This is an optimization exercise on Yosys and OpenROAD, whose aim is small area and a short achievable clock period, not a production implementation. RTL that was checked went through simulation tests only; none was proved equivalent to the original. Some runs may be left out. An edit can pass the tests and still lose a function that they never use. Only the layout flow was run in runs 3, 4 and 7 to 9; the RTL was not checked for function there.

### flow/config.mk
export PLATFORM = sky130hd
export DESIGN_NAME = cinema_system
export DESIGN_NICKNAME = cinema_system
export VERILOG_FILES = /design/flow/design.v
export SDC_FILE = /design/flow/constraint.sdc
export NUM_CORES = 4
export LEC_CHECK = 0
export CAP_MARGIN = 20
export CORE_MARGIN = 2
export CORE_UTILIZATION = 40
export SLEW_MARGIN = 20
### flow/constraint.sdc
create_clock -name core_clock -period 32.0 [get_ports {clk}]
set_input_delay 6.4000 -clock core_clock [delete_from_list [all_inputs] [get_ports {clk}]]
set_output_delay 6.4000 -clock core_clock [all_outputs]
set_load 0.01 [all_outputs]
### flow/design.v
module cinema_system(
    input clk,
    input reset,
    input [1:0] theater_id,     
    input [3:0] row,
    input [3:0] col,
    input book_seat,
    input cancel_seat,
    input [1:0] seat_category,  
    input [1:0] time_slot,      
    input [2:0] day_type,       
    output reg [7:0] seat_status_out,
    output reg [7:0] total_booked,
    output reg [7:0] total_available,
    output reg [15:0] revenue,
    output reg [15:0] total_revenue
);
    parameter AVAILABLE = 1'b0;
    parameter BOOKED = 1'b1;
    parameter STANDARD = 2'b00;
    parameter PREMIUM = 2'b01;
    parameter VIP = 2'b10;
    parameter MORNING = 2'b00;
    parameter AFTERNOON = 2'b01;
    parameter EVENING = 2'b10;
    parameter WEEKDAY = 3'b000;
    parameter WEEKEND = 3'b001;
    parameter HOLIDAY = 3'b010;
    parameter BASE_STANDARD = 16'd150;
    parameter BASE_PREMIUM = 16'd200;
    parameter BASE_VIP = 16'd300;
    parameter MORNING_MULT = 8'd80;     
    parameter AFTERNOON_MULT = 8'd100;  
    parameter EVENING_MULT = 8'd120;    
    parameter WEEKDAY_MULT = 8'd100;    
    parameter WEEKEND_MULT = 8'd120;    
    parameter HOLIDAY_MULT = 8'd150;    
    reg [255:0] seat_status;
    reg [27:0] booked_count;
    reg [63:0] theater_revenue;
    reg [15:0] base_price;
    reg [7:0] time_multiplier;
    reg [7:0] day_multiplier;
    wire [15:0] calculated_price;
    reg [255:0] seat_status_n;
    reg [6:0] booked_n;
    reg [15:0] revenue_n;
    reg [15:0] total_revenue_n;
    wire in_range = (row < 8) && (col < 8);
    wire [7:0] seat_idx = {theater_id, row[2:0], col[2:0]};
    wire [4:0] row_idx = {theater_id, row[2:0]};
    always @(*) begin
        case(seat_category)
            STANDARD: base_price = BASE_STANDARD;
            PREMIUM: base_price = BASE_PREMIUM;
            VIP: base_price = BASE_VIP;
            default: base_price = BASE_STANDARD;
        endcase
        case(time_slot)
            MORNING: time_multiplier = MORNING_MULT;
            AFTERNOON: time_multiplier = AFTERNOON_MULT;
            EVENING: time_multiplier = EVENING_MULT;
            default: time_multiplier = AFTERNOON_MULT;
        endcase
        case(day_type)
            WEEKDAY: day_multiplier = WEEKDAY_MULT;
            WEEKEND: day_multiplier = WEEKEND_MULT;
            HOLIDAY: day_multiplier = HOLIDAY_MULT;
            default: day_multiplier = WEEKDAY_MULT;
        endcase
    end
    assign calculated_price = ({16'd0, base_price} * time_multiplier * day_multiplier) / 32'd10000;
    always @(*) begin
        seat_status_n = seat_status;
        booked_n = booked_count[theater_id*7 +: 7];
        revenue_n = theater_revenue[theater_id*16 +: 16];
        total_revenue_n = total_revenue;
        if (book_seat && in_range) begin
            if (!seat_status_n[seat_idx]) begin
                seat_status_n[seat_idx] = BOOKED;
                booked_n = booked_n + 1;
                revenue_n = revenue_n + calculated_price;
                total_revenue_n = total_revenue_n + calculated_price;
            end
        end
        if (cancel_seat && in_range) begin
            if (seat_status_n[seat_idx]) begin
                seat_status_n[seat_idx] = AVAILABLE;
                booked_n = booked_n - 1;
                revenue_n = revenue_n - calculated_price;
                total_revenue_n = total_revenue_n - calculated_price;
            end
        end
    end
    always @(posedge clk or posedge reset) begin
        if (reset) begin
            seat_status <= 256'd0;
            booked_count <= 28'd0;
            theater_revenue <= 64'd0;
            seat_status_out <= 8'd0;
            total_booked <= 8'd0;
            total_available <= 8'd64;
            revenue <= 16'd0;
            total_revenue <= 16'd0;
        end
        else begin
            seat_status <= seat_status_n;
            booked_count[theater_id*7 +: 7] <= booked_n;
            theater_revenue[theater_id*16 +: 16] <= revenue_n;
            total_revenue <= total_revenue_n;
            total_booked <= {1'b0, booked_n};
            total_available <= 8'd64 - {1'b0, booked_n};
            revenue <= revenue_n;
            seat_status_out <= (row < 8) ? seat_status_n[row_idx*8 +: 8] : 8'd0;
        end
    end
endmodule
### flow/run.sh
#!/bin/bash
# synth_recipe.tcl (not shown) runs the flow's synth.tcl, then flattens the netlist and writes it again
# the make line also repeats each setting of config.mk as NAME=value (left out here)
make -C /OpenROAD-flow-scripts/flow DESIGN_CONFIG=/design/flow/config.mk WORK_HOME=/design/flow/orfs CLKGATE_MAP_FILE= SYNTH_SCRIPT=/design/flow/synth_recipe.tcl finish
==> run_1/port_nets.png <==
Drawn at 1 px/um.
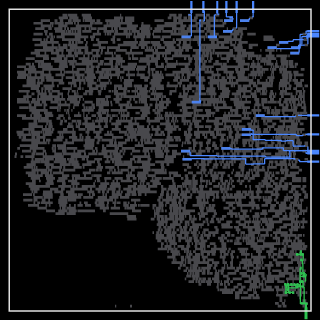
Blue shows revenue, direction output, end cells 16, buffers 16, wire 836 um. Green shows time_slot, direction input, end cells 21, buffers 5, wire 218 um.
# IOs: 77
Port Buf Inserts: 75

==> run_1/cts_layout.png <==
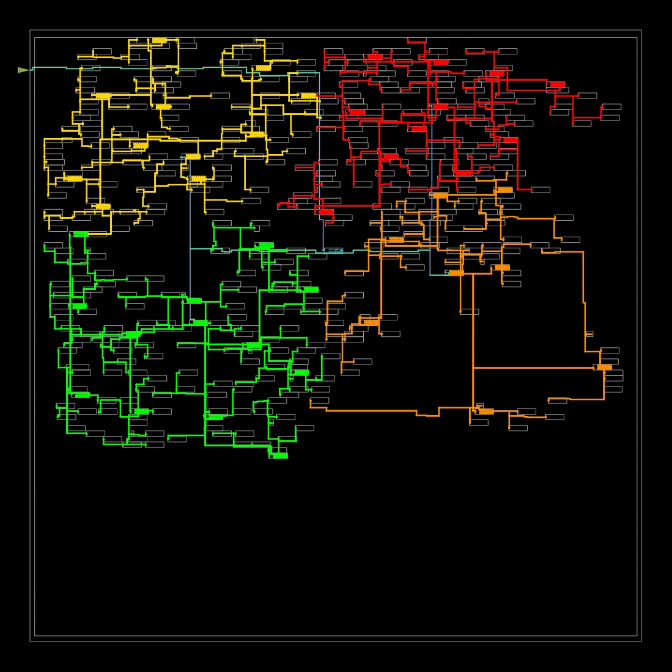
H-tree depth: 2
Clock Sinks: 402
Root Driver: clkbuf_16

==> run_1/final_all.png <==
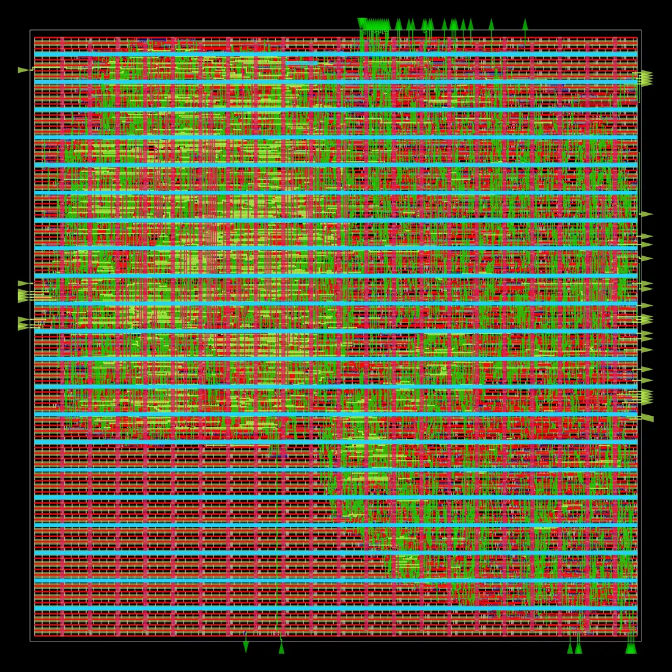
WL final: 119,900 um
Final Core Density: 0.4624
design area: 40,170 um^2
row count: 108
die height: 300.2 um

==> results.yml, run 1 <==
global_routing:
  grt_max_degree: 116
  overflow: 0
  grt_usage: 0.2617
  grt_pass1_vias: 30290
  grt_first_pass_wirelength_um: 184200
  grt_util_met2: 0.4036
  grtUsageMet1: 0.3624
  grt-busiest-layer: "met2"
job:
  drv_cap: 0
logic_synthesis:
  synth.area.mux_share: 0.1519
  synth-edff-count: 0
  async_flop_share: 1.000
  synth.avg_cell_area_um2: 9.299
  synth_largest_area_cell: "dfrtp_1"
  synth_area_leaders: "dfrtp_1 29%, mux4_2 13%, a21oi_1 9.7%"
  yosysWarnings: 1
  synth-simple-area-share: 0.1150
  synth_ff_type: "dfrtp_1"
placement:
  dp_hpwl_um: 86410
  dp.cells: 4927
routing:
  wl_met2_um: 53480
  drt_first_iter_violations: 3341
  wire_per_inst_um: 23.83
  via_per_inst: 6.276
  top_layer_used: "met5"
  ant_nets: 0
sta:
  hold_viol_final: 0
  fin_crit_ps: 30690
  fin_skew_ps: 35.33
  min_period_over_period: 0.9592
hold_path:
  hold_end: "theater_revenue[9]"
  hp-class: "reg2reg"
  whs_path_depth: 2
worst_setup_path:
  r2r-end: "seat_status_out[7]"
  worstPathArrival_ps: 31120
  crit_family: "compound AO/OA/AOI/OAI gates"
  worstRegToRegCells: 26
  endpoint: "theater_revenue[63]"
  endpoint_kind: "register"
  crit_fanout: 11
final_layout:
  final_common_cell: "a21oi_1"
  n_antenna_cell: 0
cts:
  clock_latency_ps: 620
  cts_tree: "built"
run_status:
  status: "finished clean"
floorplanning:
  dieArea_um2: 90120
  start_util: 0.4039
  chipWidth_um: 300.2
-- run 1: state kept, by name, summed over array words and instances, names as in the netlist --
signal,cells
total_available,8
booked_count,28
seat_status,256
theater_revenue,64
revenue,16
total_revenue,16
seat_status_out,8
total_booked,6
-- run 1: repair_timing --
item | 4_1_cts | 5_1_grt
gates resized for setup | 0 | 171
setup endpoints to repair | 0 | 76
buffers inserted | 0 | 26
-- run 1: cell usage after synthesis, types with 28 or more instances --
library cell and count:
xor2_1 44, a21oi_1 683, o22ai_1 108, and2_1 85, inv_1 282, fa_1 82
nand3_1 58, nor3_1 48, a211oi_1 51, clkbuf_1 165, mux2i_1 52, o21ai_0 96
a21o_1 28, nand2_1 202, dfrtp_1 401, mux2_2 34, buf_1 33, a221o_1 37
mux4_2 196, nor2_1 241, xnor2_1 100, ha_1 166
-- run 1: cell families after synthesis --
| group | Yosys count |
|---|---|
| AO/OA/AOI/OAI | 1347 |
| AND/OR/NAND/NOR | 817 |
| buffers and inverters | 524 |
| flip-flops | 402 |
| multiplexers | 283 |
| adder cells (fa/ha/maj) | 251 |
| XOR/XNOR | 149 |
| other | 1 |
-- run 1: worst register-to-register path, cell delays in order, from the launching register on --
cell,delay [ps]
dfrtp_1,460
mux4_2,530
mux4_2,540
mux4_2,480
mux4_2,490
nor2_4,200
buf_4,550
nor2b_4,260
buf_4,480
and2_1,700
a21oi_1,200
a221oi_1,580
o21ai_0,160
a31oi_1,260
mux4_2,290
a21oi_1,70
nor2_1,140
o211ai_1,90
buf_4,370
nor2b_4,240
buf_4,520
and2_1,740
a21oi_1,230
mux4_2,600
mux4_2,500
nand2_1,80
a21oi_1,210
-- run 1: per-stage QoR --
stage / setup WS [ps] / setup TNS, ps
final: 1307 / 0
after global routing: -148.7 / -1097
after CTS: 185.4 / 0
after detailed placement: -319.8 / -3211
after global placement: -68.02 / -239.5
after floorplan: 1557 / 0
-- run 1: layout make-up --
| type | count | share of cell area |
|---|---|---|
| multi-input cells | 2849 | 0.5969 |
| flip-flops and latches | 402 | 0.2504 |
| repair buffers | 257 | 0.05220 |
| inverters | 290 | 0.02741 |
| well taps | 1155 | 0.03597 |
| clock inverters | 20 | 0.006198 |
| clock buffers | 60 | 0.03089 |
==> run_1/met1.png <==
Drawn at 1.5 px/um. Supply wires on this layer in gray.
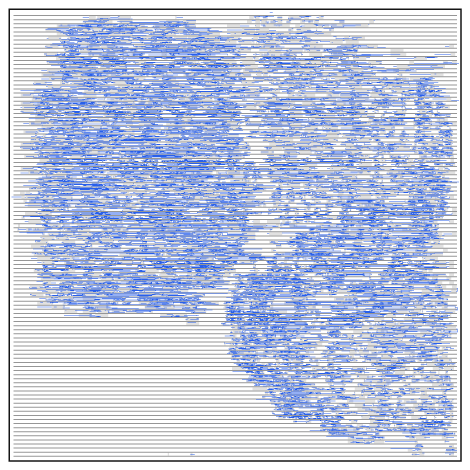

==> run 2, diff against run 1 <==
==> flow/design.v (replaced) <==
module cinema_system(
    input clk,
    input reset,
    input [1:0] theater_id,     
    input [3:0] row,
    input [3:0] col,
    input book_seat,
    input cancel_seat,
    input [1:0] seat_category,  
    input [1:0] time_slot,      
    input [2:0] day_type,       
    output [7:0] seat_status_out,
    output [7:0] total_booked,
    output [7:0] total_available,
    output [15:0] revenue,
    output [15:0] total_revenue
);
    reg [255:0] seat_status;
    reg [6:0]  cnt0, cnt1, cnt2, cnt3;
    reg [15:0] rev0, rev1, rev2, rev3;
    reg [15:0] trev;
    reg [1:0]  p_theater;
    reg [9:0]  p_price;
    reg        p_add, p_sub;
    reg [7:0]  status_q;
    reg [9:0] price;
    always @(*) begin
        case ({seat_category == 2'd2 ? 2'd2 : seat_category == 2'd1 ? 2'd1 : 2'd0,
               time_slot == 2'd0 ? 2'd0 : time_slot == 2'd2 ? 2'd2 : 2'd1,
               day_type == 3'd1 ? 2'd1 : day_type == 3'd2 ? 2'd2 : 2'd0})
            6'b00_00_00: price = 10'd120;
            6'b00_00_01: price = 10'd144;
            6'b00_00_10: price = 10'd180;
            6'b00_01_00: price = 10'd150;
            6'b00_01_01: price = 10'd180;
            6'b00_01_10: price = 10'd225;
            6'b00_10_00: price = 10'd180;
            6'b00_10_01: price = 10'd216;
            6'b00_10_10: price = 10'd270;
            6'b01_00_00: price = 10'd160;
            6'b01_00_01: price = 10'd192;
            6'b01_00_10: price = 10'd240;
            6'b01_01_00: price = 10'd200;
            6'b01_01_01: price = 10'd240;
            6'b01_01_10: price = 10'd300;
            6'b01_10_00: price = 10'd240;
            6'b01_10_01: price = 10'd288;
            6'b01_10_10: price = 10'd360;
            6'b10_00_00: price = 10'd240;
            6'b10_00_01: price = 10'd288;
            6'b10_00_10: price = 10'd360;
            6'b10_01_00: price = 10'd300;
            6'b10_01_01: price = 10'd360;
            6'b10_01_10: price = 10'd450;
            6'b10_10_00: price = 10'd360;
            6'b10_10_01: price = 10'd432;
            6'b10_10_10: price = 10'd540;
            default:     price = 10'bx;
        endcase
    end
    wire       row_ok = ~row[3];
    wire       col_ok = ~col[3];
    wire [4:0] row_idx = {theater_id, row[2:0]};
    wire [7:0] row_old = seat_status[row_idx*8 +: 8];
    wire [7:0] col_sel = (8'd1 << col[2:0]) & {8{row_ok & col_ok}};
    wire       old_bit = |(row_old & col_sel);
    wire       new_bit = ~cancel_seat & (old_bit | book_seat);
    wire [7:0] row_new = (row_old & ~col_sel) | (col_sel & {8{new_bit}});
    wire       op_add = |col_sel & ~old_bit & book_seat & ~cancel_seat;
    wire       op_sub = |col_sel & old_bit & cancel_seat;
    reg [6:0]  cnt_sel;
    reg [15:0] rev_sel;
    always @(*) begin
        case (p_theater)
            2'd0: begin cnt_sel = cnt0; rev_sel = rev0; end
            2'd1: begin cnt_sel = cnt1; rev_sel = rev1; end
            2'd2: begin cnt_sel = cnt2; rev_sel = rev2; end
            default: begin cnt_sel = cnt3; rev_sel = rev3; end
        endcase
    end
    wire [15:0] delta = p_sub ? ~{6'd0, p_price} : {6'd0, p_price & {10{p_add}}};
    wire [15:0] rev_now  = rev_sel + delta + {15'd0, p_sub};
    wire [15:0] trev_now = trev + delta + {15'd0, p_sub};
    wire [6:0]  cnt_now  = cnt_sel + {{6{p_sub}}, p_add | p_sub};
    assign seat_status_out = status_q;
    assign total_booked    = {1'b0, cnt_now};
    assign total_available = 8'd64 - {1'b0, cnt_now};
    assign revenue         = rev_now;
    assign total_revenue   = trev_now;
    integer i;
    always @(posedge clk or posedge reset) begin
        if (reset) begin
            seat_status <= 256'd0;
            cnt0 <= 7'd0; cnt1 <= 7'd0; cnt2 <= 7'd0; cnt3 <= 7'd0;
            rev0 <= 16'd0; rev1 <= 16'd0; rev2 <= 16'd0; rev3 <= 16'd0;
            trev <= 16'd0;
            p_theater <= 2'd0;
            p_price <= 10'd0;
            p_add <= 1'b0;
            p_sub <= 1'b0;
            status_q <= 8'd0;
        end else begin
            for (i = 0; i < 32; i = i + 1)
                if (row_idx == i) seat_status[i*8 +: 8] <= row_new;
            case (p_theater)
                2'd0: begin cnt0 <= cnt_now; rev0 <= rev_now; end
                2'd1: begin cnt1 <= cnt_now; rev1 <= rev_now; end
                2'd2: begin cnt2 <= cnt_now; rev2 <= rev_now; end
                default: begin cnt3 <= cnt_now; rev3 <= rev_now; end
            endcase
            trev <= trev_now;
            p_theater <= theater_id;
            p_price <= price;
            p_add <= op_add;
            p_sub <= op_sub;
            status_q <= row_ok ? row_new : 8'd0;
        end
    end
endmodule
==> run_2/met1.png <==
Drawn at 2 px/um. Supply wires on this layer in gray.
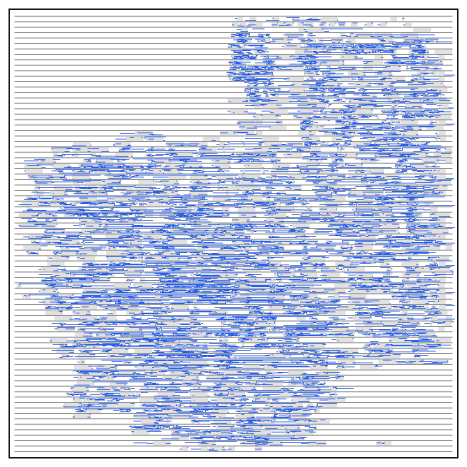
The layer carries 21.1 mm of wire. The longest straight run is 62.6 um. The wires run mostly horizontal.
M1 GR Usage: 0.2576
WL final: 46,070 um
via count: 13,420

==> run_2/final_all.png <==
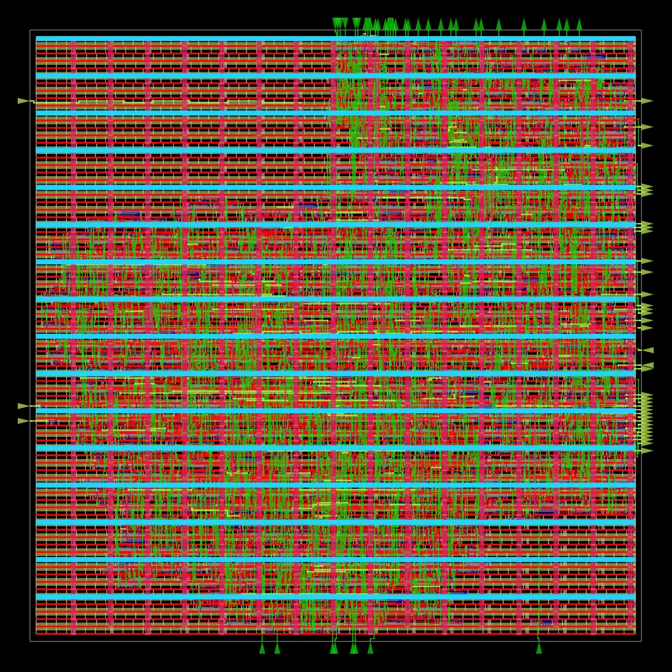
die width: 223.5 um
Final Core Density: 0.4523
row count: 80
Die ar.: 49,940 um^2
design area: 21,550 um^2

==> run_2/port_nets.png <==
Drawn at 1.5 px/um.
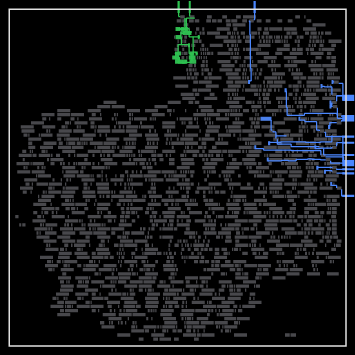
Green shows time_slot, direction input, end cells 21, buffers 2, wire 150 um. Blue shows revenue, direction output, end cells 16, buffers 16, wire 525 um.

==> run_2/metal_stack.png <==
Drawn at 2 px/um.
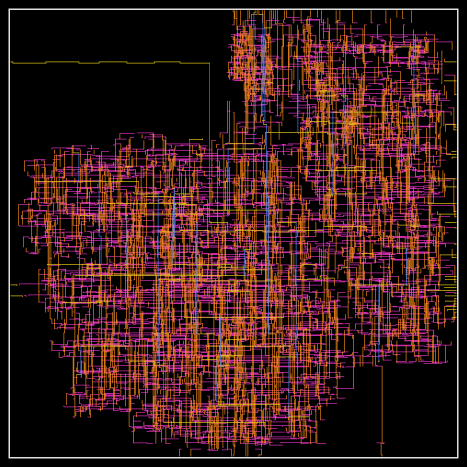
Magenta shows met1, wire length 21.1 mm. Yellow shows met3, wire length 1,660 um. Orange shows met2, wire length 22.0 mm. Blue shows met4, wire length 1,300 um.

==> run 2 against run 1 <==
Compared with the run above: fmax rose to 2.6 times the previous value; sequential share of layout area rose by 20 points; synthesized cell count decreased by 51%; hold slack worse by 55 ps; design area is 46% lower; count of clock-buffer cells in the layout grew 2; still clean on timing, DRC and antenna; routed wire length decreased by 62%; global-route usage down 7.2 points.
==> results.yml, run 2 <==
run_status:
  status: "finished clean"
worst_setup_path:
  worstPathArrival_ps: 5430
  worstRegToRegCells: 14
  slowest_stage: "dfrtp_2"
  crit_fanout: 23
  r2r-end: "rev0[14]"
  endpoint_kind: "primary output"
global_routing:
  grt-busiest-layer: "met2"
  grt_pass1_vias: 13580
  grt_usage: 0.1898
  overflow: 0
  grt_first_pass_wirelength_um: 75310
  grt_max_degree: 178
hold_path:
  whs_path_depth: 2
  hold_end: "seat_status[63]"
  hp-class: "reg2reg"
final_layout:
  final_common_cell: "nand2_1"
  n_antenna_cell: 0
  largest_register_ffs: 256
  final_net_count: 1922
  largest-register: "seat_status"
cts:
  htree_levels: 2
  cts-buffers-inserted: 43
  root_buffer: "clkbuf_16"
  cts_tree: "built"
  cts_setup_buffers: 0
  clock_latency_ps: 570
sta:
  final.setup.tns_ps: 0
  fin_crit_ps: 11830
  fin_skew_ps: 22.24
  slew_headroom: 0.2985
  hold_viol_final: 0
  min_period_over_period: 0.3696
logic_synthesis:
  synth_top_cells_by_count: "423 x nand2_1, 386 x dfrtp_1, 213 x o21ai_0, 111 x o21ai_2, 84 x clkbuf_1"
  synth.avg_cell_area_um2: 10.41
  yosysWarnings: 1
  synth-edff-count: 0
  synth_area_leaders: "dfrtp_1 50%, nand2_1 8.2%, mux4_2 7.4%"
  synth_largest_area_cell: "dfrtp_1"
  async_flop_share: 1.000
routing:
  wire_per_inst_um: 18.41
  ant_nets: 0
  drc_errors: 0
  drt_first_iter_violations: 806
  via_per_inst: 5.364
floorplanning:
  ioPinCount: 77
  start_util: 0.4044
placement:
  dp.cells: 2428
  numPortBuffers: 75
  dp_hpwl_um: 30260
job:
  drv_cap: 0
[run 2: cell types whose count changed after synthesis, moves of 117 or more]
cell | previous run | this run
ha_1 | 166 | 38
a21oi_1 | 683 | 36
mux4_2 | 196 | 63
inv_1 | 282 | 44
nand2_1 | 202 | 423
o21ai_0 | 96 | 213
nor2_1 | 241 | 43
[run 2: area by class of cell]
| class | count | area (um^2) |
|---|---|---|
| inverters | 45 | 176.4 |
| fillers | 4505 | 26090 |
| clock buffers | 62 | 1239 |
| multi-input cells | 1288 | 8723 |
| well taps | 615 | 769.5 |
| repair buffers | 94 | 902.1 |
| flip-flops and latches | 386 | 9661 |
| clock inverters | 12 | 81.33 |
[run 2: cell families after synthesis]
group	synth area share
multiplexers	0.1066
buffers and inverters	0.04617
flip-flops	0.5013
XOR/XNOR	0.01864
AND/OR/NAND/NOR	0.1212
adder cells (fa/ha/maj)	0.03039
AO/OA/AOI/OAI	0.1754
other	0.0001946
[run 2: per-layer routing]
metal	vias up	wire (um)
met3	70	1661
met5	-	0
met1	6586	21130
li1	6529	-
met4	0	1303
met2	236	21970
[run 2: worst max-delay path: cells and delay by family (launching register included)]
| family | cells | cell delay, ps |
|---|---|---|
| AO/OA/AOI/OAI | 7 | 2240 |
| adder cells (fa/ha/maj) | 2 | 690 |
| buffers and inverters | 3 | 680 |
| flip-flops | 1 | 770 |
| AND/OR/NAND/NOR | 3 | 480 |
[run 2: how the worst max path moves through the flow]
stage | end | startpoint | slack, ps
global route | revenue[14] | p_sub | 19830
CTS | revenue[14] | p_sub | 19650
finish | revenue[14] | p_sub | 20170
floorplan | cnt0[0] | reset | 14870
detailed placement | revenue[14] | p_sub | 20260
global placement | total_revenue[15] | p_sub | 20370
[run 2: metrics by stage]
step / hold WS (ps) / setup slack, ps
6_report: 472.0 / 20170
5_1_grt: 486.0 / 19830
4_1_cts: 472.8 / 19650
3_5_place_dp: 459.9 / 20260
3_3_place_gp: 454.2 / 20370
2_1_floorplan: 444.4 / 14870
==> run_2/density.png <==
Drawn at 1.5 px/um. The die is cut into 22 by 22 equal tiles; black is low, pale yellow is high, 0 to 100% covered.
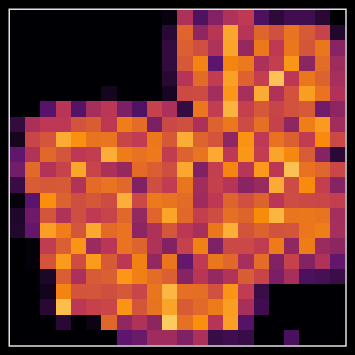

--- run 3 (changed files replaced; the others as in run 2) ---
removed: flow/run.sh
==> flow/design.v <==
module hold_reg #(parameter W = 8) (
    input clk,
    input wr,
    input keep,
    input [W-1:0] n,
    output reg [W-1:0] q,
    output [W-1:0] d
);
    assign d = ({W{wr}} & n) | ({W{keep}} & q);
    always @(posedge clk) q <= d;
endmodule
module cinema_system(
    input clk,
    input reset,
    input [1:0] theater_id,     
    input [3:0] row,
    input [3:0] col,
    input book_seat,
    input cancel_seat,
    input [1:0] seat_category,  
    input [1:0] time_slot,      
    input [2:0] day_type,       
    output [7:0] seat_status_out,
    output [7:0] total_booked,
    output [7:0] total_available,
    output [15:0] revenue,
    output [15:0] total_revenue
);
    reg        valid;
    reg [1:0]  p_theater;
    reg [6:0]  p_cnt;
    reg [15:0] p_rev;
    reg [9:0]  p_price;
    reg        p_add, p_sub;
    reg [15:0] trev;
    reg [7:0]  status_q;
    reg [9:0] price;
    always @(*) begin
        case ({seat_category == 2'd2 ? 2'd2 : seat_category == 2'd1 ? 2'd1 : 2'd0,
               time_slot == 2'd0 ? 2'd0 : time_slot == 2'd2 ? 2'd2 : 2'd1,
               day_type == 3'd1 ? 2'd1 : day_type == 3'd2 ? 2'd2 : 2'd0})
            6'b00_00_00: price = 10'd120;
            6'b00_00_01: price = 10'd144;
            6'b00_00_10: price = 10'd180;
            6'b00_01_00: price = 10'd150;
            6'b00_01_01: price = 10'd180;
            6'b00_01_10: price = 10'd225;
            6'b00_10_00: price = 10'd180;
            6'b00_10_01: price = 10'd216;
            6'b00_10_10: price = 10'd270;
            6'b01_00_00: price = 10'd160;
            6'b01_00_01: price = 10'd192;
            6'b01_00_10: price = 10'd240;
            6'b01_01_00: price = 10'd200;
            6'b01_01_01: price = 10'd240;
            6'b01_01_10: price = 10'd300;
            6'b01_10_00: price = 10'd240;
            6'b01_10_01: price = 10'd288;
            6'b01_10_10: price = 10'd360;
            6'b10_00_00: price = 10'd240;
            6'b10_00_01: price = 10'd288;
            6'b10_00_10: price = 10'd360;
            6'b10_01_00: price = 10'd300;
            6'b10_01_01: price = 10'd360;
            6'b10_01_10: price = 10'd450;
            6'b10_10_00: price = 10'd360;
            6'b10_10_01: price = 10'd432;
            6'b10_10_10: price = 10'd540;
            default:     price = 10'bx;
        endcase
    end
    wire        row_ok = ~row[3];
    wire        col_ok = ~col[3];
    wire [4:0]  row_idx = {theater_id, row[2:0]};
    wire [31:0] row_wr = 32'd1 << row_idx;
    wire [31:0] row_keep = ~row_wr & {32{valid}};
    wire [255:0] seat_q;
    wire [7:0]  row_new;
    genvar g;
    generate for (g = 0; g < 32; g = g + 1) begin : seat_rows
        wire [7:0] unused_d;
        hold_reg #(8) u (.clk(clk), .wr(row_wr[g]), .keep(row_keep[g]), .n(row_new),
                         .q(seat_q[g*8 +: 8]), .d(unused_d));
    end endgenerate
    wire [7:0] row_old = seat_q[row_idx*8 +: 8] & {8{valid}};
    wire [7:0] col_sel = (8'd1 << col[2:0]) & {8{row_ok & col_ok}};
    wire       old_bit = |(row_old & col_sel);
    wire       new_bit = ~cancel_seat & (old_bit | book_seat);
    assign     row_new = (row_old & ~col_sel) | (col_sel & {8{new_bit}});
    wire       op_add = |col_sel & ~old_bit & book_seat & ~cancel_seat;
    wire       op_sub = |col_sel & old_bit & cancel_seat;
    wire [15:0] delta = {{6{p_sub}}, p_sub ? ~p_price : (p_price & {10{p_add}})};
    wire [16:0] rev_sum  = {p_rev, 1'b1} + {delta, p_sub};
    wire [16:0] trev_sum = {trev, 1'b1} + {delta, p_sub};
    wire [15:0] rev_now  = rev_sum[16:1];
    wire [15:0] trev_now = trev_sum[16:1];
    wire [6:0]  cnt_now  = p_cnt + {{6{p_sub}}, p_add | p_sub};
    wire [6:0]  avail_now = ~p_cnt + (p_add ? 7'd64 : p_sub ? 7'd66 : 7'd65);
    assign seat_status_out = status_q;
    assign total_booked    = {1'b0, cnt_now};
    assign total_available = {1'b0, avail_now};
    assign revenue         = rev_now;
    assign total_revenue   = trev_now;
    wire [3:0]  th_wr = 4'd1 << p_theater;
    wire [3:0]  th_keep = ~th_wr & {4{valid}};
    wire [22:0] th_d [0:3];
    generate for (g = 0; g < 4; g = g + 1) begin : theaters
        wire [22:0] q;
        hold_reg #(23) u (.clk(clk), .wr(th_wr[g]), .keep(th_keep[g]), .n({cnt_now, rev_now}),
                          .q(q), .d(th_d[g]));
    end endgenerate
    wire [22:0] th_sel = th_d[theater_id];
    always @(posedge clk or posedge reset) begin
        if (reset) begin
            valid <= 1'b0;
            trev <= 16'd0;
            p_theater <= 2'd0;
            p_cnt <= 7'd0;
            p_rev <= 16'd0;
            p_price <= 10'd0;
            p_add <= 1'b0;
            p_sub <= 1'b0;
            status_q <= 8'd0;
        end else begin
            valid <= 1'b1;
            trev <= trev_now;
            p_theater <= theater_id;
            {p_cnt, p_rev} <= th_sel;
            p_price <= price;
            p_add <= op_add;
            p_sub <= op_sub;
            status_q <= row_ok ? row_new : 8'd0;
        end
    end
endmodule
==> flow/flow/run.sh <==
#!/bin/bash
# Standard ORFS layout (standard.sh, standard synthesis), with the
# buffers ABC inserts removed at floorplan and timing repair asked to reach a
# setup slack margin, so that the achieved period is pushed down.
set -euo pipefail
MARGIN=$(cat flow/margin.txt)
TNS=$(cat flow/tns.txt)
bash standard.sh REMOVE_ABC_BUFFERS=1 SETUP_SLACK_MARGIN=$MARGIN TNS_END_PERCENT=$TNS finish > make_finish.log 2>&1
==> flow/flow/margin.txt <==
22
==> flow/flow/tns.txt <==
100
==> flow/standard.sh <==
#!/bin/bash
# synth_recipe.tcl (not shown) runs the flow's synth.tcl, then flattens the netlist and writes it again
# the make line also repeats each setting of config.mk as NAME=value (left out here)
make -C /OpenROAD-flow-scripts/flow DESIGN_CONFIG=/design/flow/config.mk WORK_HOME=/design/flow/orfs CLKGATE_MAP_FILE= SYNTH_SCRIPT=/design/flow/synth_recipe.tcl "${@:-finish}"
==> flow/config.mk <==
export PLATFORM = sky130hd
export DESIGN_NAME = cinema_system
export DESIGN_NICKNAME = cinema_system
export VERILOG_FILES = /design/flow/design.v
export SDC_FILE = /design/flow/constraint.sdc
export NUM_CORES = 4
export LEC_CHECK = 0
export CAP_MARGIN = 20
export CORE_MARGIN = 2
export CORE_UTILIZATION = 50
export SLEW_MARGIN = 20
export SYNTH_HIERARCHICAL = 1
==> run_3/density.png <==
Drawn at 2 px/um. The die is cut into 20 by 20 equal tiles; black is low, pale yellow is high, 0 to 100% covered.
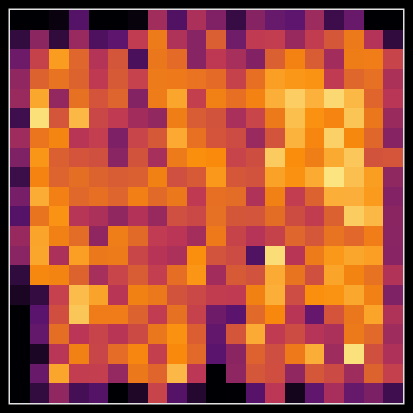
The densest ninth of the die: middle right. The mean over all tiles is 54%. 3.7% of the tiles are nearly empty. 16% of the tiles are over 75% full. The fullest tile reaches 94%.
Initial Util: 0.5071
Final Core Density: 0.5902
CORE AREA: 36,520 um^2

==> run_3/metal_stack.png <==
Drawn at 2 px/um.
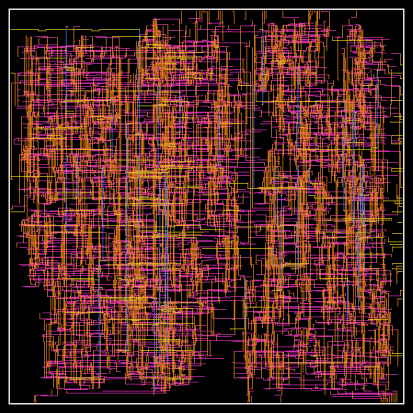
Magenta shows met1, wire length 23.3 mm. Blue shows met4, wire length 1,500 um. Yellow shows met3, wire length 2,410 um. Orange shows met2, wire length 24.8 mm.

==> run 3 against run 2 <==
Compared with the run above: count of clock-buffer cells in the layout grew 13; via count grew 4.9%; sequential share of layout area shrank 5.3 points; area after synthesis shrank 3.9%; utilization grew 14 points; flip-flop and latch count grew 24; largest cell class is now multi-input combinational cells; design area is essentially flat; die area shrank 23%.
==> results.yml, run 3 <==
floorplanning:
  ioPinCount: 77
  dieHeight_um: 196.5
  dieArea_um2: 38600
  row_count: 70
  chipWidth_um: 196.5
sta:
  final.setup.tns_ps: 0
  slew_headroom: 0.2580
  fin_crit_ps: 10030
  slew_violations: 0
  hold_viol_final: 0
  min_period_over_period: 0.3135
global_routing:
  grt_pass1_vias: 14100
  grt_usage: 0.2672
  grt_max_degree: 63
  grt_first_pass_wirelength_um: 81520
  overflow: 0
final_layout:
  seq_area_um2: 8519
  multiInputGateArea_um2: 9535
  largest-register: "seat_rows.u.q"
  final_net_count: 1775
  final_common_cell: "dfxtp_1"
  reg_top3: "seat_rows.u.q x256, theaters.u.q x92"
  fill_cells: 2980
  n_antenna_cell: 0
  largest_register_ffs: 256
routing:
  via_per_inst: 6.362
  drc_errors: 0
  drt_first_iter_violations: 1080
  ant_nets: 0
  wl_um: 51980
  wire_per_inst_um: 23.50
hold_path:
  whs_path_depth: 1
  hp-class: "reg2reg"
  hold_end: "theaters[2].u.q[20]"
placement:
  dp_hpwl_um: 31050
run_status:
  status: "finished clean"
cts:
  cts_tree: "built"
  clock-sinks: 410
  clkSlewWorstSetupHoldPaths_ps: 60
  root_buffer: "clkbuf_16"
  htree_levels: 2
  cts-buffers-inserted: 44
  clock_latency_ps: 550
worst_setup_path:
  worstRegToRegCells: 18
  worst-path-buf-inv: 6
  crit_path_start_kind: "register"
  worstPathArrival_ps: 3630
  crit_fanout: 5
  r2r-end: "p_rev[13]"
  endpoint_kind: "primary output"
  slowest_stage: "dfrtp_2"
  crit_family: "compound AO/OA/AOI/OAI gates"
logic_synthesis:
  synth.avg_cell_area_um2: 11.16
  async_flop_share: 0.1512
  synth_ff_type: "dfxtp_1"
  synth_top_cells_by_count: "348 x dfxtp_1, 342 x a22o_1, 121 x nor2_1, 69 x mux4_2, 62 x dfrtp_1"
  synth-edff-count: 0
  synth_area_leaders: "dfxtp_1 38%, a22o_1 16%, mux4_2 8.4%"
  yosysWarnings: 9
job:
  drv_cap: 0
==> run_3/met1.png <==
Drawn at 2 px/um. Supply wires on this layer in gray.
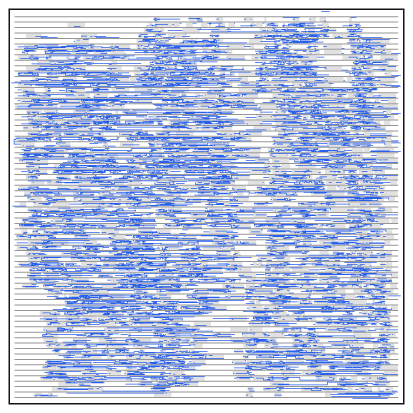
The layer carries 23.3 mm of wire. The wires run mostly horizontal.
M1 GR Usage: 0.3659
via count: 14,070

==> run_3/port_nets.png <==
Drawn at 2 px/um.
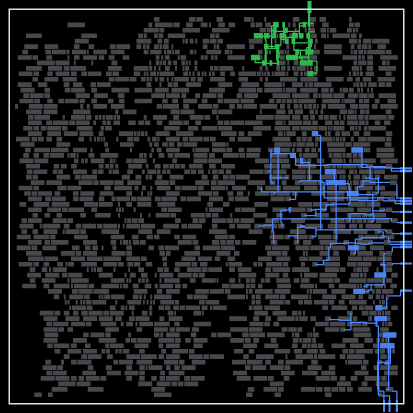
Green shows time_slot, direction input, end cells 33, buffers 2, wire 241 um. Blue shows revenue, direction output, end cells 16, buffers 16, wire 1,040 um.
Port Buf Inserts: 74

## run 3: worst max-delay path by stage
stage / depth (start not counted) / start / endpoint / slack [ps]
2_1_floorplan: 10 / p_sub / revenue[15] / 21890
6_report: 15 / p_sub / revenue[15] / 21970
3_3_place_gp: 15 / p_sub / revenue[15] / 20880
4_1_cts: 16 / p_sub / revenue[15] / 21860
3_5_place_dp: 15 / p_sub / revenue[15] / 20800
5_1_grt: 14 / p_sub / revenue[15] / 21830
## run 3: metal layers
layer,vias to the layer above,global-route usage,routed length [um]
li1,6475,-,-
met1,7066,0.3659,23290
met2,445,0.4408,24780
met3,87,0.03217,2409
met4,0,0.09035,1498
met5,-,0,0
## run 3: kinds of logic (layout without fill, tap and decap cells)
group,after synthesis,in the layout,share of synthesized area
compound gates,564,564,0.2448
mux,87,87,0.09411
simple gates,336,336,0.08864
fa+ha+maj,44,44,0.03135
other cells,2,3,0.0004055
flops,410,410,0.4599
buf+inv,180,263,0.06323
xor+xnor,37,37,0.01750
## run 3: timing repair
action                                  4_1_cts  5_1_grt
cloned                                        1        0
pin swaps                                    28       16
endpoints found under the hold margin         0        0
resized for setup                           121       41
buffers inserted                             31       13
endpoints found under the setup margin      295      275
hold buffers                                  0        0
## run 3: cell type report
type                            instances  area share
Multi-Input combinational cell       1071      0.4424
Clock inverter                          5    0.001509
Inverter                               33    0.005921
Timing Repair Buffer                  150     0.06240
Tap cell                              468     0.02717
Clock buffer                           75     0.06542
Sequential cell                       410      0.3952
## run 3: worst reg2reg max path: stages, from the launching register on
cell        delay (ps)
dfrtp_2            380
buf_12             120
clkinvlp_4         150
buf_4              180
o21ai_4            160
buf_4              150
ha_4               200
nor2b_4            140
o31ai_4            240
a211oi_4           110
a2111oi_2          350
buf_4              210
buf_4              120
nor3_2              40
o21ai_2            200
a21boi_4            80
buf_4              150
a22o_1             240
mux4_2             460
## run 3: through the flow
step	cell area (um^2)	std cells	hold slack (ps)	util	setup slack [ps]
after floorplan	17480	1514	431.0	-	21890
after global placement	19150	2087	442.9	0.5242	20880
after detailed placement	19150	2087	446.8	0.5242	20800
after CTS	21300	2199	461.4	0.5832	21860
after global routing	21560	2212	475.1	0.5902	21830
final	21560	2212	461.6	0.5902	21970
==> run_3/final_all.png <==
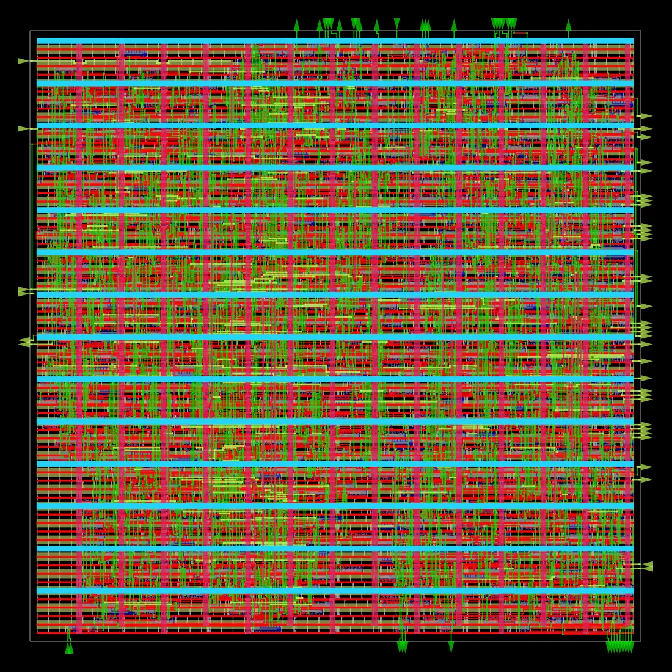

==> run 4, diff against run 3 <==
==> flow/flow/margin.txt (replaced) <==
0
==> run_4/final_all.png <==
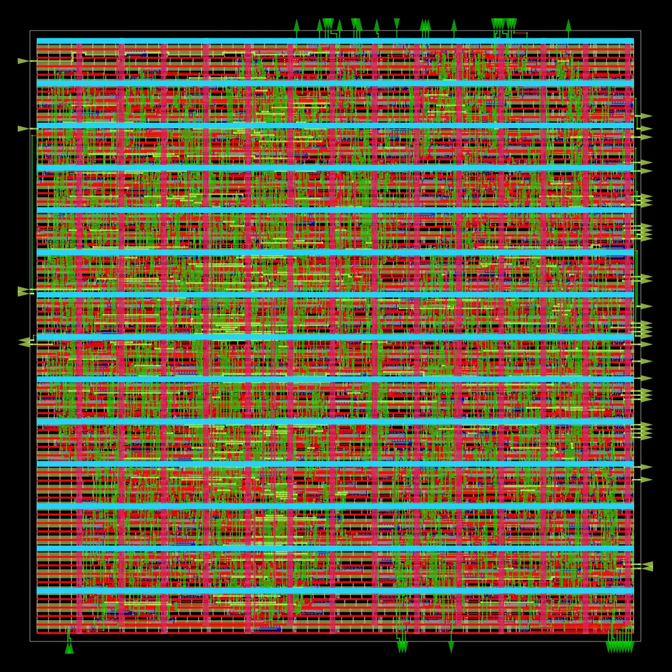
die width: 196.5 um
design area: 20,610 um^2
row count: 70
Final Core Density: 0.5643
die height: 196.5 um

==> run_4/cts_layout.png <==
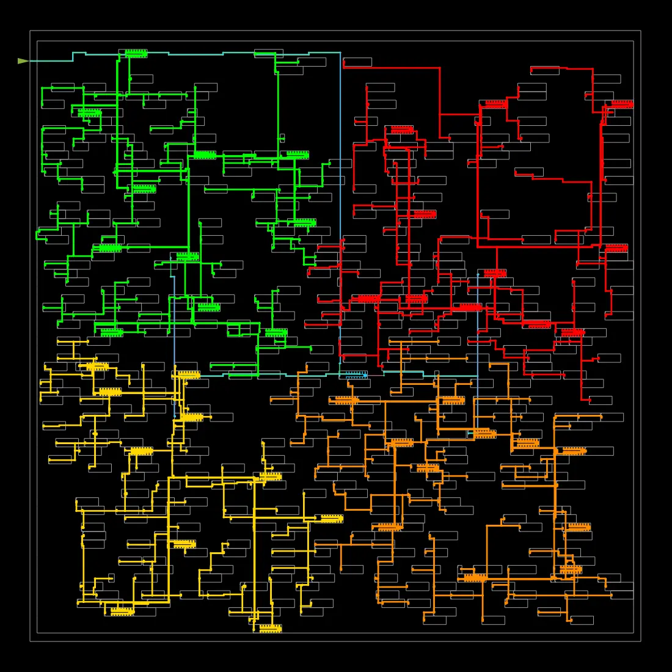
FF+latch count: 410
Clock Sinks: 410
Num CTS Buffers: 44

==> run_4/metal_stack.png <==
Drawn at 2 px/um.
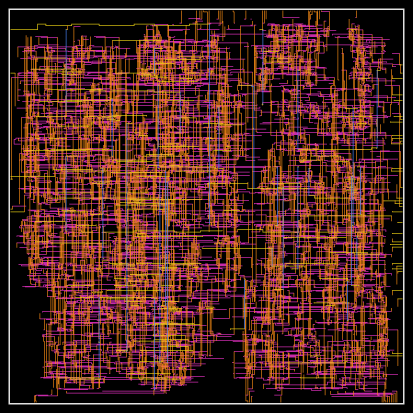
Yellow shows met3, wire length 2,670 um. Orange shows met2, wire length 23.8 mm. Blue shows met4, wire length 1,320 um. Magenta shows met1, wire length 22.5 mm.
post-DR wirelength/cell: 23.21 um
WL final: 50,310 um
via count: 13,840
gr usage total: 0.2596

==> run_4/port_nets.png <==
Drawn at 2 px/um.
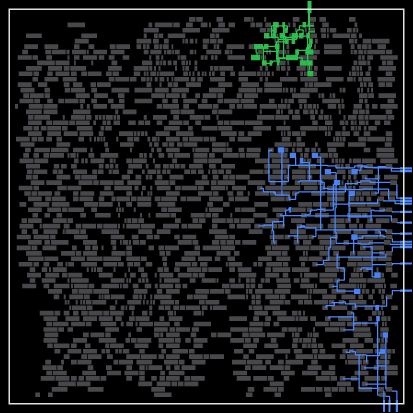
Green shows time_slot, direction input, end cells 33, buffers 2, wire 234 um. Blue shows revenue, direction output, end cells 16, buffers 16, wire 1,170 um.

==> run 4 against run 3 <==
Compared with the run above: via count down 1.6%; cell count down 2.0%; setup slack lost 1700 ps; routed wire length fell by 3.2%; area after synthesis unchanged; count of clock-buffer cells in the layout did not move; fmax down 14%; clock skew rose by 2.5 ps; die area stayed put; flip-flop and latch count stayed put; critical endpoint unchanged; largest cell class unchanged.
==> results.yml, run 4 <==
logic_synthesis:
  async_flop_share: 0.1512
  seq_area_frac_synth: 0.4599
  synth_largest_area_cell: "dfxtp_1"
  synth_area_um2: 18520
  yosysWarnings: 9
  synth-edff-count: 0
  synth_top_cells_by_count: "348 x dfxtp_1, 342 x a22o_1, 121 x nor2_1, 69 x mux4_2, 62 x dfrtp_1"
  synth_most_common_cell: "dfxtp_1"
  synth.avg_cell_area_um2: 11.16
  yosysUniqueCellTypes: 72
  synth_ff_type: "dfxtp_1"
  synth_area_leaders: "dfxtp_1 38%, a22o_1 16%, mux4_2 8.4%"
  yosysTopAreaCellShare: 0.3762
global_routing:
  overflow: 0
  grt_max_degree: 63
  grt_pass1_vias: 13710
  grt_first_pass_wirelength_um: 79250
final_layout:
  final_common_cell: "dfxtp_1"
  largest-register: "seat_rows.u.q"
  n_antenna_cell: 0
  final_net_count: 1731
  largest_register_ffs: 256
  finalNonFillerCells: 2168
  reg_top3: "seat_rows.u.q x256, theaters.u.q x92"
worst_setup_path:
  critPathRequiredTime_ps: 25600
  crit_fanout: 25
  crit_family: "compound AO/OA/AOI/OAI gates"
  worstRegToRegCells: 16
  worst-path-buf-inv: 4
  slowest_stage: "clkdlybuf4s50_1"
  endpoint_kind: "primary output"
  crit_cells: 15
  crit_path_start_kind: "register"
  path_class: "reg2out"
  worstPathArrival_ps: 5290
routing:
  drc_errors: 0
  drt_first_iter_violations: 1135
  dr.pass1.iters: 6
  ant_nets: 0
  via_per_inst: 6.385
placement:
  dp.cells: 2087
  numPortBuffers: 74
  dp_hpwl_um: 31050
  gp_congestion: 0.8958
run_status:
  status: "finished clean"
sta:
  fin_crit_ps: 11690
  final.setup.tns_ps: 0
  rsz0062_at_grt: "false"
  hold_viol_final: 0
  fin_skew_ps: 26.84
  hold_ws_ps: 461.7
  slew_violations: 0
  min_period_over_period: 0.3654
  slew_headroom: 0.2633
floorplanning:
  dieArea_um2: 38600
  ioPinCount: 77
  start_util: 0.5071
  core_um2: 36520
cts:
  clkSlewWorstSetupHoldPaths_ps: 60
  cts_tree: "built"
  htree_levels: 2
  cts_setup_buffers: 0
  clock_latency_ps: 550
  ctsHoldBuffers: 0
  root_buffer: "clkbuf_16"
  ctsResizeCount: 0
hold_path:
  hp-class: "reg2reg"
  whs_path_depth: 1
job:
  drv_cap: 0
==> run 4: cell counts after synthesis <==
No cell type changed its count.
==> run 4: worst paths after layout <==
kind,startpoint,to,slack (ps)
hold reg to reg,theaters[2].u.q[20],theaters[2].u.q[20],460
max in group asynchronous,reset,p_rev[11],24940
hold / removal,theaters[2].u.q[20],theaters[2].u.q[20],460
setup / recovery,p_sub,revenue[15],20310
min in group asynchronous,reset,status_q[4],6410
setup reg to reg,p_sub,p_rev[15],27330
==> run 4: stage by stage <==
stage	setup WS (ps)	util	cell area [um^2]
4_1_cts	20240	0.5637	20590
2_1_floorplan	21890	-	17480
6_report	20310	0.5643	20610
3_3_place_gp	20880	0.5242	19150
3_5_place_dp	20800	0.5242	19150
5_1_grt	19850	0.5643	20610
==> run 4: final cells by class <==
type	instances	area, um^2
clock inverters	5	32.53
repair buffers	106	968.4
multi-input cells	1071	8972
inverters	33	123.9
flip-flops and latches	410	8518
clock buffers	75	1410
fillers	3088	15910
well taps	468	585.6
==> run 4: layer usage <==
layer,global-route usage,wire [um]
met4,0.08418,1323
met5,0,0
met3,0.03097,2666
met2,0.4241,23790
met1,0.3603,22530
==> run 4: cell families after synthesis <==
group / share of synthesized area
xor+xnor: 0.01750
fa+ha+maj: 0.03135
simple gates: 0.08864
buf+inv: 0.06323
other cells: 0.0004055
compound gates: 0.2448
flops: 0.4599
mux: 0.09411
==> run 4: worst register-to-register path, delay by kind of cell (launching register included) <==
family,cells,cell delay (ps)
buffers and inverters,3,560
and+or+nand+nor,5,1380
DFF,1,360
adders and majority gates,1,420
muxes,1,230
AOI/OAI and AO/OA,6,1650
==> run_4/density.png <==
Drawn at 2 px/um. The die is cut into 20 by 20 equal tiles; black is low, pale yellow is high, 0 to 100% covered.
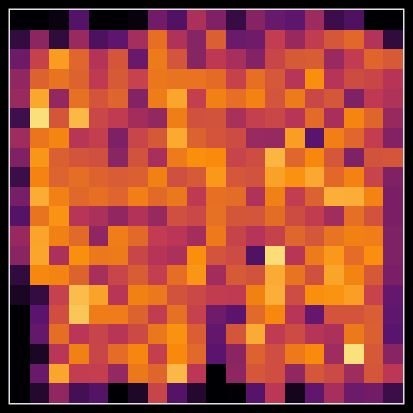

==> run 5, diff against run 4 <==
--- a/flow/design.v
+++ b/flow/design.v
@@ -32,3 +32,3 @@
     reg [15:0] p_rev;
-    reg [9:0]  p_price;
+    reg [9:0]  p_delta;    
     reg        p_add, p_sub;
@@ -36,2 +36,4 @@
     reg [7:0]  status_q;
+    reg        p_wr;
+    reg [4:0]  p_row;
     reg [9:0] price;
@@ -74,6 +76,5 @@
     wire [4:0]  row_idx = {theater_id, row[2:0]};
-    wire [31:0] row_wr = 32'd1 << row_idx;
+    wire [31:0] row_wr = {31'd0, p_wr} << p_row;
     wire [31:0] row_keep = ~row_wr & {32{valid}};
     wire [255:0] seat_q;
-    wire [7:0]  row_new;
     genvar g;
@@ -81,6 +82,7 @@
         wire [7:0] unused_d;
-        hold_reg #(8) u (.clk(clk), .wr(row_wr[g]), .keep(row_keep[g]), .n(row_new),
+        hold_reg #(8) u (.clk(clk), .wr(row_wr[g]), .keep(row_keep[g]), .n(status_q),
                          .q(seat_q[g*8 +: 8]), .d(unused_d));
     end endgenerate
-    wire [7:0] row_old = seat_q[row_idx*8 +: 8] & {8{valid}};
+    wire       fwd = p_wr & (p_row == row_idx);
+    wire [7:0] row_old = fwd ? status_q : seat_q[row_idx*8 +: 8] & {8{valid}};
     wire [7:0] col_sel = (8'd1 << col[2:0]) & {8{row_ok & col_ok}};
@@ -88,6 +90,6 @@
     wire       new_bit = ~cancel_seat & (old_bit | book_seat);
-    assign     row_new = (row_old & ~col_sel) | (col_sel & {8{new_bit}});
+    wire [7:0] row_new = (row_old & ~col_sel) | (col_sel & {8{new_bit}});
     wire       op_add = |col_sel & ~old_bit & book_seat & ~cancel_seat;
     wire       op_sub = |col_sel & old_bit & cancel_seat;
-    wire [15:0] delta = {{6{p_sub}}, p_sub ? ~p_price : (p_price & {10{p_add}})};
+    wire [15:0] delta = {{6{p_sub}}, p_delta};
     wire [16:0] rev_sum  = {p_rev, 1'b1} + {delta, p_sub};
@@ -112,2 +114,6 @@
     wire [22:0] th_sel = th_d[theater_id];
+    always @(posedge clk) begin
+        p_theater <= theater_id;
+        p_row <= row_idx;
+    end
     always @(posedge clk or posedge reset) begin
@@ -116,6 +122,5 @@
             trev <= 16'd0;
-            p_theater <= 2'd0;
             p_cnt <= 7'd0;
             p_rev <= 16'd0;
-            p_price <= 10'd0;
+            p_delta <= 10'd0;
             p_add <= 1'b0;
@@ -123,2 +128,3 @@
             status_q <= 8'd0;
+            p_wr <= 1'b0;
         end else begin
@@ -126,5 +132,4 @@
             trev <= trev_now;
-            p_theater <= theater_id;
             {p_cnt, p_rev} <= th_sel;
-            p_price <= price;
+            p_delta <= op_sub ? ~price : op_add ? price : 10'd0;
             p_add <= op_add;
@@ -132,2 +137,3 @@
             status_q <= row_ok ? row_new : 8'd0;
+            p_wr <= row_ok;
         end
==> flow/flow/run.sh (replaced) <==
#!/bin/bash
# Standard ORFS layout (standard.sh, standard synthesis) with:
#  - the buffers ABC inserts removed at floorplan (REMOVE_ABC_BUFFERS),
#  - small port buffers,
#  - timing repair asked to reach a setup slack margin, so that the achieved
#    period is pushed down (the SDC and clock period are unchanged).
set -euo pipefail
MARGIN=$(cat flow/margin.txt)
bash standard.sh REMOVE_ABC_BUFFERS=1 SETUP_SLACK_MARGIN=$MARGIN \
  "BUFFER_PORTS_ARGS=-buffer_cell $(cat flow/portbuf.txt)" finish > make_finish.log 2>&1
==> flow/flow/margin.txt (replaced) <==
25
==> flow/flow/portbuf.txt (new file) <==
sky130_fd_sc_hd__buf_2
--- a/flow/config.mk
+++ b/flow/config.mk
@@ -9,3 +9,4 @@
 export CORE_MARGIN = 2
-export CORE_UTILIZATION = 50
+export CORE_UTILIZATION = 60
+export CTS_BUF_LIST = sky130_fd_sc_hd__clkbuf_4 sky130_fd_sc_hd__clkbuf_8
 export SLEW_MARGIN = 20
removed: flow/flow/tns.txt
==> run_5/density.png <==
Drawn at 2 px/um. The die is cut into 18 by 18 equal tiles; black is low, pale yellow is high, 0 to 100% covered.
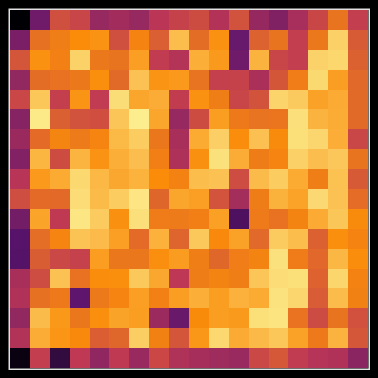
The mean over all tiles is 69%. 0.30% of the tiles are nearly empty. 43% of the tiles are over 75% full. The fullest tile reaches 96%.

==> run_5/metal_stack.png <==
Drawn at 3 px/um.
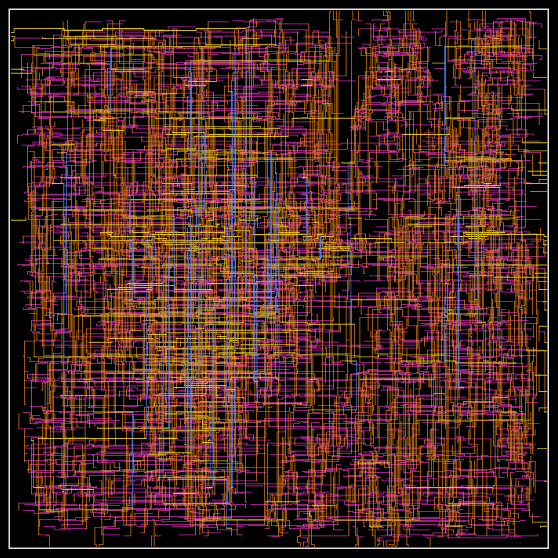
Blue shows met4, wire length 2,780 um. Magenta shows met1, wire length 23.2 mm. Orange shows met2, wire length 25.9 mm. Yellow shows met3, wire length 4,460 um.

==> run 5 against run 4 <==
Compared with the run above: flip-flop and latch count up 4; register-to-register slack improved by 1100 ps; clock skew increased by 11 ps; count of clock-buffer cells in the layout rose by 36; area after synthesis decreased by 0.55%; highest routed layer unchanged.
==> results.yml, run 5 <==
run_status:
  status: "finished clean"
worst_setup_path:
  critPathLaunch: "p_delta[0]"
  worst-path-buf-inv: 3
  worstPathArrival_ps: 3280
  slowest_stage: "dfrtp_1"
  r2r_slack_ps: 28440
  crit_path_start_kind: "register"
  worstRegToRegCells: 13
  path_class: "reg2out"
  endpoint: "total_revenue[14]"
  endpoint_kind: "primary output"
  r2r-end: "p_rev[12]"
  critPathRequiredTime_ps: 25600
  crit_fanout: 2
  r2r-start: "p_delta[0]"
  crit_cells: 12
  crit_family: "compound AO/OA/AOI/OAI gates"
final_layout:
  largest-register: "seat_rows.u.q"
  largest_register_ffs: 256
  final_common_cell: "dfxtp_1"
  reg_top3: "seat_rows.u.q x256, theaters.u.q x92"
  n_antenna_cell: 0
  fin_util: 0.7418
  final_net_count: 1852
  area_delta_synth_final_pct: 22.56
global_routing:
  grt_first_pass_wirelength_um: 83570
  grt_max_degree: 62
  grt_usage: 0.3420
  grt_pass1_vias: 14170
routing:
  wl_um: 56400
  dr.pass1.iters: 6
  drc_errors: 0
  drt_first_iter_violations: 1501
  via_per_inst: 6.609
  ant_nets: 0
  vias: 14770
  wire_per_inst_um: 25.23
sta:
  final.setup.tns_ps: 0
  hold_viol_final: 0
  clock.fmax_mhz: 103.4
  slew_violations: 0
  rsz0062_at_grt: "true"
  min_period_over_period: 0.3024
  fin_skew_ps: 38.09
  slew_headroom: 0.2761
  fin_crit_ps: 9676
logic_synthesis:
  yosysUniqueCellTypes: 64
  synth_largest_area_cell: "dfxtp_1"
  synth.avg_cell_area_um2: 11.41
  seq_area_frac_synth: 0.4666
  synth_ff_type: "dfxtp_1"
  yosysWarnings: 9
  synth_area_um2: 18420
  synth_top_cells_by_count: "353 x dfxtp_1, 343 x a22o_1, 116 x nor2_1, 76 x mux4_2, 65 x nand2_1"
  synth_area_leaders: "dfxtp_1 38%, a22o_1 16%, mux4_2 9.3%"
  synth_cells: 1614
  synth_most_common_cell: "dfxtp_1"
  synth-edff-count: 0
  yosysTopAreaCellShare: 0.3837
  async_flop_share: 0.1473
floorplanning:
  core_um2: 30430
  dieHeight_um: 179.2
  dieArea_um2: 32110
  ioPinCount: 77
  row_count: 64
  start_util: 0.6053
  chipWidth_um: 179.2
placement:
  gp_congestion: 0.9173
  dp_hpwl_um: 31310
  numPortBuffers: 74
hold_path:
  hp-class: "reg2reg"
  whs_path_depth: 1
  hold_end: "theaters[2].u.q[22]"
  hp-start: "theaters[2].u.q[22]"
job:
  drv_cap: 0
cts:
  clock_latency_ps: 600
  root_buffer: "clkbuf_8"
  cts-buffers-inserted: 70
  clkSlewWorstSetupHoldPaths_ps: 60
==> run_5/port_nets.png <==
Drawn at 2 px/um.
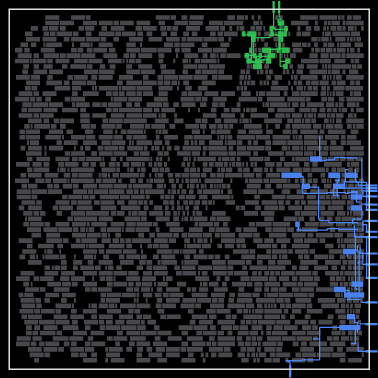
Blue shows revenue, direction output, end cells 16, buffers 16, wire 529 um. Green shows time_slot, direction input, end cells 29, buffers 2, wire 183 um.

==> run_5/cts_layout.png <==
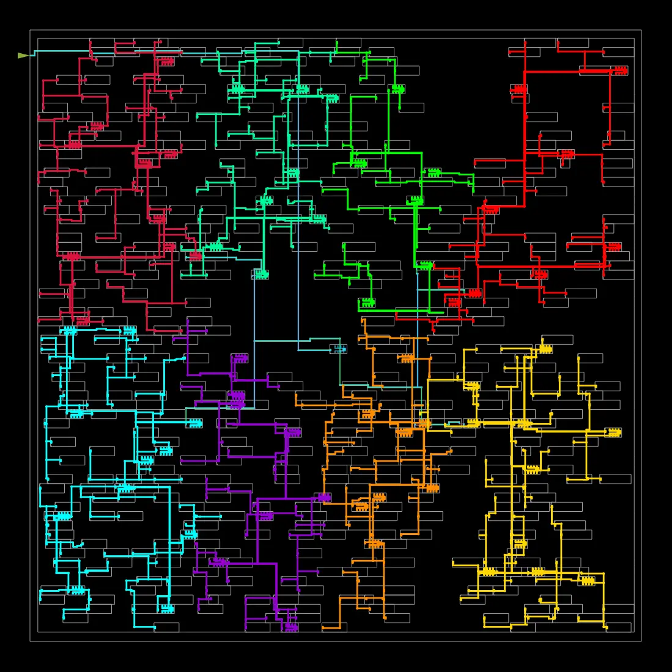
H-tree depth: 3
FF+latch count: 414
Clock Sinks: 414

-- run 5: cell types whose count changed after synthesis, sizes merged, moves of 7 or more --
| cell | previous run | this run |
|---|---|---|
| nand2 | 55 | 65 |
| mux4 | 69 | 76 |
| nor3 | 47 | 27 |
| o31ai | 23 | 9 |
| mux2i | 11 | 38 |
| clkbuf | 37 | 30 |
| and3 | 12 | 2 |
-- run 5: logic make-up after synthesis --
| group | share of synthesized area |
|---|---|
| AND/OR/NAND/NOR | 0.07690 |
| buffers and inverters | 0.05897 |
| flip-flops | 0.4666 |
| AO/OA/AOI/OAI | 0.2315 |
| adder cells (fa/ha/maj) | 0.03084 |
| other | 0.0004078 |
| multiplexers | 0.1148 |
| XOR/XNOR | 0.01997 |
-- run 5: repair_timing --
action                     4_1_cts  5_1_grt
gates cloned                    17        1
setup endpoints to repair       98       74
buffers inserted                86       36
pin swaps                       77       52
hold buffers                     0        0
gates resized for setup        212       49
-- run 5: metrics by stage --
stage          instances  instance area (um^2)  worst slack (ps)  hold WS (ps)
2_1_floorplan       1480                 17450             22680         433.1
3_3_place_gp        1972                 18500             21960         442.8
3_5_place_dp        1972                 18500             21920         447.5
4_1_cts             2198                 22020             22230         462.0
5_1_grt             2235                 22570             22160         472.4
6_report            2235                 22570             22320         460.1
-- run 5: worst register-to-register path: stages (launching register included) --
cell	delay, ps
dfrtp_1	410
ha_1	290
a21o_1	200
a22o_1	210
o41a_1	350
a41o_1	240
o41ai_4	320
o21bai_1	160
a21oi_2	200
xnor2_2	80
buf_4	140
buf_4	140
a22o_1	240
mux4_2	460
-- run 5: metal layers --
layer,up-vias,track usage,share of wire
li1,6514,-,-
met1,7303,0.4544,0.41
met2,772,0.5466,0.46
met3,182,0.06361,0.079
met4,0,0.1522,0.049
met5,-,0,0
-- run 5: final cells by class --
| type | count | area (um^2) |
|---|---|---|
| flip-flops and latches | 414 | 8605 |
| multi-input cells | 1035 | 9527 |
| repair buffers | 236 | 2354 |
| fillers | 2067 | 7856 |
| clock inverters | 12 | 86.33 |
| well taps | 396 | 495.5 |
| clock buffers | 111 | 1378 |
| inverters | 31 | 128.9 |
==> run_5/met1.png <==
Drawn at 3 px/um. Supply wires on this layer in gray.
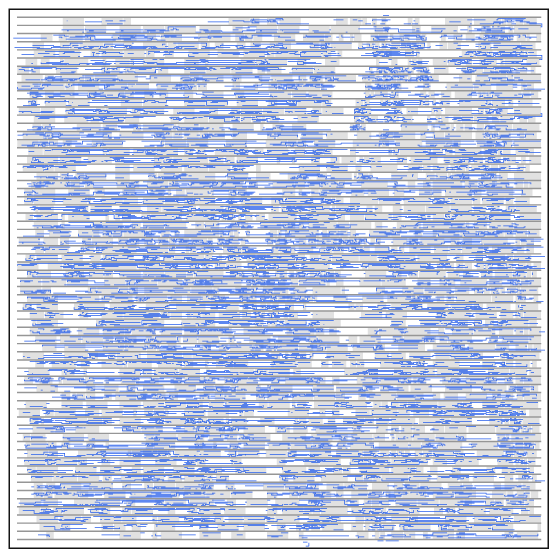

==> run 6, diff against run 5 <==
==> flow/flow/margin.txt (replaced) <==
23
==> run_6/met1.png <==
Drawn at 3 px/um. Supply wires on this layer in gray.
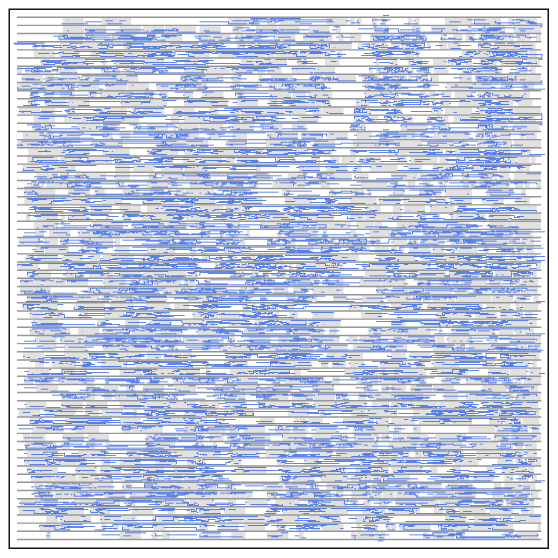
1,713 nets have wire on it. The longest straight run is 54.7 um. The wires run mostly horizontal. The layer holds 43% of the routed length.

==> run_6/port_nets.png <==
Drawn at 2 px/um.
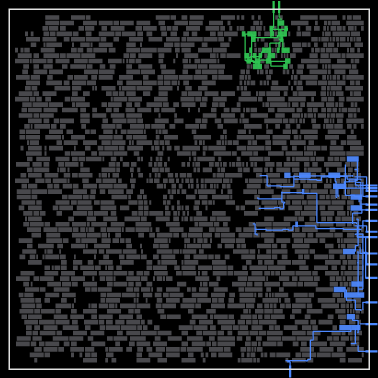
Blue shows revenue, direction output, end cells 16, buffers 16, wire 655 um. Green shows time_slot, direction input, end cells 29, buffers 2, wire 185 um.

==> run 6 against run 5 <==
Compared with the run above: utilization down 5.0 points; register-to-register slack got worse by 50 ps; synthesized cell count unchanged; first-iteration DRC count is 22% lower; count of clock-buffer cells in the layout unchanged; area after synthesis unchanged; routed wire length decreased by 9.8%; design area is 6.7% lower; via count fell by 5.0%; largest cell class unchanged.
==> results.yml, run 6 <==
run_status:
  status: "finished clean"
logic_synthesis:
  yosysUniqueCellTypes: 64
  synth_cells: 1614
  yosysWarnings: 9
  synth_area_leaders: "dfxtp_1 38%, a22o_1 16%, mux4_2 9.3%"
  synth_most_common_cell: "dfxtp_1"
  synth_ff_type: "dfxtp_1"
  synth_top_cells_by_count: "353 x dfxtp_1, 343 x a22o_1, 116 x nor2_1, 76 x mux4_2, 65 x nand2_1"
  synth_area_um2: 18420
  yosysTopAreaCellShare: 0.3837
  seq_area_frac_synth: 0.4666
  synth.avg_cell_area_um2: 11.41
  synth-seq-cells: 414
  async_flop_share: 0.1473
  synth_largest_area_cell: "dfxtp_1"
  synth-edff-count: 0
worst_setup_path:
  crit_fanout: 5
  slowest_delay_ps: 420
  worstPathArrival_ps: 3300
  worst-path-buf-inv: 1
  critPathRequiredTime_ps: 25600
  crit_family: "compound AO/OA/AOI/OAI gates"
  path_cells: "ha_1, and2_1, a22o_1, o41a_1, a41o_1, o41ai_4, o2111ai_2, a21oi_2, xnor2_2, buf_2"
  path_class: "reg2out"
  endpoint_kind: "primary output"
  slowest_stage: "dfrtp_1"
  crit_path_start_kind: "register"
routing:
  via_per_inst: 6.487
  wire_per_inst_um: 23.52
  drc_errors: 0
  ant_nets: 0
  vias: 14030
  wl_um: 50880
  dr.pass1.iters: 8
  drt_first_iter_violations: 1175
final_layout:
  multiInputGateArea_um2: 9234
  n_antenna_cell: 0
  reg_top3: "seat_rows.u.q x256, theaters.u.q x92"
  fill_cells: 2289
  area_delta_synth_final_pct: 14.33
  final_net_count: 1780
  largest_register_ffs: 256
  seq_area_um2: 8594
  largest-register: "seat_rows.u.q"
  final_common_cell: "dfxtp_1"
  fin_util: 0.6920
  final_cell_mix: "353 x dfxtp_1, 343 x a22o_1, 104 x nor2_1, 87 x clkbuf_8, 80 x buf_4"
  layout-drive-gt1-share: 0.2643
job:
  drv_cap: 0
sta:
  fin_skew_ps: 40.20
  clock.fmax_mhz: 103.1
  final.setup.tns_ps: 0
  worst_slew_pin_slew_ps: 1101
  slew_headroom: 0.2654
  setup_viol: 0
  slew_violations: 0
  hold_viol_final: 0
  min_period_over_period: 0.3031
  fin_crit_ps: 9698
  rsz0062_at_grt: "true"
floorplanning:
  start_util: 0.6053
  ioPinCount: 77
  dieArea_um2: 32110
  dieHeight_um: 179.2
  core_um2: 30430
  chipWidth_um: 179.2
  row_count: 64
global_routing:
  grt_usage: 0.3106
  grt_max_degree: 62
  overflow: 0
  grt_pass1_vias: 13550
  grt_first_pass_wirelength_um: 77290
  antenna_found_initial: 0
placement:
  numPortBuffers: 74
  dp_hpwl_um: 31310
  gp_congestion: 0.9173
cts:
  htree_levels: 3
  ctsHoldBuffers: 0
  cts.path.max_buffers: 3
  cts_tree: "built"
  clock_latency_ps: 600
  clkSlewWorstSetupHoldPaths_ps: 60
  clock-sinks: 414
hold_path:
  hp-class: "reg2reg"
==> run_6/cts_layout.png <==
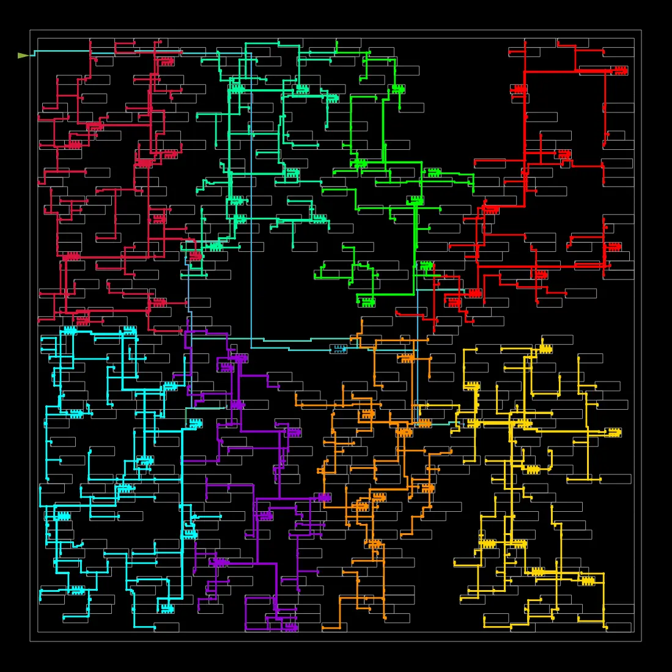
Root Driver: clkbuf_8
Num CTS Buffers: 70

==> run_6/metal_stack.png <==
Drawn at 3 px/um.
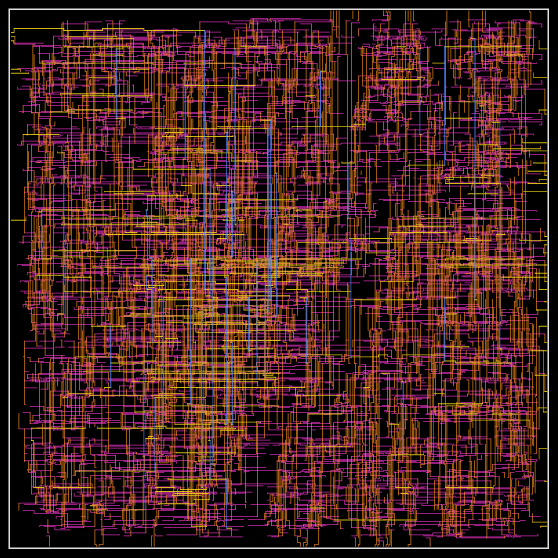
Yellow shows met3, wire length 3,410 um. Orange shows met2, wire length 23.7 mm. Magenta shows met1, wire length 22.0 mm. Blue shows met4, wire length 1,740 um.

[run 6: cell type report]
class / instances / area share
multi-input cells: 1035 / 0.4385
flip-flops and latches: 414 / 0.4081
clock buffers: 111 / 0.06542
repair buffers: 164 / 0.05449
well taps: 396 / 0.02353
inverters: 31 / 0.005823
clock inverters: 12 / 0.004100
[run 6: through the flow]
stage	worst slack, ps	hold slack, ps	area [um^2]	cells
global route	22160	472.4	21060	2163
global placement	21960	442.8	18500	1972
floorplan	22680	433.1	17450	1480
detailed placement	21920	447.5	18500	1972
finish	22300	459.7	21060	2163
CTS	22230	462.2	20680	2139
[run 6: timing repair]
action / 4_1_cts / 5_1_grt
gates cloned: 1 / 0
resized for setup: 78 / 42
setup buffers: 43 / 24
pin swaps: 51 / 44
endpoints found under the setup margin: 52 / 49
[run 6: cell families (layout without fill, tap and decap cells)]
group | after synthesis | in the layout | synth area share
muxes | 116 | 116 | 0.1148
adders and majority gates | 43 | 43 | 0.03084
DFF | 414 | 414 | 0.4666
other | 2 | 3 | 0.0004078
AOI/OAI and AO/OA | 528 | 528 | 0.2315
buffers and inverters | 166 | 318 | 0.05897
and+or+nand+nor | 303 | 303 | 0.07690
xor gates and xnor gates | 42 | 42 | 0.01997
[run 6: routing by layer]
metal	part of all wire	GRT usage	routed length [um]
met5	0	0	0
met2	0.47	0.4954	23680
met3	0.067	0.05789	3414
met1	0.43	0.4186	22040
met4	0.034	0.1257	1740
[run 6: final timing paths]
check | start | slack, ps | endpoint | cells after the start
worst min register to register | theaters[2].u.q[22] | 460 | theaters[2].u.q[22] | 1
min in group asynchronous | reset | 6070 | trev[13] | 3
worst max-delay path | p_delta[2] | 22300 | revenue[14] | 10
worst max register to register | p_delta[2] | 28390 | p_rev[12] | 13
max in group asynchronous | reset | 25310 | p_sub | 3
worst min-delay path | theaters[2].u.q[22] | 460 | theaters[2].u.q[22] | 1
==> run_6/density.png <==
Drawn at 2 px/um. The die is cut into 18 by 18 equal tiles; black is low, pale yellow is high, 0 to 100% covered.
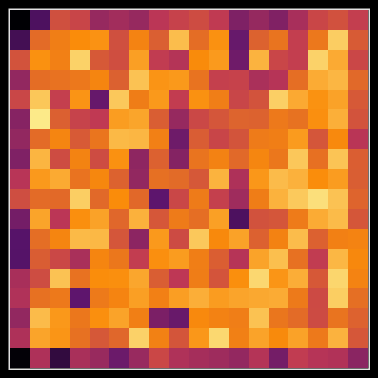

==> run 7, diff against run 6 <==
--- a/flow/design.v
+++ b/flow/design.v
@@ -10,2 +10,21 @@
     always @(posedge clk) q <= d;
+endmodule
+module rev_adder (
+    input [15:0] a,
+    input [9:0] d,
+    input s,
+    output [15:0] y
+);
+    wire [16:0] sum = {a, 1'b1} + {{6{s}}, d, s};
+    assign y = sum[16:1];
+endmodule
+module cnt_adder (
+    input [6:0] c,
+    input add,
+    input sub,
+    output [6:0] booked,
+    output [6:0] avail
+);
+    assign booked = c + {{6{sub}}, add | sub};
+    assign avail = ~c + (add ? 7'd64 : sub ? 7'd66 : 7'd65);
 endmodule
@@ -93,9 +112,7 @@
     wire       op_sub = |col_sel & old_bit & cancel_seat;
-    wire [15:0] delta = {{6{p_sub}}, p_delta};
-    wire [16:0] rev_sum  = {p_rev, 1'b1} + {delta, p_sub};
-    wire [16:0] trev_sum = {trev, 1'b1} + {delta, p_sub};
-    wire [15:0] rev_now  = rev_sum[16:1];
-    wire [15:0] trev_now = trev_sum[16:1];
-    wire [6:0]  cnt_now  = p_cnt + {{6{p_sub}}, p_add | p_sub};
-    wire [6:0]  avail_now = ~p_cnt + (p_add ? 7'd64 : p_sub ? 7'd66 : 7'd65);
+    wire [15:0] rev_now, trev_now;
+    wire [6:0]  cnt_now, avail_now;
+    rev_adder u_rev (.a(p_rev), .d(p_delta), .s(p_sub), .y(rev_now));
+    rev_adder u_trev (.a(trev), .d(p_delta), .s(p_sub), .y(trev_now));
+    cnt_adder u_cnt (.c(p_cnt), .add(p_add), .sub(p_sub), .booked(cnt_now), .avail(avail_now));
     assign seat_status_out = status_q;
--- a/flow/config.mk
+++ b/flow/config.mk
@@ -10,3 +10,5 @@
 export CORE_UTILIZATION = 60
-export CTS_BUF_LIST = sky130_fd_sc_hd__clkbuf_4 sky130_fd_sc_hd__clkbuf_8
+export CTS_BUF_LIST = sky130_fd_sc_hd__clkbuf_8 sky130_fd_sc_hd__clkbuf_16
+export CTS_CLUSTER_DIAMETER = 60
+export CTS_CLUSTER_SIZE = 20
 export SLEW_MARGIN = 20
==> run_7/density.png <==
Drawn at 2 px/um. The die is cut into 18 by 18 equal tiles; black is low, pale yellow is high, 0 to 100% covered.
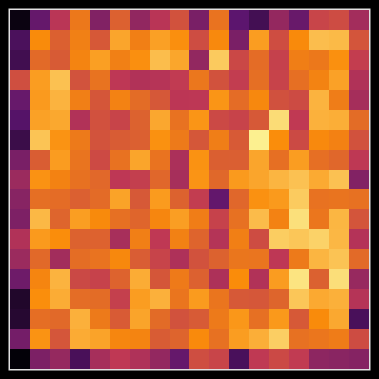
The fullest tile reaches 97%. 0.30% of the tiles are nearly empty. The mean over all tiles is 63%.
Final Core Density: 0.6819
CORE AREA: 30,430 um^2
Initial Util: 0.6073

==> run_7/met1.png <==
Drawn at 3 px/um. Supply wires on this layer in gray.
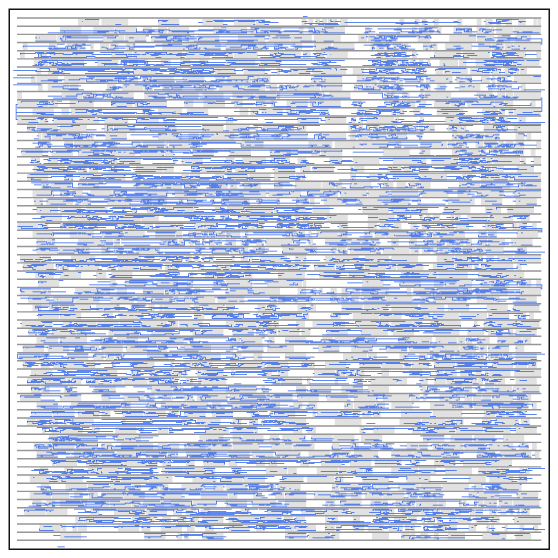
The longest straight run is 51.1 um. The layer carries 21.8 mm of wire. The layer holds 43% of the routed length. 1,628 nets have wire on it.

==> run 7 against run 6 <==
Compared with the run above: critical path depth is 1 lower; synthesized cell count fell by 1.5%; via count fell by 3.2%; still clean; utilization decreased by 1.0 points; largest cell class unchanged.
==> results.yml, run 7 <==
final_layout:
  final_cell_mix: "353 x dfxtp_1, 341 x a22o_1, 105 x nor2_1, 78 x mux4_2, 70 x buf_2"
  seq_area_um2: 8594
  layout-drive-gt1-share: 0.2336
  reg_top3: "seat_rows.u.q x256, theaters.u.q x92"
  largest_register_ffs: 256
  multiInputGateArea_um2: 9371
routing:
  wl_um: 50880
  vias: 13590
  drt_first_iter_violations: 1084
  dr.pass1.iters: 5
logic_synthesis:
  synth_top_cells_by_count: "353 x dfxtp_1, 341 x a22o_1, 109 x nor2_1, 78 x mux4_2, 61 x dfrtp_1"
  synth-edff-count: 0
  synth-seq-cells: 414
  synth_most_common_cell: "dfxtp_1"
  seq_area_frac_synth: 0.4650
  synth_area_um2: 18480
  yosysWarnings: 9
  synth_ff_type: "dfxtp_1"
  synth_cells: 1589
  yosysTopAreaCellShare: 0.3824
  async_flop_share: 0.1473
hold_path:
  hp-start: "theaters[3].u.q[22]"
  hp-class: "reg2reg"
placement:
  gp_congestion: 0.9151
  dp_slack_ps: 21940
cts:
  clock-sinks: 414
worst_setup_path:
  critPathLaunch: "p_sub"
  crit_family: "compound AO/OA/AOI/OAI gates"
  r2r-end: "p_rev[0]"
  worst-path-buf-inv: 2
run_status:
  status: "finished clean"
sta:
  fin_crit_ps: 9194
  fin_skew_ps: 22.11
  slew_headroom: 0.2962
  min_period_over_period: 0.2873
  hold_viol_final: 0
  setup_viol: 0
floorplanning:
  dieHeight_um: 179.5
  ioPinCount: 77
global_routing:
  grt_first_pass_wirelength_um: 77410
  grt_pass1_vias: 13120
  grt_usage: 0.3023
==> run_7/cts_layout.png <==
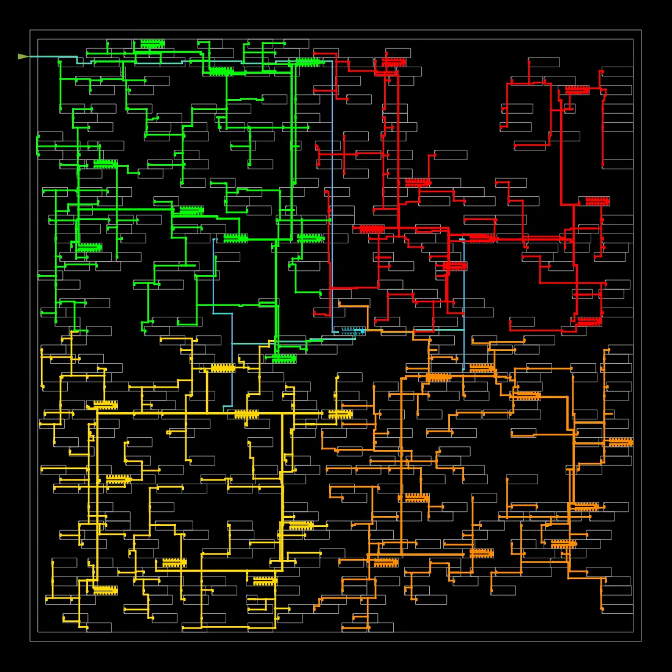
Num CTS Buffers: 36
H-tree depth: 2

==> run_7/port_nets.png <==
Drawn at 2 px/um.
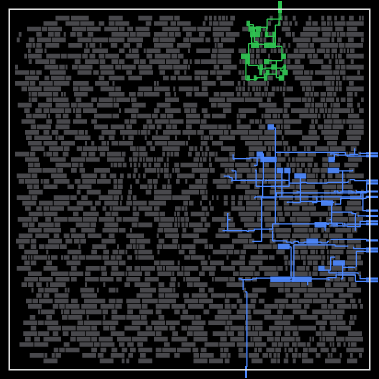
Green shows time_slot, direction input, end cells 26, buffers 2, wire 202 um. Blue shows revenue, direction output, end cells 16, buffers 16, wire 1,010 um.

run 7: metrics by stage:
step                      utilization  cells
after floorplan                     -   1456
after global placement         0.6090   1947
after detailed placement       0.6091   1947
after CTS                      0.6644   2031
after global routing           0.6819   2058
final                          0.6819   2059
run 7: cells by family (layout without fill, tap and decap cells):
kind of cell	count (synthesis)	count (layout)	share of synthesized area
other	2	5	0.0004064
and+or+nand+nor	262	262	0.06649
adders and majority gates	43	43	0.03074
AOI/OAI and AO/OA	531	531	0.2305
xor gates and xnor gates	48	48	0.02316
buffers and inverters	154	225	0.05755
DFF	414	414	0.4650
muxes	135	135	0.1261
run 7: worst max path at each step:
stage	endpoint	slack, ps	cells after the start
floorplan	total_booked[6]	23030	8
global placement	p_sub	21970	10
detailed placement	p_sub	21940	10
CTS	revenue[8]	22820	8
global route	revenue[11]	22690	9
finish	revenue[11]	22810	9
run 7: worst register-to-register path, cell delays in order, from the launching register on:
cell and delay [ps]:
dfxtp_1 420, nand2_1 370, inv_1 910, nor2_2 370, buf_4 310, a22o_2 240, mux4_2 460
run 7: final cells by class:
class                           instances  area share
Multi-Input combinational cell       1022      0.4516
Sequential cell                       414      0.4142
Timing Repair Buffer                  141     0.04721
Clock buffer                           37     0.04462
Tap cell                              396     0.02388
Clock inverter                         27     0.01465
Inverter                               20    0.003618
Antenna cell                            2   0.0002412
run 7: timing repair:
item | 4_1_cts | 5_1_grt
gates resized for setup | 47 | 56
endpoints found under the setup margin | 41 | 35
pin swaps | 18 | 24
setup buffers | 19 | 25
cloned | 1 | 1
hold buffers | 0 | 0
run 7: metal layers:
metal | part of all wire | GRT usage
met1 | 0.43 | 0.4159
met2 | 0.47 | 0.4933
met3 | 0.062 | 0.03748
met4 | 0.039 | 0.1115
met5 | 0.00014 | 0
run 7: modules after synthesis (local to each module, per instance), a selection:
module         cell area (um^2)  cells
cnt_adder                 404.1     52
rev_adder                 724.4     96
cinema_system              5901    569
==> run_7/metal_stack.png <==
Drawn at 3 px/um.
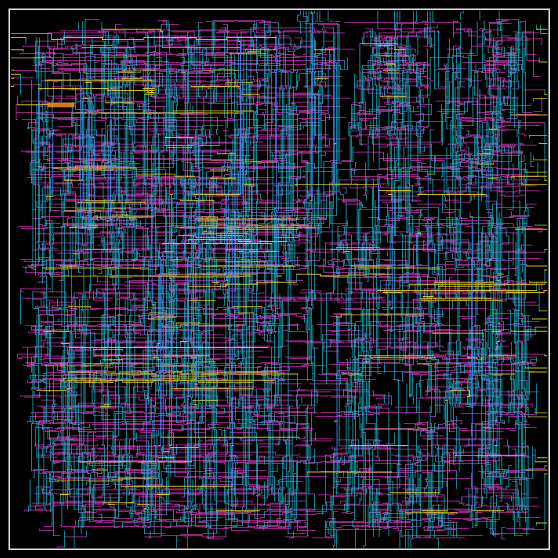

==> run 8, diff against run 7 <==
--- a/flow/design.v
+++ b/flow/design.v
@@ -27,4 +27,16 @@
 );
-    assign booked = c + {{6{sub}}, add | sub};
-    assign avail = ~c + (add ? 7'd64 : sub ? 7'd66 : 7'd65);
+    wire [6:0] t, u;
+    assign t[0] = add | sub;
+    assign u[0] = ~add & ~sub;
+    genvar i;
+    generate for (i = 1; i < 7; i = i + 1) begin : g
+        assign t[i] = (add & (&c[i-1:0])) | (sub & ~(|c[i-1:0]));
+        if (i == 1) begin : g1
+            assign u[i] = (~add & ~sub & ~c[0]) | sub;
+        end else begin : g2
+            assign u[i] = (~add & ~sub & ~(|c[i-1:0])) | (sub & ~(|c[i-1:1]));
+        end
+    end endgenerate
+    assign booked = c ^ t;
+    assign avail = ~c ^ u ^ 7'b1000000;
 endmodule
--- a/flow/config.mk
+++ b/flow/config.mk
@@ -9,6 +9,6 @@
 export CORE_MARGIN = 2
-export CORE_UTILIZATION = 60
-export CTS_BUF_LIST = sky130_fd_sc_hd__clkbuf_8 sky130_fd_sc_hd__clkbuf_16
-export CTS_CLUSTER_DIAMETER = 60
-export CTS_CLUSTER_SIZE = 20
+export CORE_UTILIZATION = 65
+export CTS_BUF_LIST = sky130_fd_sc_hd__clkbuf_16
+export CTS_CLUSTER_DIAMETER = 100
+export CTS_CLUSTER_SIZE = 30
 export SLEW_MARGIN = 20
==> run_8/metal_stack.png <==
Drawn at 3 px/um.
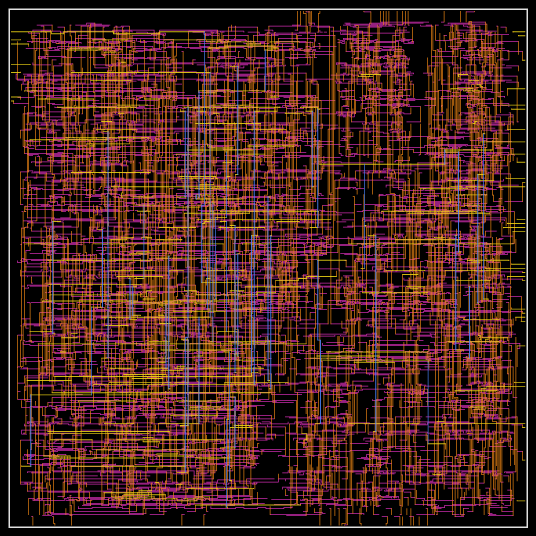
Blue shows met4, wire length 1,790 um. Magenta shows met1, wire length 20.8 mm. Yellow shows met3, wire length 3,380 um. Orange shows met2, wire length 23.3 mm.
gr usage total: 0.3236
WL final: 49,190 um
post-DR wirelength/cell: 24.82 um
via count: 13,590

==> run_8/density.png <==
Drawn at 2 px/um. The die is cut into 17 by 17 equal tiles; black is low, pale yellow is high, 0 to 100% covered.
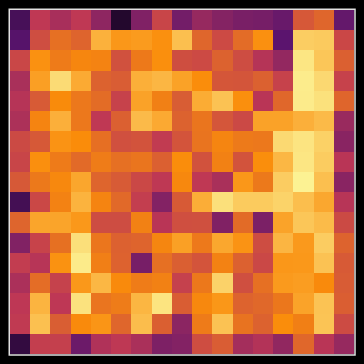
The densest ninth of the die: middle right. The mean over all tiles is 65%. 32% of the tiles are over 75% full.

==> run 8 against run 7 <==
Compared with the run above: the layout now fails its checks (antenna violations); first-iteration DRC count is 17% higher; critical endpoint is now total_revenue[15]; register-to-register slack better by 130 ps; routed wire length is 3.3% lower; critical path type unchanged; largest cell class unchanged; cell count is 3.7% lower.
==> results.yml, run 8 <==
logic_synthesis:
  yosysUniqueCellTypes: 67
  synth_ff_type: "dfxtp_1"
  synth_cells: 1577
  synth_top_family_by_area: "compound AO/OA/AOI/OAI gates"
  synth_xor_area_frac: 0.02431
  synth_top_cells_by_count: "353 x dfxtp_1, 341 x a22o_1, 108 x nor2_1, 78 x mux4_2, 61 x dfrtp_1"
  synth.area.mux_share: 0.1279
  synth_most_common_cell: "dfxtp_1"
  yosysWarnings: 9
  async_flop_share: 0.1473
  synth_area_leaders: "dfxtp_1 38%, a22o_1 16%, mux4_2 9.6%"
  synth_fa_ha_area_frac: 0.02397
worst_setup_path:
  path_class: "reg2out"
  r2r-start: "p_delta[8]"
  worstPathArrival_ps: 2780
  crit_fanout: 5
  crit_path_start_kind: "register"
  endpoint_kind: "primary output"
  r2r-end: "p_rev[15]"
run_status:
  failed_checks: "antenna violations"
  status: "finished with violations"
sta:
  timing.final.ws_setup_ps: 22820
  hold_ws_ps: 474.8
  worst_slew_pin_slew_ps: 1073
  rsz0062_at_grt: "true"
  hold_viol_final: 0
  fin_crit_ps: 9176
  slew_headroom: 0.2838
  setup_viol: 0
  clock.fmax_mhz: 109.0
  slew_violations: 0
floorplanning:
  ioPinCount: 77
  core_um2: 27780
  chipWidth_um: 172.1
final_layout:
  final_net_count: 1644
  reg_top3: "seat_rows.u.q x256, theaters.u.q x92"
  layout-drive-gt1-share: 0.2078
  area_delta_synth_final_pct: 7.838
  fill_cells: 1993
  largest-register: "seat_rows.u.q"
cts:
  cts_tree: "built"
  clock_latency_ps: 570
  cts_setup_buffers: 15
  root_buffer: "clkbuf_16"
  ctsHoldBuffers: 0
  clkSlewWorstSetupHoldPaths_ps: 110
routing:
  ant_nets: 1
  drt_first_iter_violations: 1268
  dr.pass1.iters: 5
global_routing:
  grt_first_pass_wirelength_um: 74100
  grt_pass1_vias: 12580
  overflow: 0
  grt_max_degree: 62
  antenna_found_initial: 1
placement:
  gp_congestion: 0.9341
  dp_slack_ps: 21920
  dp_hpwl_um: 30670
==> run_8/final_all.png <==
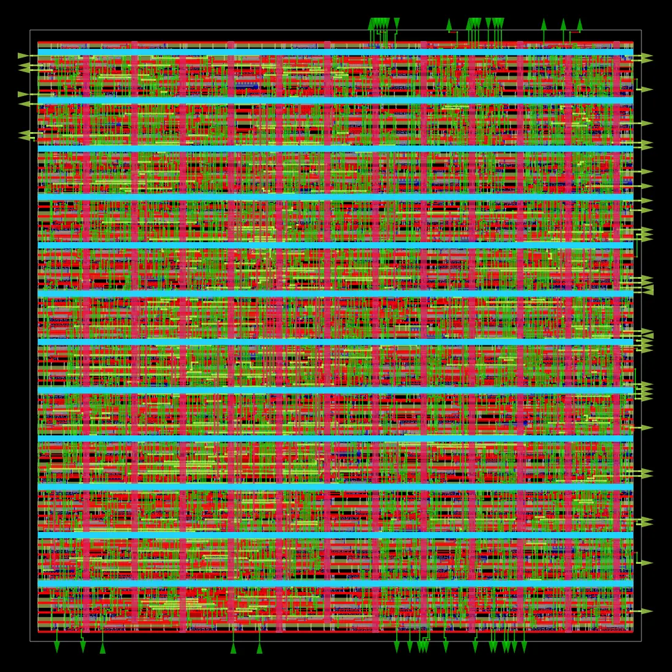
Die ar.: 29,630 um^2
Finished Layout Cells: 1,982
Final Core Density: 0.7133
die height: 172.1 um

==> run_8/met1.png <==
Drawn at 3 px/um. Supply wires on this layer in gray.
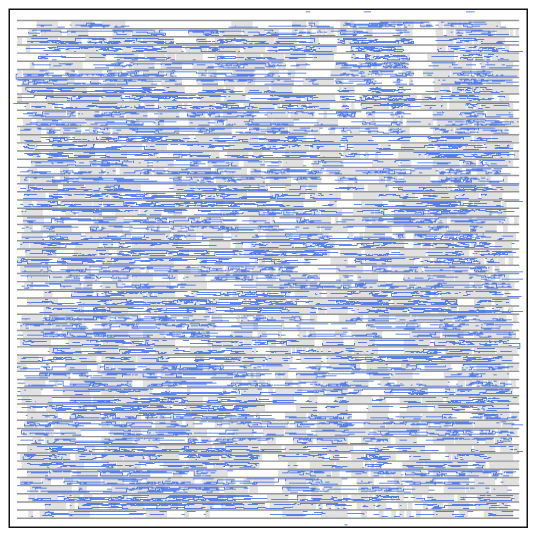
The layer holds 42% of the routed length. The layer carries 20.8 mm of wire. The wires run mostly horizontal. The longest straight run is 91.5 um. 1,575 nets have wire on it.

## run 8: cell count changes in the layout (fill, tap and decap cells not counted), moves of 3 or more
cell and change:
o21ai_1 +3, o21ai_0 -4, diode_2 +4, clkbuf_16 -20
clkinv_8 -5, xor2_2 +5, clkinv_4 -6, ha_4 +4
ha_1 -9, nand3b_1 +3, buf_4 -14, inv_6 -7
## run 8: metal layers
| metal | vias to the layer above | routed length, um | share of wire | track usage |
|---|---|---|---|---|
| met2 | 571 | 23270 | 0.47 | 0.5195 |
| met4 | 0 | 1785 | 0.036 | 0.1129 |
| met5 | - | 0 | 0 | 0 |
| met3 | 103 | 3377 | 0.069 | 0.04097 |
| met1 | 6883 | 20760 | 0.42 | 0.4555 |
| li1 | 6034 | - | - | - |
## run 8: worst min path at each step
stage / endpoint / startpoint / slack, ps
final: theaters[2].u.q[15] / theaters[2].u.q[15] / 470
after CTS: theaters[0].u.q[0] / theaters[0].u.q[0] / 470
after detailed placement: theaters[0].u.q[2] / theaters[0].u.q[2] / 450
after global placement: theaters[3].u.q[22] / theaters[3].u.q[22] / 440
after floorplan: theaters[2].u.q[0] / theaters[2].u.q[0] / 430
after global routing: theaters[2].u.q[22] / theaters[2].u.q[22] / 490
## run 8: metrics by stage
stage / cell area, um^2
global placement: 18370
floorplan: 17370
CTS: 19310
finish: 19820
global route: 19800
detailed placement: 18370
## run 8: Yosys stat by module, one instance, submodules excluded, excerpt
module         copies in the design  cells inside  flip-flops and latches
cnt_adder                         1            40                       0
cinema_system                     1           569                      66
rev_adder                         2            96                       0
## run 8: area by class of cell
type,instances,area [um^2],share of cell area
Antenna cell,6,15.01,0.0007577
Clock buffer,18,450.4,0.02273
Clock inverter,11,87.58,0.004420
Inverter,15,56.30,0.002841
Multi-Input combinational cell,1012,9269,0.4678
Sequential cell,414,8596,0.4338
Tap cell,378,473.0,0.02387
Timing Repair Buffer,128,868.3,0.04382
## run 8: kinds of logic after synthesis
kind of cell / count (synthesis)
fa+ha+maj: 34
xor+xnor: 51
mux: 137
buf+inv: 152
simple gates: 265
flops: 414
compound gates: 522
other cells: 2
## run 8: worst max-delay path: stages (launching register included)
cell,delay [ps]
dfrtp_1,470
ha_2,360
a21oi_1,380
nor2_1,90
a211o_1,320
a31oi_2,170
a21o_1,170
xnor2_2,120
buf_2,150
==> run_8/port_nets.png <==
Drawn at 2 px/um.
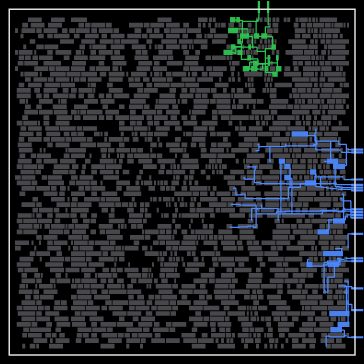

==> run 9, diff against run 8 <==
==> flow/flow/portbuf.txt (replaced) <==
sky130_fd_sc_hd__buf_1
--- a/flow/config.mk
+++ b/flow/config.mk
@@ -10,5 +10,5 @@
 export CORE_UTILIZATION = 65
-export CTS_BUF_LIST = sky130_fd_sc_hd__clkbuf_16
-export CTS_CLUSTER_DIAMETER = 100
-export CTS_CLUSTER_SIZE = 30
+export CTS_BUF_LIST = sky130_fd_sc_hd__clkbuf_8
+export CTS_CLUSTER_DIAMETER = 50
+export CTS_CLUSTER_SIZE = 16
 export SLEW_MARGIN = 20
==> run_9/port_nets.png <==
Drawn at 2 px/um.
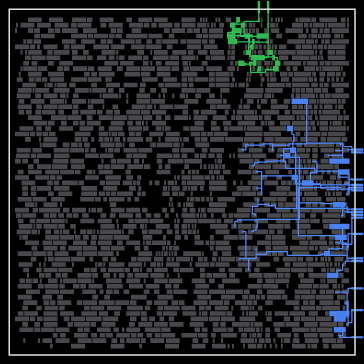
Green shows time_slot, direction input, end cells 26, buffers 2, wire 182 um. Blue shows revenue, direction output, end cells 16, buffers 16, wire 831 um.

==> run_9/met1.png <==
Drawn at 3 px/um. Supply wires on this layer in gray.
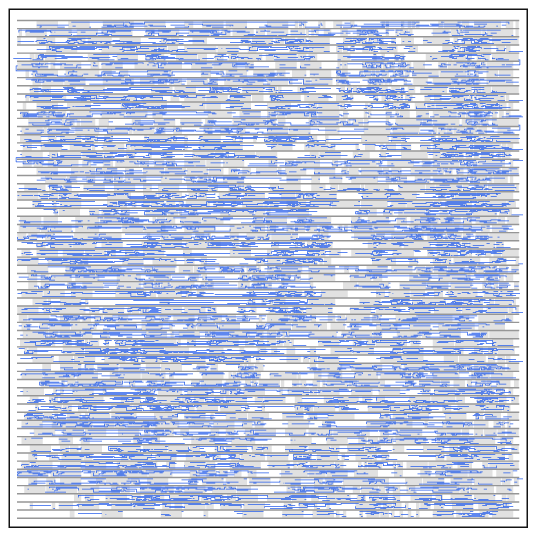
1,606 nets have wire on it. The layer carries 21.2 mm of wire. The layer holds 42% of the routed length.

==> run 9 against run 8 <==
Compared with the run above: the run now finishes clean; global-route usage increased by 0.52 points; setup slack worse by 100 ps; sequential share of layout area decreased by 0.62 points; largest cell class unchanged; clock skew is 12 ps lower; die area did not move; flip-flop and latch count is the same; hold slack got worse by 5.8 ps; fmax down 1.1%; highest routed layer unchanged; synthesized cell count stayed put.
==> results.yml, run 9 <==
cts:
  clkSlewWorstSetupHoldPaths_ps: 100
  root_buffer: "clkbuf_8"
  cts-buffers-inserted: 39
  cts_tree: "built"
  clock-sinks: 414
  htree_levels: 2
  clock_latency_ps: 580
  cts.path.max_buffers: 3
sta:
  hold_viol_final: 0
  hold_ws_ps: 469.0
  worst_slew_pin_slew_ps: 1086
  fin_skew_ps: 28.81
  clock.fmax_mhz: 107.8
  setup_viol: 0
  fin_crit_ps: 9276
  slew_violations: 0
  rsz0062_at_grt: "true"
  final.setup.tns_ps: 0
  slew_headroom: 0.2750
  timing.final.ws_setup_ps: 22720
  min_period_over_period: 0.2899
worst_setup_path:
  crit_fanout: 5
  endpoint_kind: "primary output"
  worst-path-buf-inv: 2
  path_class: "reg2out"
  worstPathArrival_ps: 2880
  path_cells: "buf_12, fa_2, nand3_4, a21oi_2, o41a_1, nor4b_2, nor3_1, xor2_1, clkbuf_2"
  crit_family: "compound AO/OA/AOI/OAI gates"
  worstRegToRegCells: 12
  crit_cells: 9
  slowest_stage: "dfrtp_2"
  critPathRequiredTime_ps: 25600
  crit_path_start_kind: "register"
  slowest_delay_ps: 440
final_layout:
  final_cell_mix: "353 x dfxtp_1, 341 x a22o_1, 103 x nor2_1, 78 x mux4_2, 59 x dfrtp_1"
  largest_register_ffs: 256
  final_common_cell: "dfxtp_1"
  final_net_count: 1669
  area_delta_synth_final_pct: 9.397
  layout-drive-gt1-share: 0.2023
  reg_top3: "seat_rows.u.q x256, theaters.u.q x92"
  largest-register: "seat_rows.u.q"
routing:
  vias: 13750
  drt_first_iter_violations: 1444
  wire_per_inst_um: 24.72
  ant_nets: 0
  dr.pass1.iters: 5
  drc_errors: 0
  via_per_inst: 6.805
hold_path:
  whs_path_depth: 1
  hp-class: "reg2reg"
placement:
  dp.cells: 1913
  numPortBuffers: 74
  gp_congestion: 0.8981
  dp_hpwl_um: 30620
  dp_slack_ps: 21930
logic_synthesis:
  synth.area.mux_share: 0.1279
  seq_area_frac_synth: 0.4677
  yosysWarnings: 9
  async_flop_share: 0.1473
  synth_top_family_by_area: "compound AO/OA/AOI/OAI gates"
  synth_ff_type: "dfxtp_1"
  synth_xor_area_frac: 0.02431
  synth-simple-area-share: 0.06877
  yosysTopAreaCellShare: 0.3846
  synth_area_um2: 18380
  synth.avg_cell_area_um2: 11.65
  synth_cells: 1577
  synth_compound_area_frac: 0.2289
  synth_most_common_cell: "dfxtp_1"
  synth_top_cells_by_count: "353 x dfxtp_1, 341 x a22o_1, 108 x nor2_1, 78 x mux4_2, 61 x dfrtp_1"
  synth-edff-count: 0
  synth_fa_ha_area_frac: 0.02397
  synth_largest_area_cell: "dfxtp_1"
  yosysUniqueCellTypes: 67
  synth_area_leaders: "dfxtp_1 38%, a22o_1 16%, mux4_2 9.6%"
  synth-seq-cells: 414
floorplanning:
  ioPinCount: 77
  start_util: 0.6614
  dieArea_um2: 29630
global_routing:
  grt_first_pass_wirelength_um: 74810
  grt_usage: 0.3287
  overflow: 0
  grt_max_degree: 62
  antenna_found_initial: 0
  grt_pass1_vias: 13010
job:
  drv_cap: 0
run_status:
  status: "finished clean"
==> run_9/density.png <==
Drawn at 2 px/um. The die is cut into 17 by 17 equal tiles; black is low, pale yellow is high, 0 to 100% covered.
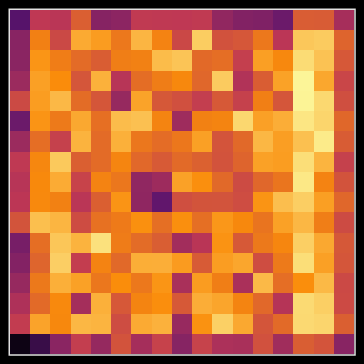
The densest ninth of the die: middle right. The mean over all tiles is 66%. 34% of the tiles are over 75% full. The fullest tile reaches 98%.
CORE AREA: 27,780 um^2
Final Core Density: 0.7236

==> run_9/final_all.png <==
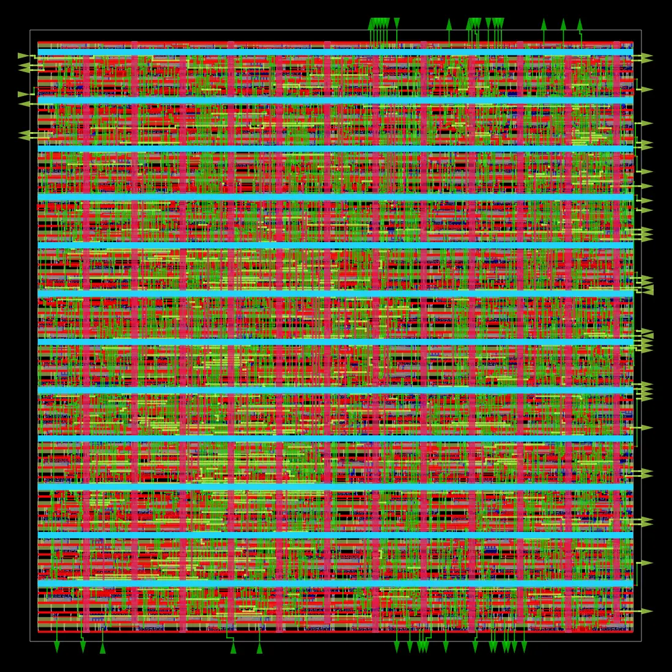
row count: 61
Finished Layout Cells: 2,020
WL final: 49,930 um
design area: 20,100 um^2
die width: 172.1 um

run 9: cell counts after synthesis:
Identical to the previous run, type by type.
run 9: area by class of cell:
cell class | instances | area, um^2
Clock inverter | 26 | 269.0
Sequential cell | 414 | 8596
Multi-Input combinational cell | 1012 | 9291
Inverter | 15 | 56.30
Antenna cell | 1 | 2.502
Fill cell | 1980 | 7680
Clock buffer | 42 | 578.1
Tap cell | 378 | 473.0
Timing Repair Buffer | 132 | 835.8
run 9: kinds of logic after synthesis:
logic type,after synthesis
DFF,414
adders and majority gates,34
xor gates and xnor gates,51
muxes,137
and+or+nand+nor,265
AOI/OAI and AO/OA,522
other,2
buffers and inverters,152
run 9: through the flow:
step	cell area, um^2
2_1_floorplan	17370
3_3_place_gp	18290
3_5_place_dp	18290
4_1_cts	19720
5_1_grt	20100
6_report	20100
run 9: per-module statistics from Yosys, one instance, submodules excluded, excerpt:
module | cell area [um^2] | flip-flops and latches
cinema_system | 5901 | 66
cnt_adder | 300.3 | 0
rev_adder | 724.4 | 0
run 9: worst paths after layout:
path / start / endpoint / slack, ps
hold / removal: theaters[3].u.q[22] / theaters[3].u.q[22] / 470
setup / recovery: p_sub / revenue[11] / 22720
setup reg to reg: p_sub / p_rev[11] / 28780
min in group asynchronous: reset / trev[13] / 6050
max in group asynchronous: reset / p_delta[0] / 25340
hold reg to reg: theaters[3].u.q[22] / theaters[3].u.q[22] / 470
run 9: layer usage:
layer,up-vias,track usage,share of wire
met4,0,0.1330,0.041
met1,6856,0.4461,0.42
met3,133,0.06180,0.075
li1,6103,-,-
met2,655,0.5231,0.46
met5,-,0,0
run 9: what timing repair did:
| action | CTS | global route |
|---|---|---|
| endpoints found under the setup margin | 38 | 36 |
| hold endpoints to repair | 0 | 0 |
| pin swaps | 25 | 21 |
| gates cloned | 1 | 0 |
| hold buffers | 0 | 0 |
| gates resized for setup | 67 | 59 |
| setup buffers | 21 | 16 |
==> run_9/cts_layout.png <==
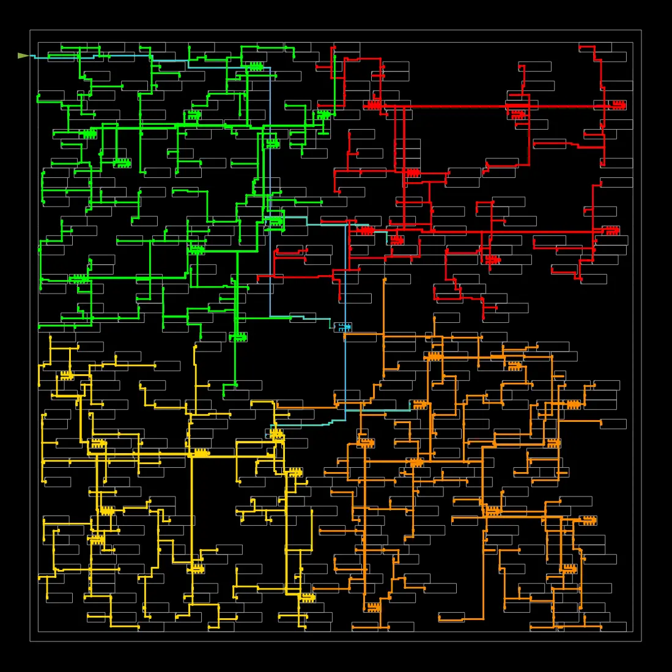

==> run 10, diff against run 9 <==
--- a/flow/design.v
+++ b/flow/design.v
@@ -41,2 +41,8 @@
     assign avail = ~c ^ u ^ 7'b1000000;
+endmodule
+module aoi3 (
+    input a0, s0, a1, s1, a2, s2,
+    output y
+);
+    assign y = ~((a0 & s0) | (a1 & s1) | (a2 & s2));
 endmodule
@@ -116,4 +122,25 @@
     end endgenerate
-    wire       fwd = p_wr & (p_row == row_idx);
-    wire [7:0] row_old = fwd ? status_q : seat_q[row_idx*8 +: 8] & {8{valid}};
+    wire [3:0]  th_dec = 4'd1 << theater_id;
+    wire [7:0]  rw_dec = 8'd1 << row[2:0];
+    wire [31:0] row_rd;
+    generate for (g = 0; g < 32; g = g + 1) begin : rd
+        assign row_rd[g] = th_dec[g / 8] & rw_dec[g % 8] & row_keep[g];
+    end endgenerate
+    wire        fwd = p_wr & (p_row == row_idx);
+    wire [32:0] rd_sel = {fwd, row_rd};
+    wire [7:0]  row_old;
+    genvar b;
+    generate for (b = 0; b < 8; b = b + 1) begin : rdb
+        wire [32:0] v;
+        wire [10:0] n;
+        for (g = 0; g < 32; g = g + 1) begin : vv
+            assign v[g] = seat_q[g*8 + b];
+        end
+        assign v[32] = status_q[b];
+        for (g = 0; g < 11; g = g + 1) begin : t
+            aoi3 u (.a0(v[3*g]), .s0(rd_sel[3*g]), .a1(v[3*g+1]), .s1(rd_sel[3*g+1]),
+                    .a2(v[3*g+2]), .s2(rd_sel[3*g+2]), .y(n[g]));
+        end
+        assign row_old[b] = ~&n;
+    end endgenerate
     wire [7:0] col_sel = (8'd1 << col[2:0]) & {8{row_ok & col_ok}};
==> run_10/cts_layout.png <==
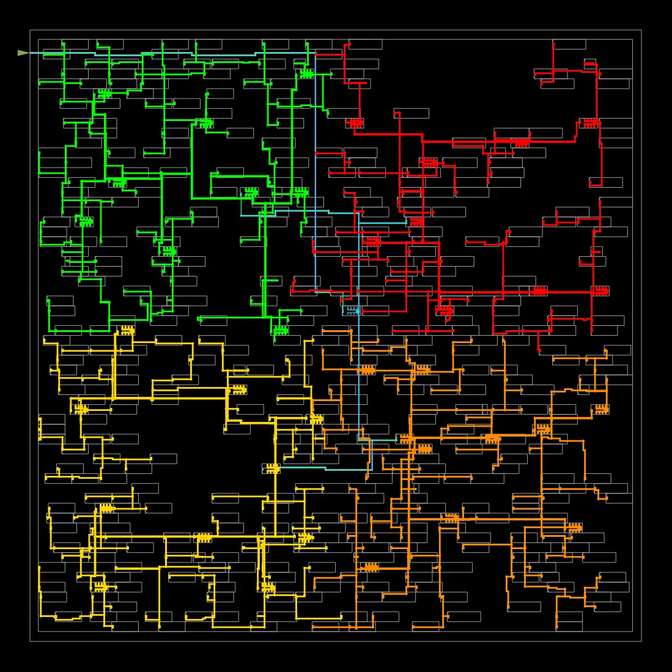
Num CTS Buffers: 39

==> run_10/density.png <==
Drawn at 2 px/um. The die is cut into 17 by 17 equal tiles; black is low, pale yellow is high, 0 to 100% covered.
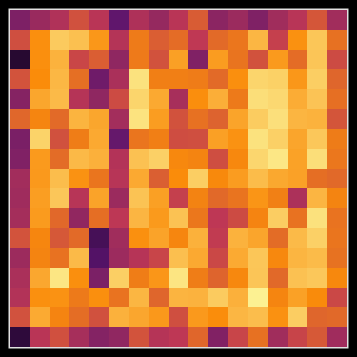
The mean over all tiles is 68%. 43% of the tiles are over 75% full. The fullest tile reaches 97%.

==> run_10/met1.png <==
Drawn at 3 px/um. Supply wires on this layer in gray.
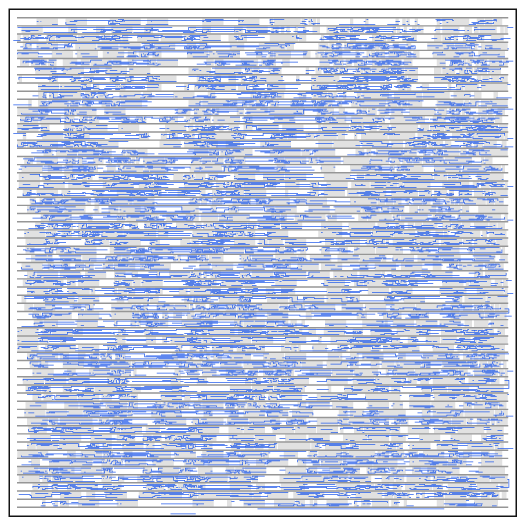
The longest straight run is 62.1 um. The layer holds 42% of the routed length. The wires run mostly horizontal.
M1 GR Usage: 0.4604
via count: 14,070
WL final: 49,710 um

==> run_10/port_nets.png <==
Drawn at 2 px/um.
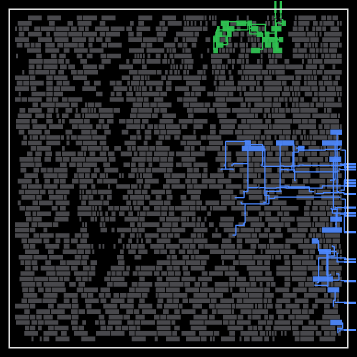
Blue shows revenue, direction output, end cells 16, buffers 16, wire 762 um. Green shows time_slot, direction input, end cells 28, buffers 2, wire 184 um.

==> run 10 against run 9 <==
Compared with the run above: critical path depth is the same; design area shrank 2.2%; still clean on timing, DRC and antenna; via count up 2.4%; fmax shrank 0.93%; routed wire length down 0.45%; count of clock-buffer cells in the layout increased by 2; critical path type unchanged; flip-flop and latch count stayed put; clock skew increased by 12 ps.
==> results.yml, run 10 <==
global_routing:
  grt_max_degree: 62
  antenna_found_initial: 0
  grt_first_pass_wirelength_um: 74840
  overflow: 0
floorplanning:
  dieArea_um2: 28390
  start_util: 0.6581
  ioPinCount: 77
routing:
  wire_per_inst_um: 25.02
  via_per_inst: 7.083
  drt_first_iter_violations: 1720
  ant_nets: 0
  dr.pass1.iters: 11
placement:
  dp_slack_ps: 21600
  dp.cells: 1860
  numPortBuffers: 74
logic_synthesis:
  synth_area_leaders: "dfxtp_1 40%, a22o_1 17%, dfrtp_1 8.7%"
  synth-edff-count: 0
  synth.avg_cell_area_um2: 11.31
  synth-seq-cells: 414
  yosysWarnings: 9
  seq_area_frac_synth: 0.4886
  synth_top_cells_by_count: "353 x dfxtp_1, 342 x a22o_1, 88 x a222oi_1, 70 x nor2_1, 61 x dfrtp_1"
  synth_most_common_cell: "dfxtp_1"
  yosysTopAreaCellShare: 0.4018
  synth_largest_area_cell: "dfxtp_1"
worst_setup_path:
  crit_path_start_kind: "register"
  crit_fanout: 3
  path_class: "reg2out"
  critPathLaunch: "p_sub"
  worstPathArrival_ps: 2960
  r2r-start: "p_row[1]"
  slowest_stage: "o41a_1"
  r2r_slack_ps: 27580
  endpoint: "revenue[11]"
  slowest_delay_ps: 530
sta:
  timing.final.ws_setup_ps: 22640
  clock.fmax_mhz: 106.8
  hold_viol_final: 0
  slew_violations: 0
  worst_slew_pin_slew_ps: 1204
  fin_skew_ps: 40.93
  min_period_over_period: 0.2926
cts:
  clock-sinks: 414
  clkSlewWorstSetupHoldPaths_ps: 90
  root_buffer: "clkbuf_8"
final_layout:
  final_net_count: 1675
  layout-drive-gt1-share: 0.1956
  final_common_cell: "dfxtp_1"
  fill_cells: 1861
  reg_top3: "seat_rows.u.q x256, theaters.u.q x92"
run_status:
  status: "finished clean"
## run 10: repair_timing
| item | CTS | global route |
|---|---|---|
| hold endpoints to repair | 0 | 0 |
| endpoints found under the setup margin | 45 | 42 |
| cloned | 1 | 1 |
| pin swaps | 37 | 59 |
| hold buffers | 0 | 0 |
| gates resized for setup | 88 | 95 |
| setup buffers | 31 | 26 |
## run 10: worst min-delay path by stage
stage                        start                   to  slack [ps]  cells past startpoint
2_1_floorplan   theaters[2].u.q[0]   theaters[2].u.q[0]         430                      1
3_3_place_gp    theaters[0].u.q[0]   theaters[0].u.q[0]         440                      1
3_5_place_dp   theaters[0].u.q[10]  theaters[0].u.q[10]         450                      1
4_1_cts         theaters[2].u.q[5]   theaters[2].u.q[5]         470                      1
5_1_grt         theaters[3].u.q[0]   theaters[3].u.q[0]         480                      1
6_report       theaters[0].u.q[13]  theaters[0].u.q[13]         480                      1
## run 10: kinds of logic after synthesis
logic type / count (synthesis) / share of synthesized area
compound gates: 578 / 0.2764
flops: 414 / 0.4886
simple gates: 308 / 0.09419
buf+inv: 137 / 0.05577
xor+xnor: 50 / 0.02490
fa+ha+maj: 36 / 0.02632
mux: 30 / 0.03344
other cells: 2 / 0.0004270
## run 10: layer usage
| metal | vias up | wire, um | track usage |
|---|---|---|---|
| li1 | 6271 | - | - |
| met2 | 752 | 22920 | 0.5353 |
| met3 | 154 | 3698 | 0.04349 |
| met4 | 0 | 2079 | 0.1413 |
| met5 | - | 0 | 0 |
| met1 | 6897 | 21010 | 0.4604 |
## run 10: stage by stage
| stage | hold slack (ps) | util | cell area (um^2) |
|---|---|---|---|
| floorplan | 433.2 | - | 16660 |
| global placement | 444.5 | 0.6535 | 17470 |
| detailed placement | 449.6 | 0.6535 | 17470 |
| CTS | 473.3 | 0.7131 | 19060 |
| global route | 483.9 | 0.7358 | 19660 |
| finish | 476.2 | 0.7358 | 19660 |
## run 10: layout make-up
type | count | area, um^2 | area share
Inverter | 13 | 48.80 | 0.002482
Multi-Input combinational cell | 1006 | 8773 | 0.4462
Timing Repair Buffer | 145 | 934.6 | 0.04753
Clock buffer | 44 | 605.6 | 0.03080
Tap cell | 341 | 426.7 | 0.02170
Clock inverter | 24 | 276.5 | 0.01406
Sequential cell | 414 | 8598 | 0.4373
## run 10: worst reg2reg max path, delay by kind of cell, from the launching register on
family / cells / cell delay, ps
flops: 1 / 430
compound gates: 3 / 1130
simple gates: 7 / 2750
==> run_10/metal_stack.png <==
Drawn at 3 px/um.
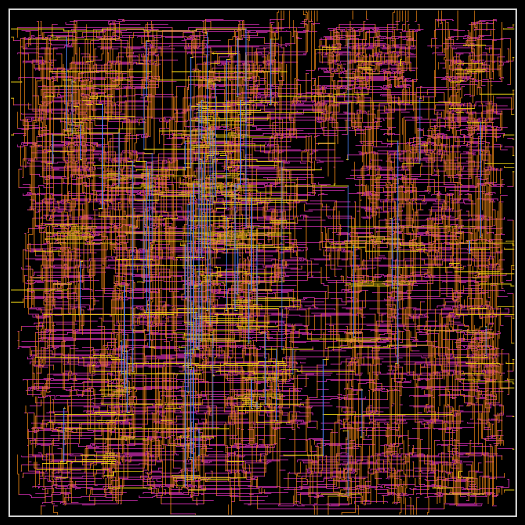

==> run 11, diff against run 10 <==
==> flow/flow/run.sh (replaced) <==
#!/bin/bash
# Standard ORFS layout (standard.sh, so the standard synthesis,
# floorplan, power grid and tap cells are unchanged), with extra make
# variables from flow/knobs.txt, one VAR=value per line:
#  - REMOVE_ABC_BUFFERS=1: drop the buffers ABC inserts (resizer rebuffers),
#  - BUFFER_PORTS_ARGS: small port buffers,
#  - SETUP_SLACK_MARGIN / TNS_END_PERCENT: timing repair asked to reach a
#    setup slack margin, which pushes the achieved period down (the SDC and
#    the clock period are unchanged),
#  - CTS_ARGS: clock tree with large clusters and no dummy loads.
# make's output goes to make_finish.log; ORFS keeps each step's log under
# orfs/logs.
set -euo pipefail
args=()
while IFS= read -r line; do
  [[ -z "$line" || "$line" == \#* ]] && continue
  args+=("$line")
done < flow/knobs.txt
bash standard.sh "${args[@]}" finish > make_finish.log 2>&1
==> flow/flow/knobs.txt (new file) <==
REMOVE_ABC_BUFFERS=1
BUFFER_PORTS_ARGS=-buffer_cell sky130_fd_sc_hd__buf_1
SETUP_SLACK_MARGIN=23
TNS_END_PERCENT=100
CTS_ARGS=-sink_clustering_enable -repair_clock_nets -sink_clustering_size 24 -sink_clustering_max_diameter 80 -buf_list sky130_fd_sc_hd__clkbuf_16 -dont_use_dummy_load
--- a/flow/config.mk
+++ b/flow/config.mk
@@ -10,5 +10,2 @@
 export CORE_UTILIZATION = 65
-export CTS_BUF_LIST = sky130_fd_sc_hd__clkbuf_8
-export CTS_CLUSTER_DIAMETER = 50
-export CTS_CLUSTER_SIZE = 16
 export SLEW_MARGIN = 20
removed: flow/flow/margin.txt
removed: flow/flow/portbuf.txt
==> run_11/metal_stack.png <==
Drawn at 3 px/um.
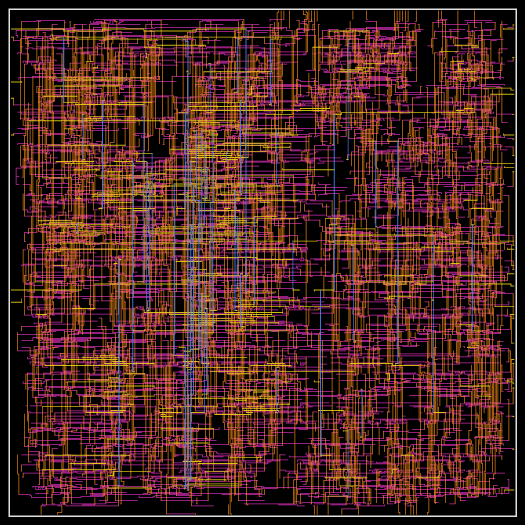
Orange shows met2, wire length 22.7 mm. Magenta shows met1, wire length 20.7 mm. Yellow shows met3, wire length 3,620 um. Blue shows met4, wire length 1,950 um.

==> run_11/cts_layout.png <==
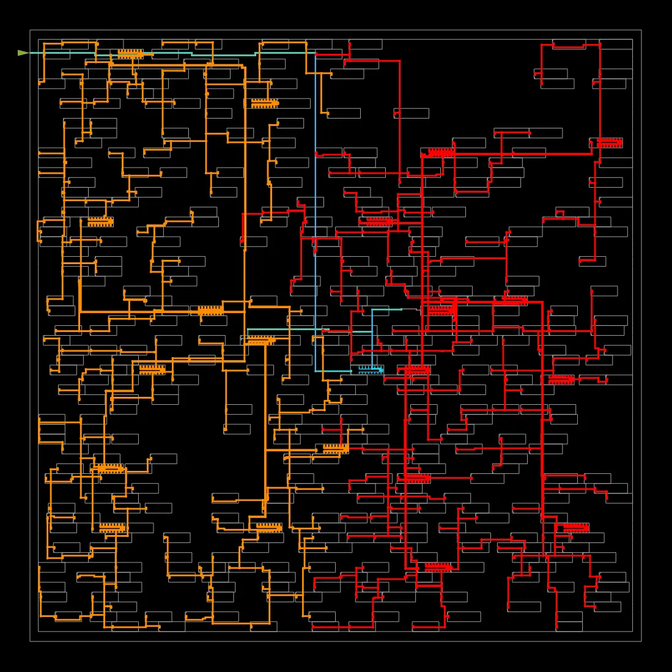
Num CTS Buffers: 21
Root Driver: clkbuf_16
H-tree depth: 1

==> run_11/met1.png <==
Drawn at 3 px/um. Supply wires on this layer in gray.
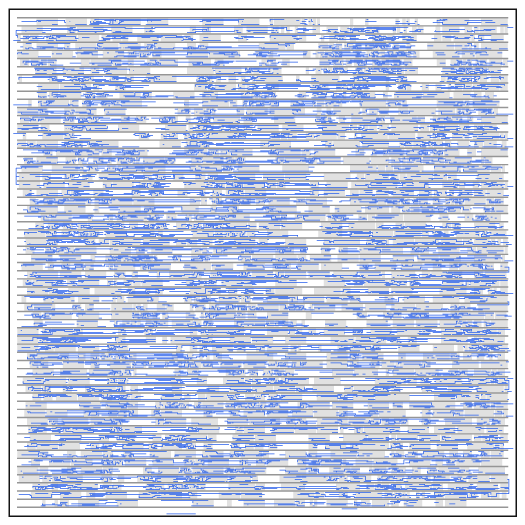
The wires run mostly horizontal. The layer holds 42% of the routed length. The layer carries 20.7 mm of wire.
WL final: 48,930 um
via count: 13,880
M1 GR Usage: 0.4535

==> run_11/port_nets.png <==
Drawn at 2 px/um.
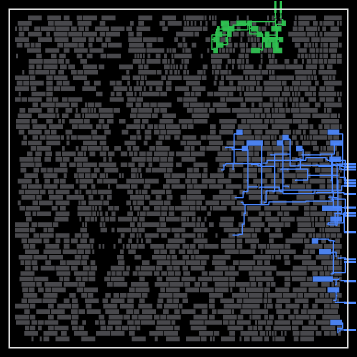
Blue shows revenue, direction output, end cells 16, buffers 16, wire 820 um. Green shows time_slot, direction input, end cells 28, buffers 2, wire 184 um.

==> run 11 against run 10 <==
Compared with the run above: still clean on timing, DRC and antenna; critical path depth down 1; synthesized cell count unchanged; cell count down 2.5%; design area down 2.4%; setup slack better by 79 ps; highest routed layer unchanged.
==> results.yml, run 11 <==
floorplanning:
  chipWidth_um: 168.5
  dieHeight_um: 168.5
  core_um2: 26730
  dieArea_um2: 28390
  row_count: 60
  ioPinCount: 77
logic_synthesis:
  yosysTopAreaCellShare: 0.4018
  synth_cells: 1555
  synth_top_family_by_area: "compound AO/OA/AOI/OAI gates"
  synth_largest_area_cell: "dfxtp_1"
  synth_compound_area_frac: 0.2764
  synth-simple-area-share: 0.09419
  synth_fa_ha_area_frac: 0.02632
  synth_top_cells_by_count: "353 x dfxtp_1, 342 x a22o_1, 88 x a222oi_1, 70 x nor2_1, 61 x dfrtp_1"
worst_setup_path:
  crit_fanout: 4
  path_class: "reg2out"
  r2r-start: "p_row[1]"
  crit_path_start_kind: "register"
cts:
  cts.path.max_buffers: 3
  cts_tree: "built"
global_routing:
  grt_usage: 0.3286
  grt_max_degree: 62
hold_path:
  whs_path_depth: 1
  hp-class: "reg2reg"
  hold_end: "theaters[0].u.q[13]"
placement:
  numPortBuffers: 74
  gp_congestion: 0.9978
  placed_area_um2: 17470
  dp_hpwl_um: 30760
sta:
  slew_headroom: 0.2199
  worst_slew_pin_slew_ps: 1170
  rsz0062_at_grt: "true"
  slew_violations: 0
  fin_skew_ps: 34.00
final_layout:
  final_common_cell: "dfxtp_1"
  layout-drive-gt1-share: 0.1672
  final_area_um2: 19200
  reg_top3: "seat_rows.u.q x256, theaters.u.q x92"
  fin_util: 0.7184
  area_delta_synth_final_pct: 9.156
  final_cell_mix: "353 x dfxtp_1, 342 x a22o_1, 88 x a222oi_1, 70 x nor2_1, 63 x buf_4"
  largest-register: "seat_rows.u.q"
  largest_register_ffs: 256
  n_antenna_cell: 0
routing:
  top_layer_used: "met4"
  dr.pass1.iters: 10
  wl_met2_um: 22690
  wl_met3_um: 3620
run_status:
  status: "finished clean"
run 11: cell count changes in the layout (fill, tap and decap cells not counted), moves of 5 or more:
cell	previous run	this run
clkbuf_8	44	0
clkbuf_16	0	22
inv_1	18	12
inv_6	5	0
nor3_1	7	12
run 11: worst max-delay path: stages, from the launching register on:
cell	delay [ps]
dfrtp_1	390
ha_1	400
a21oi_2	240
a21oi_2	90
o41a_1	470
nor4b_2	290
nor3_2	80
xor2_1	220
buf_2	180
run 11: what timing repair did:
item	CTS	global route
endpoints found under the setup margin	44	42
cloned	2	0
buffers inserted	27	28
pin swaps	34	52
resized for setup	86	77
run 11: logic make-up (layout without fill, tap and decap cells):
group,after synthesis,count (layout)
buf+inv,137,177
simple gates,308,309
xor+xnor,50,50
fa+ha+maj,36,36
compound gates,578,578
mux,30,30
flops,414,414
other cells,2,3
run 11: worst max-delay path by stage:
stage          cells after the start                end           from  slack, ps
2_1_floorplan                      9         p_delta[1]  theater_id[0]      23220
3_3_place_gp                      10        status_q[7]  theater_id[1]      21720
3_5_place_dp                      10        status_q[7]  theater_id[1]      21600
4_1_cts                            9        revenue[11]          p_sub      22740
5_1_grt                           10  total_revenue[11]          p_sub      22600
6_report                           8        revenue[11]       p_rev[2]      22720
run 11: area by class of cell:
| cell class | count | area [um^2] |
|---|---|---|
| clock buffer | 21 | 525.5 |
| fill | 1919 | 7527 |
| inverter | 13 | 48.80 |
| multi-input combinational | 1006 | 8680 |
| sequential | 414 | 8598 |
| tap | 341 | 426.7 |
| timing repair buffer | 143 | 919.6 |
run 11: Yosys stat by module, one instance, submodules excluded, a selection:
module / times used / area [um^2] / cells / flops+latches
cinema_system: 1 / 4233 / 459 / 66
cnt_adder: 1 / 300.3 / 40 / 0
aoi3: 88 / 10.01 / 1 / 0
rev_adder: 2 / 724.4 / 96 / 0
run 11: per-layer routing:
layer	up-vias	GRT usage
met1	6818	0.4535
met4	0	0.1274
met3	120	0.04185
met5	-	0
li1	6201	-
met2	736	0.5323

what the ideal ports hide:
In the flow no input, the clock included, has a driving cell. The finished layouts below were timed again as built, in two steps. Step 1 (the two cells are an assumption about what drives the block):
set clk [get_ports {clk}]
set_driving_cell -lib_cell sky130_fd_sc_hd__clkbuf_16 $clk
set_driving_cell -lib_cell sky130_fd_sc_hd__buf_2 [delete_from_list [all_inputs] $clk]
Step 2 moves the port delays by t, midway between the first and last clock arrival at a register: inputs arrive t later, outputs are due t later. That takes back most of the time a late clock gives input paths. a / b / c = no drivers / after step 1 / after step 2; a / b = the first two.
run | t, ns | slack for setup (ns) | worst register clock-pin slew, ns | worst slew at a driven data input, ns
run 1 | 0.667 | 1.307 / 1.346 / 0.678 | 0.07 / 0.07 | 0.05
run 2 | 0.607 | 20.174 / 20.124 / 20.341 | 0.06 / 0.06 | 0.07
run 3 | 0.598 | 21.968 / 21.911 / 21.630 | 0.06 / 0.06 | 0.10
run 4 | 0.597 | 20.307 / 20.251 / 20.847 | 0.06 / 0.06 | 0.10
run 5 | 0.631 | 22.324 / 22.274 / 22.887 | 0.07 / 0.07 | 0.19
run 6 | 0.629 | 22.302 / 22.250 / 22.621 | 0.06 / 0.06 | 0.08
run 7 | 0.585 | 22.806 / 22.749 / 22.540 | 0.08 / 0.08 | 0.08
run 8 | 0.599 | 22.824 / 22.771 / 22.520 | 0.12 / 0.12 | 0.08
run 9 | 0.609 | 22.724 / 22.675 / 22.606 | 0.10 / 0.10 | 0.08
run 10 | 0.605 | 22.637 / 22.590 / 22.327 | 0.10 / 0.10 | 0.07
run 11 | 0.574 | 22.716 / 22.662 / 22.451 | 0.10 / 0.10 | 0.07
The setup slack of run 1, which loses most, moves by +0.039 ns with the drivers and by -0.629 ns with both steps.
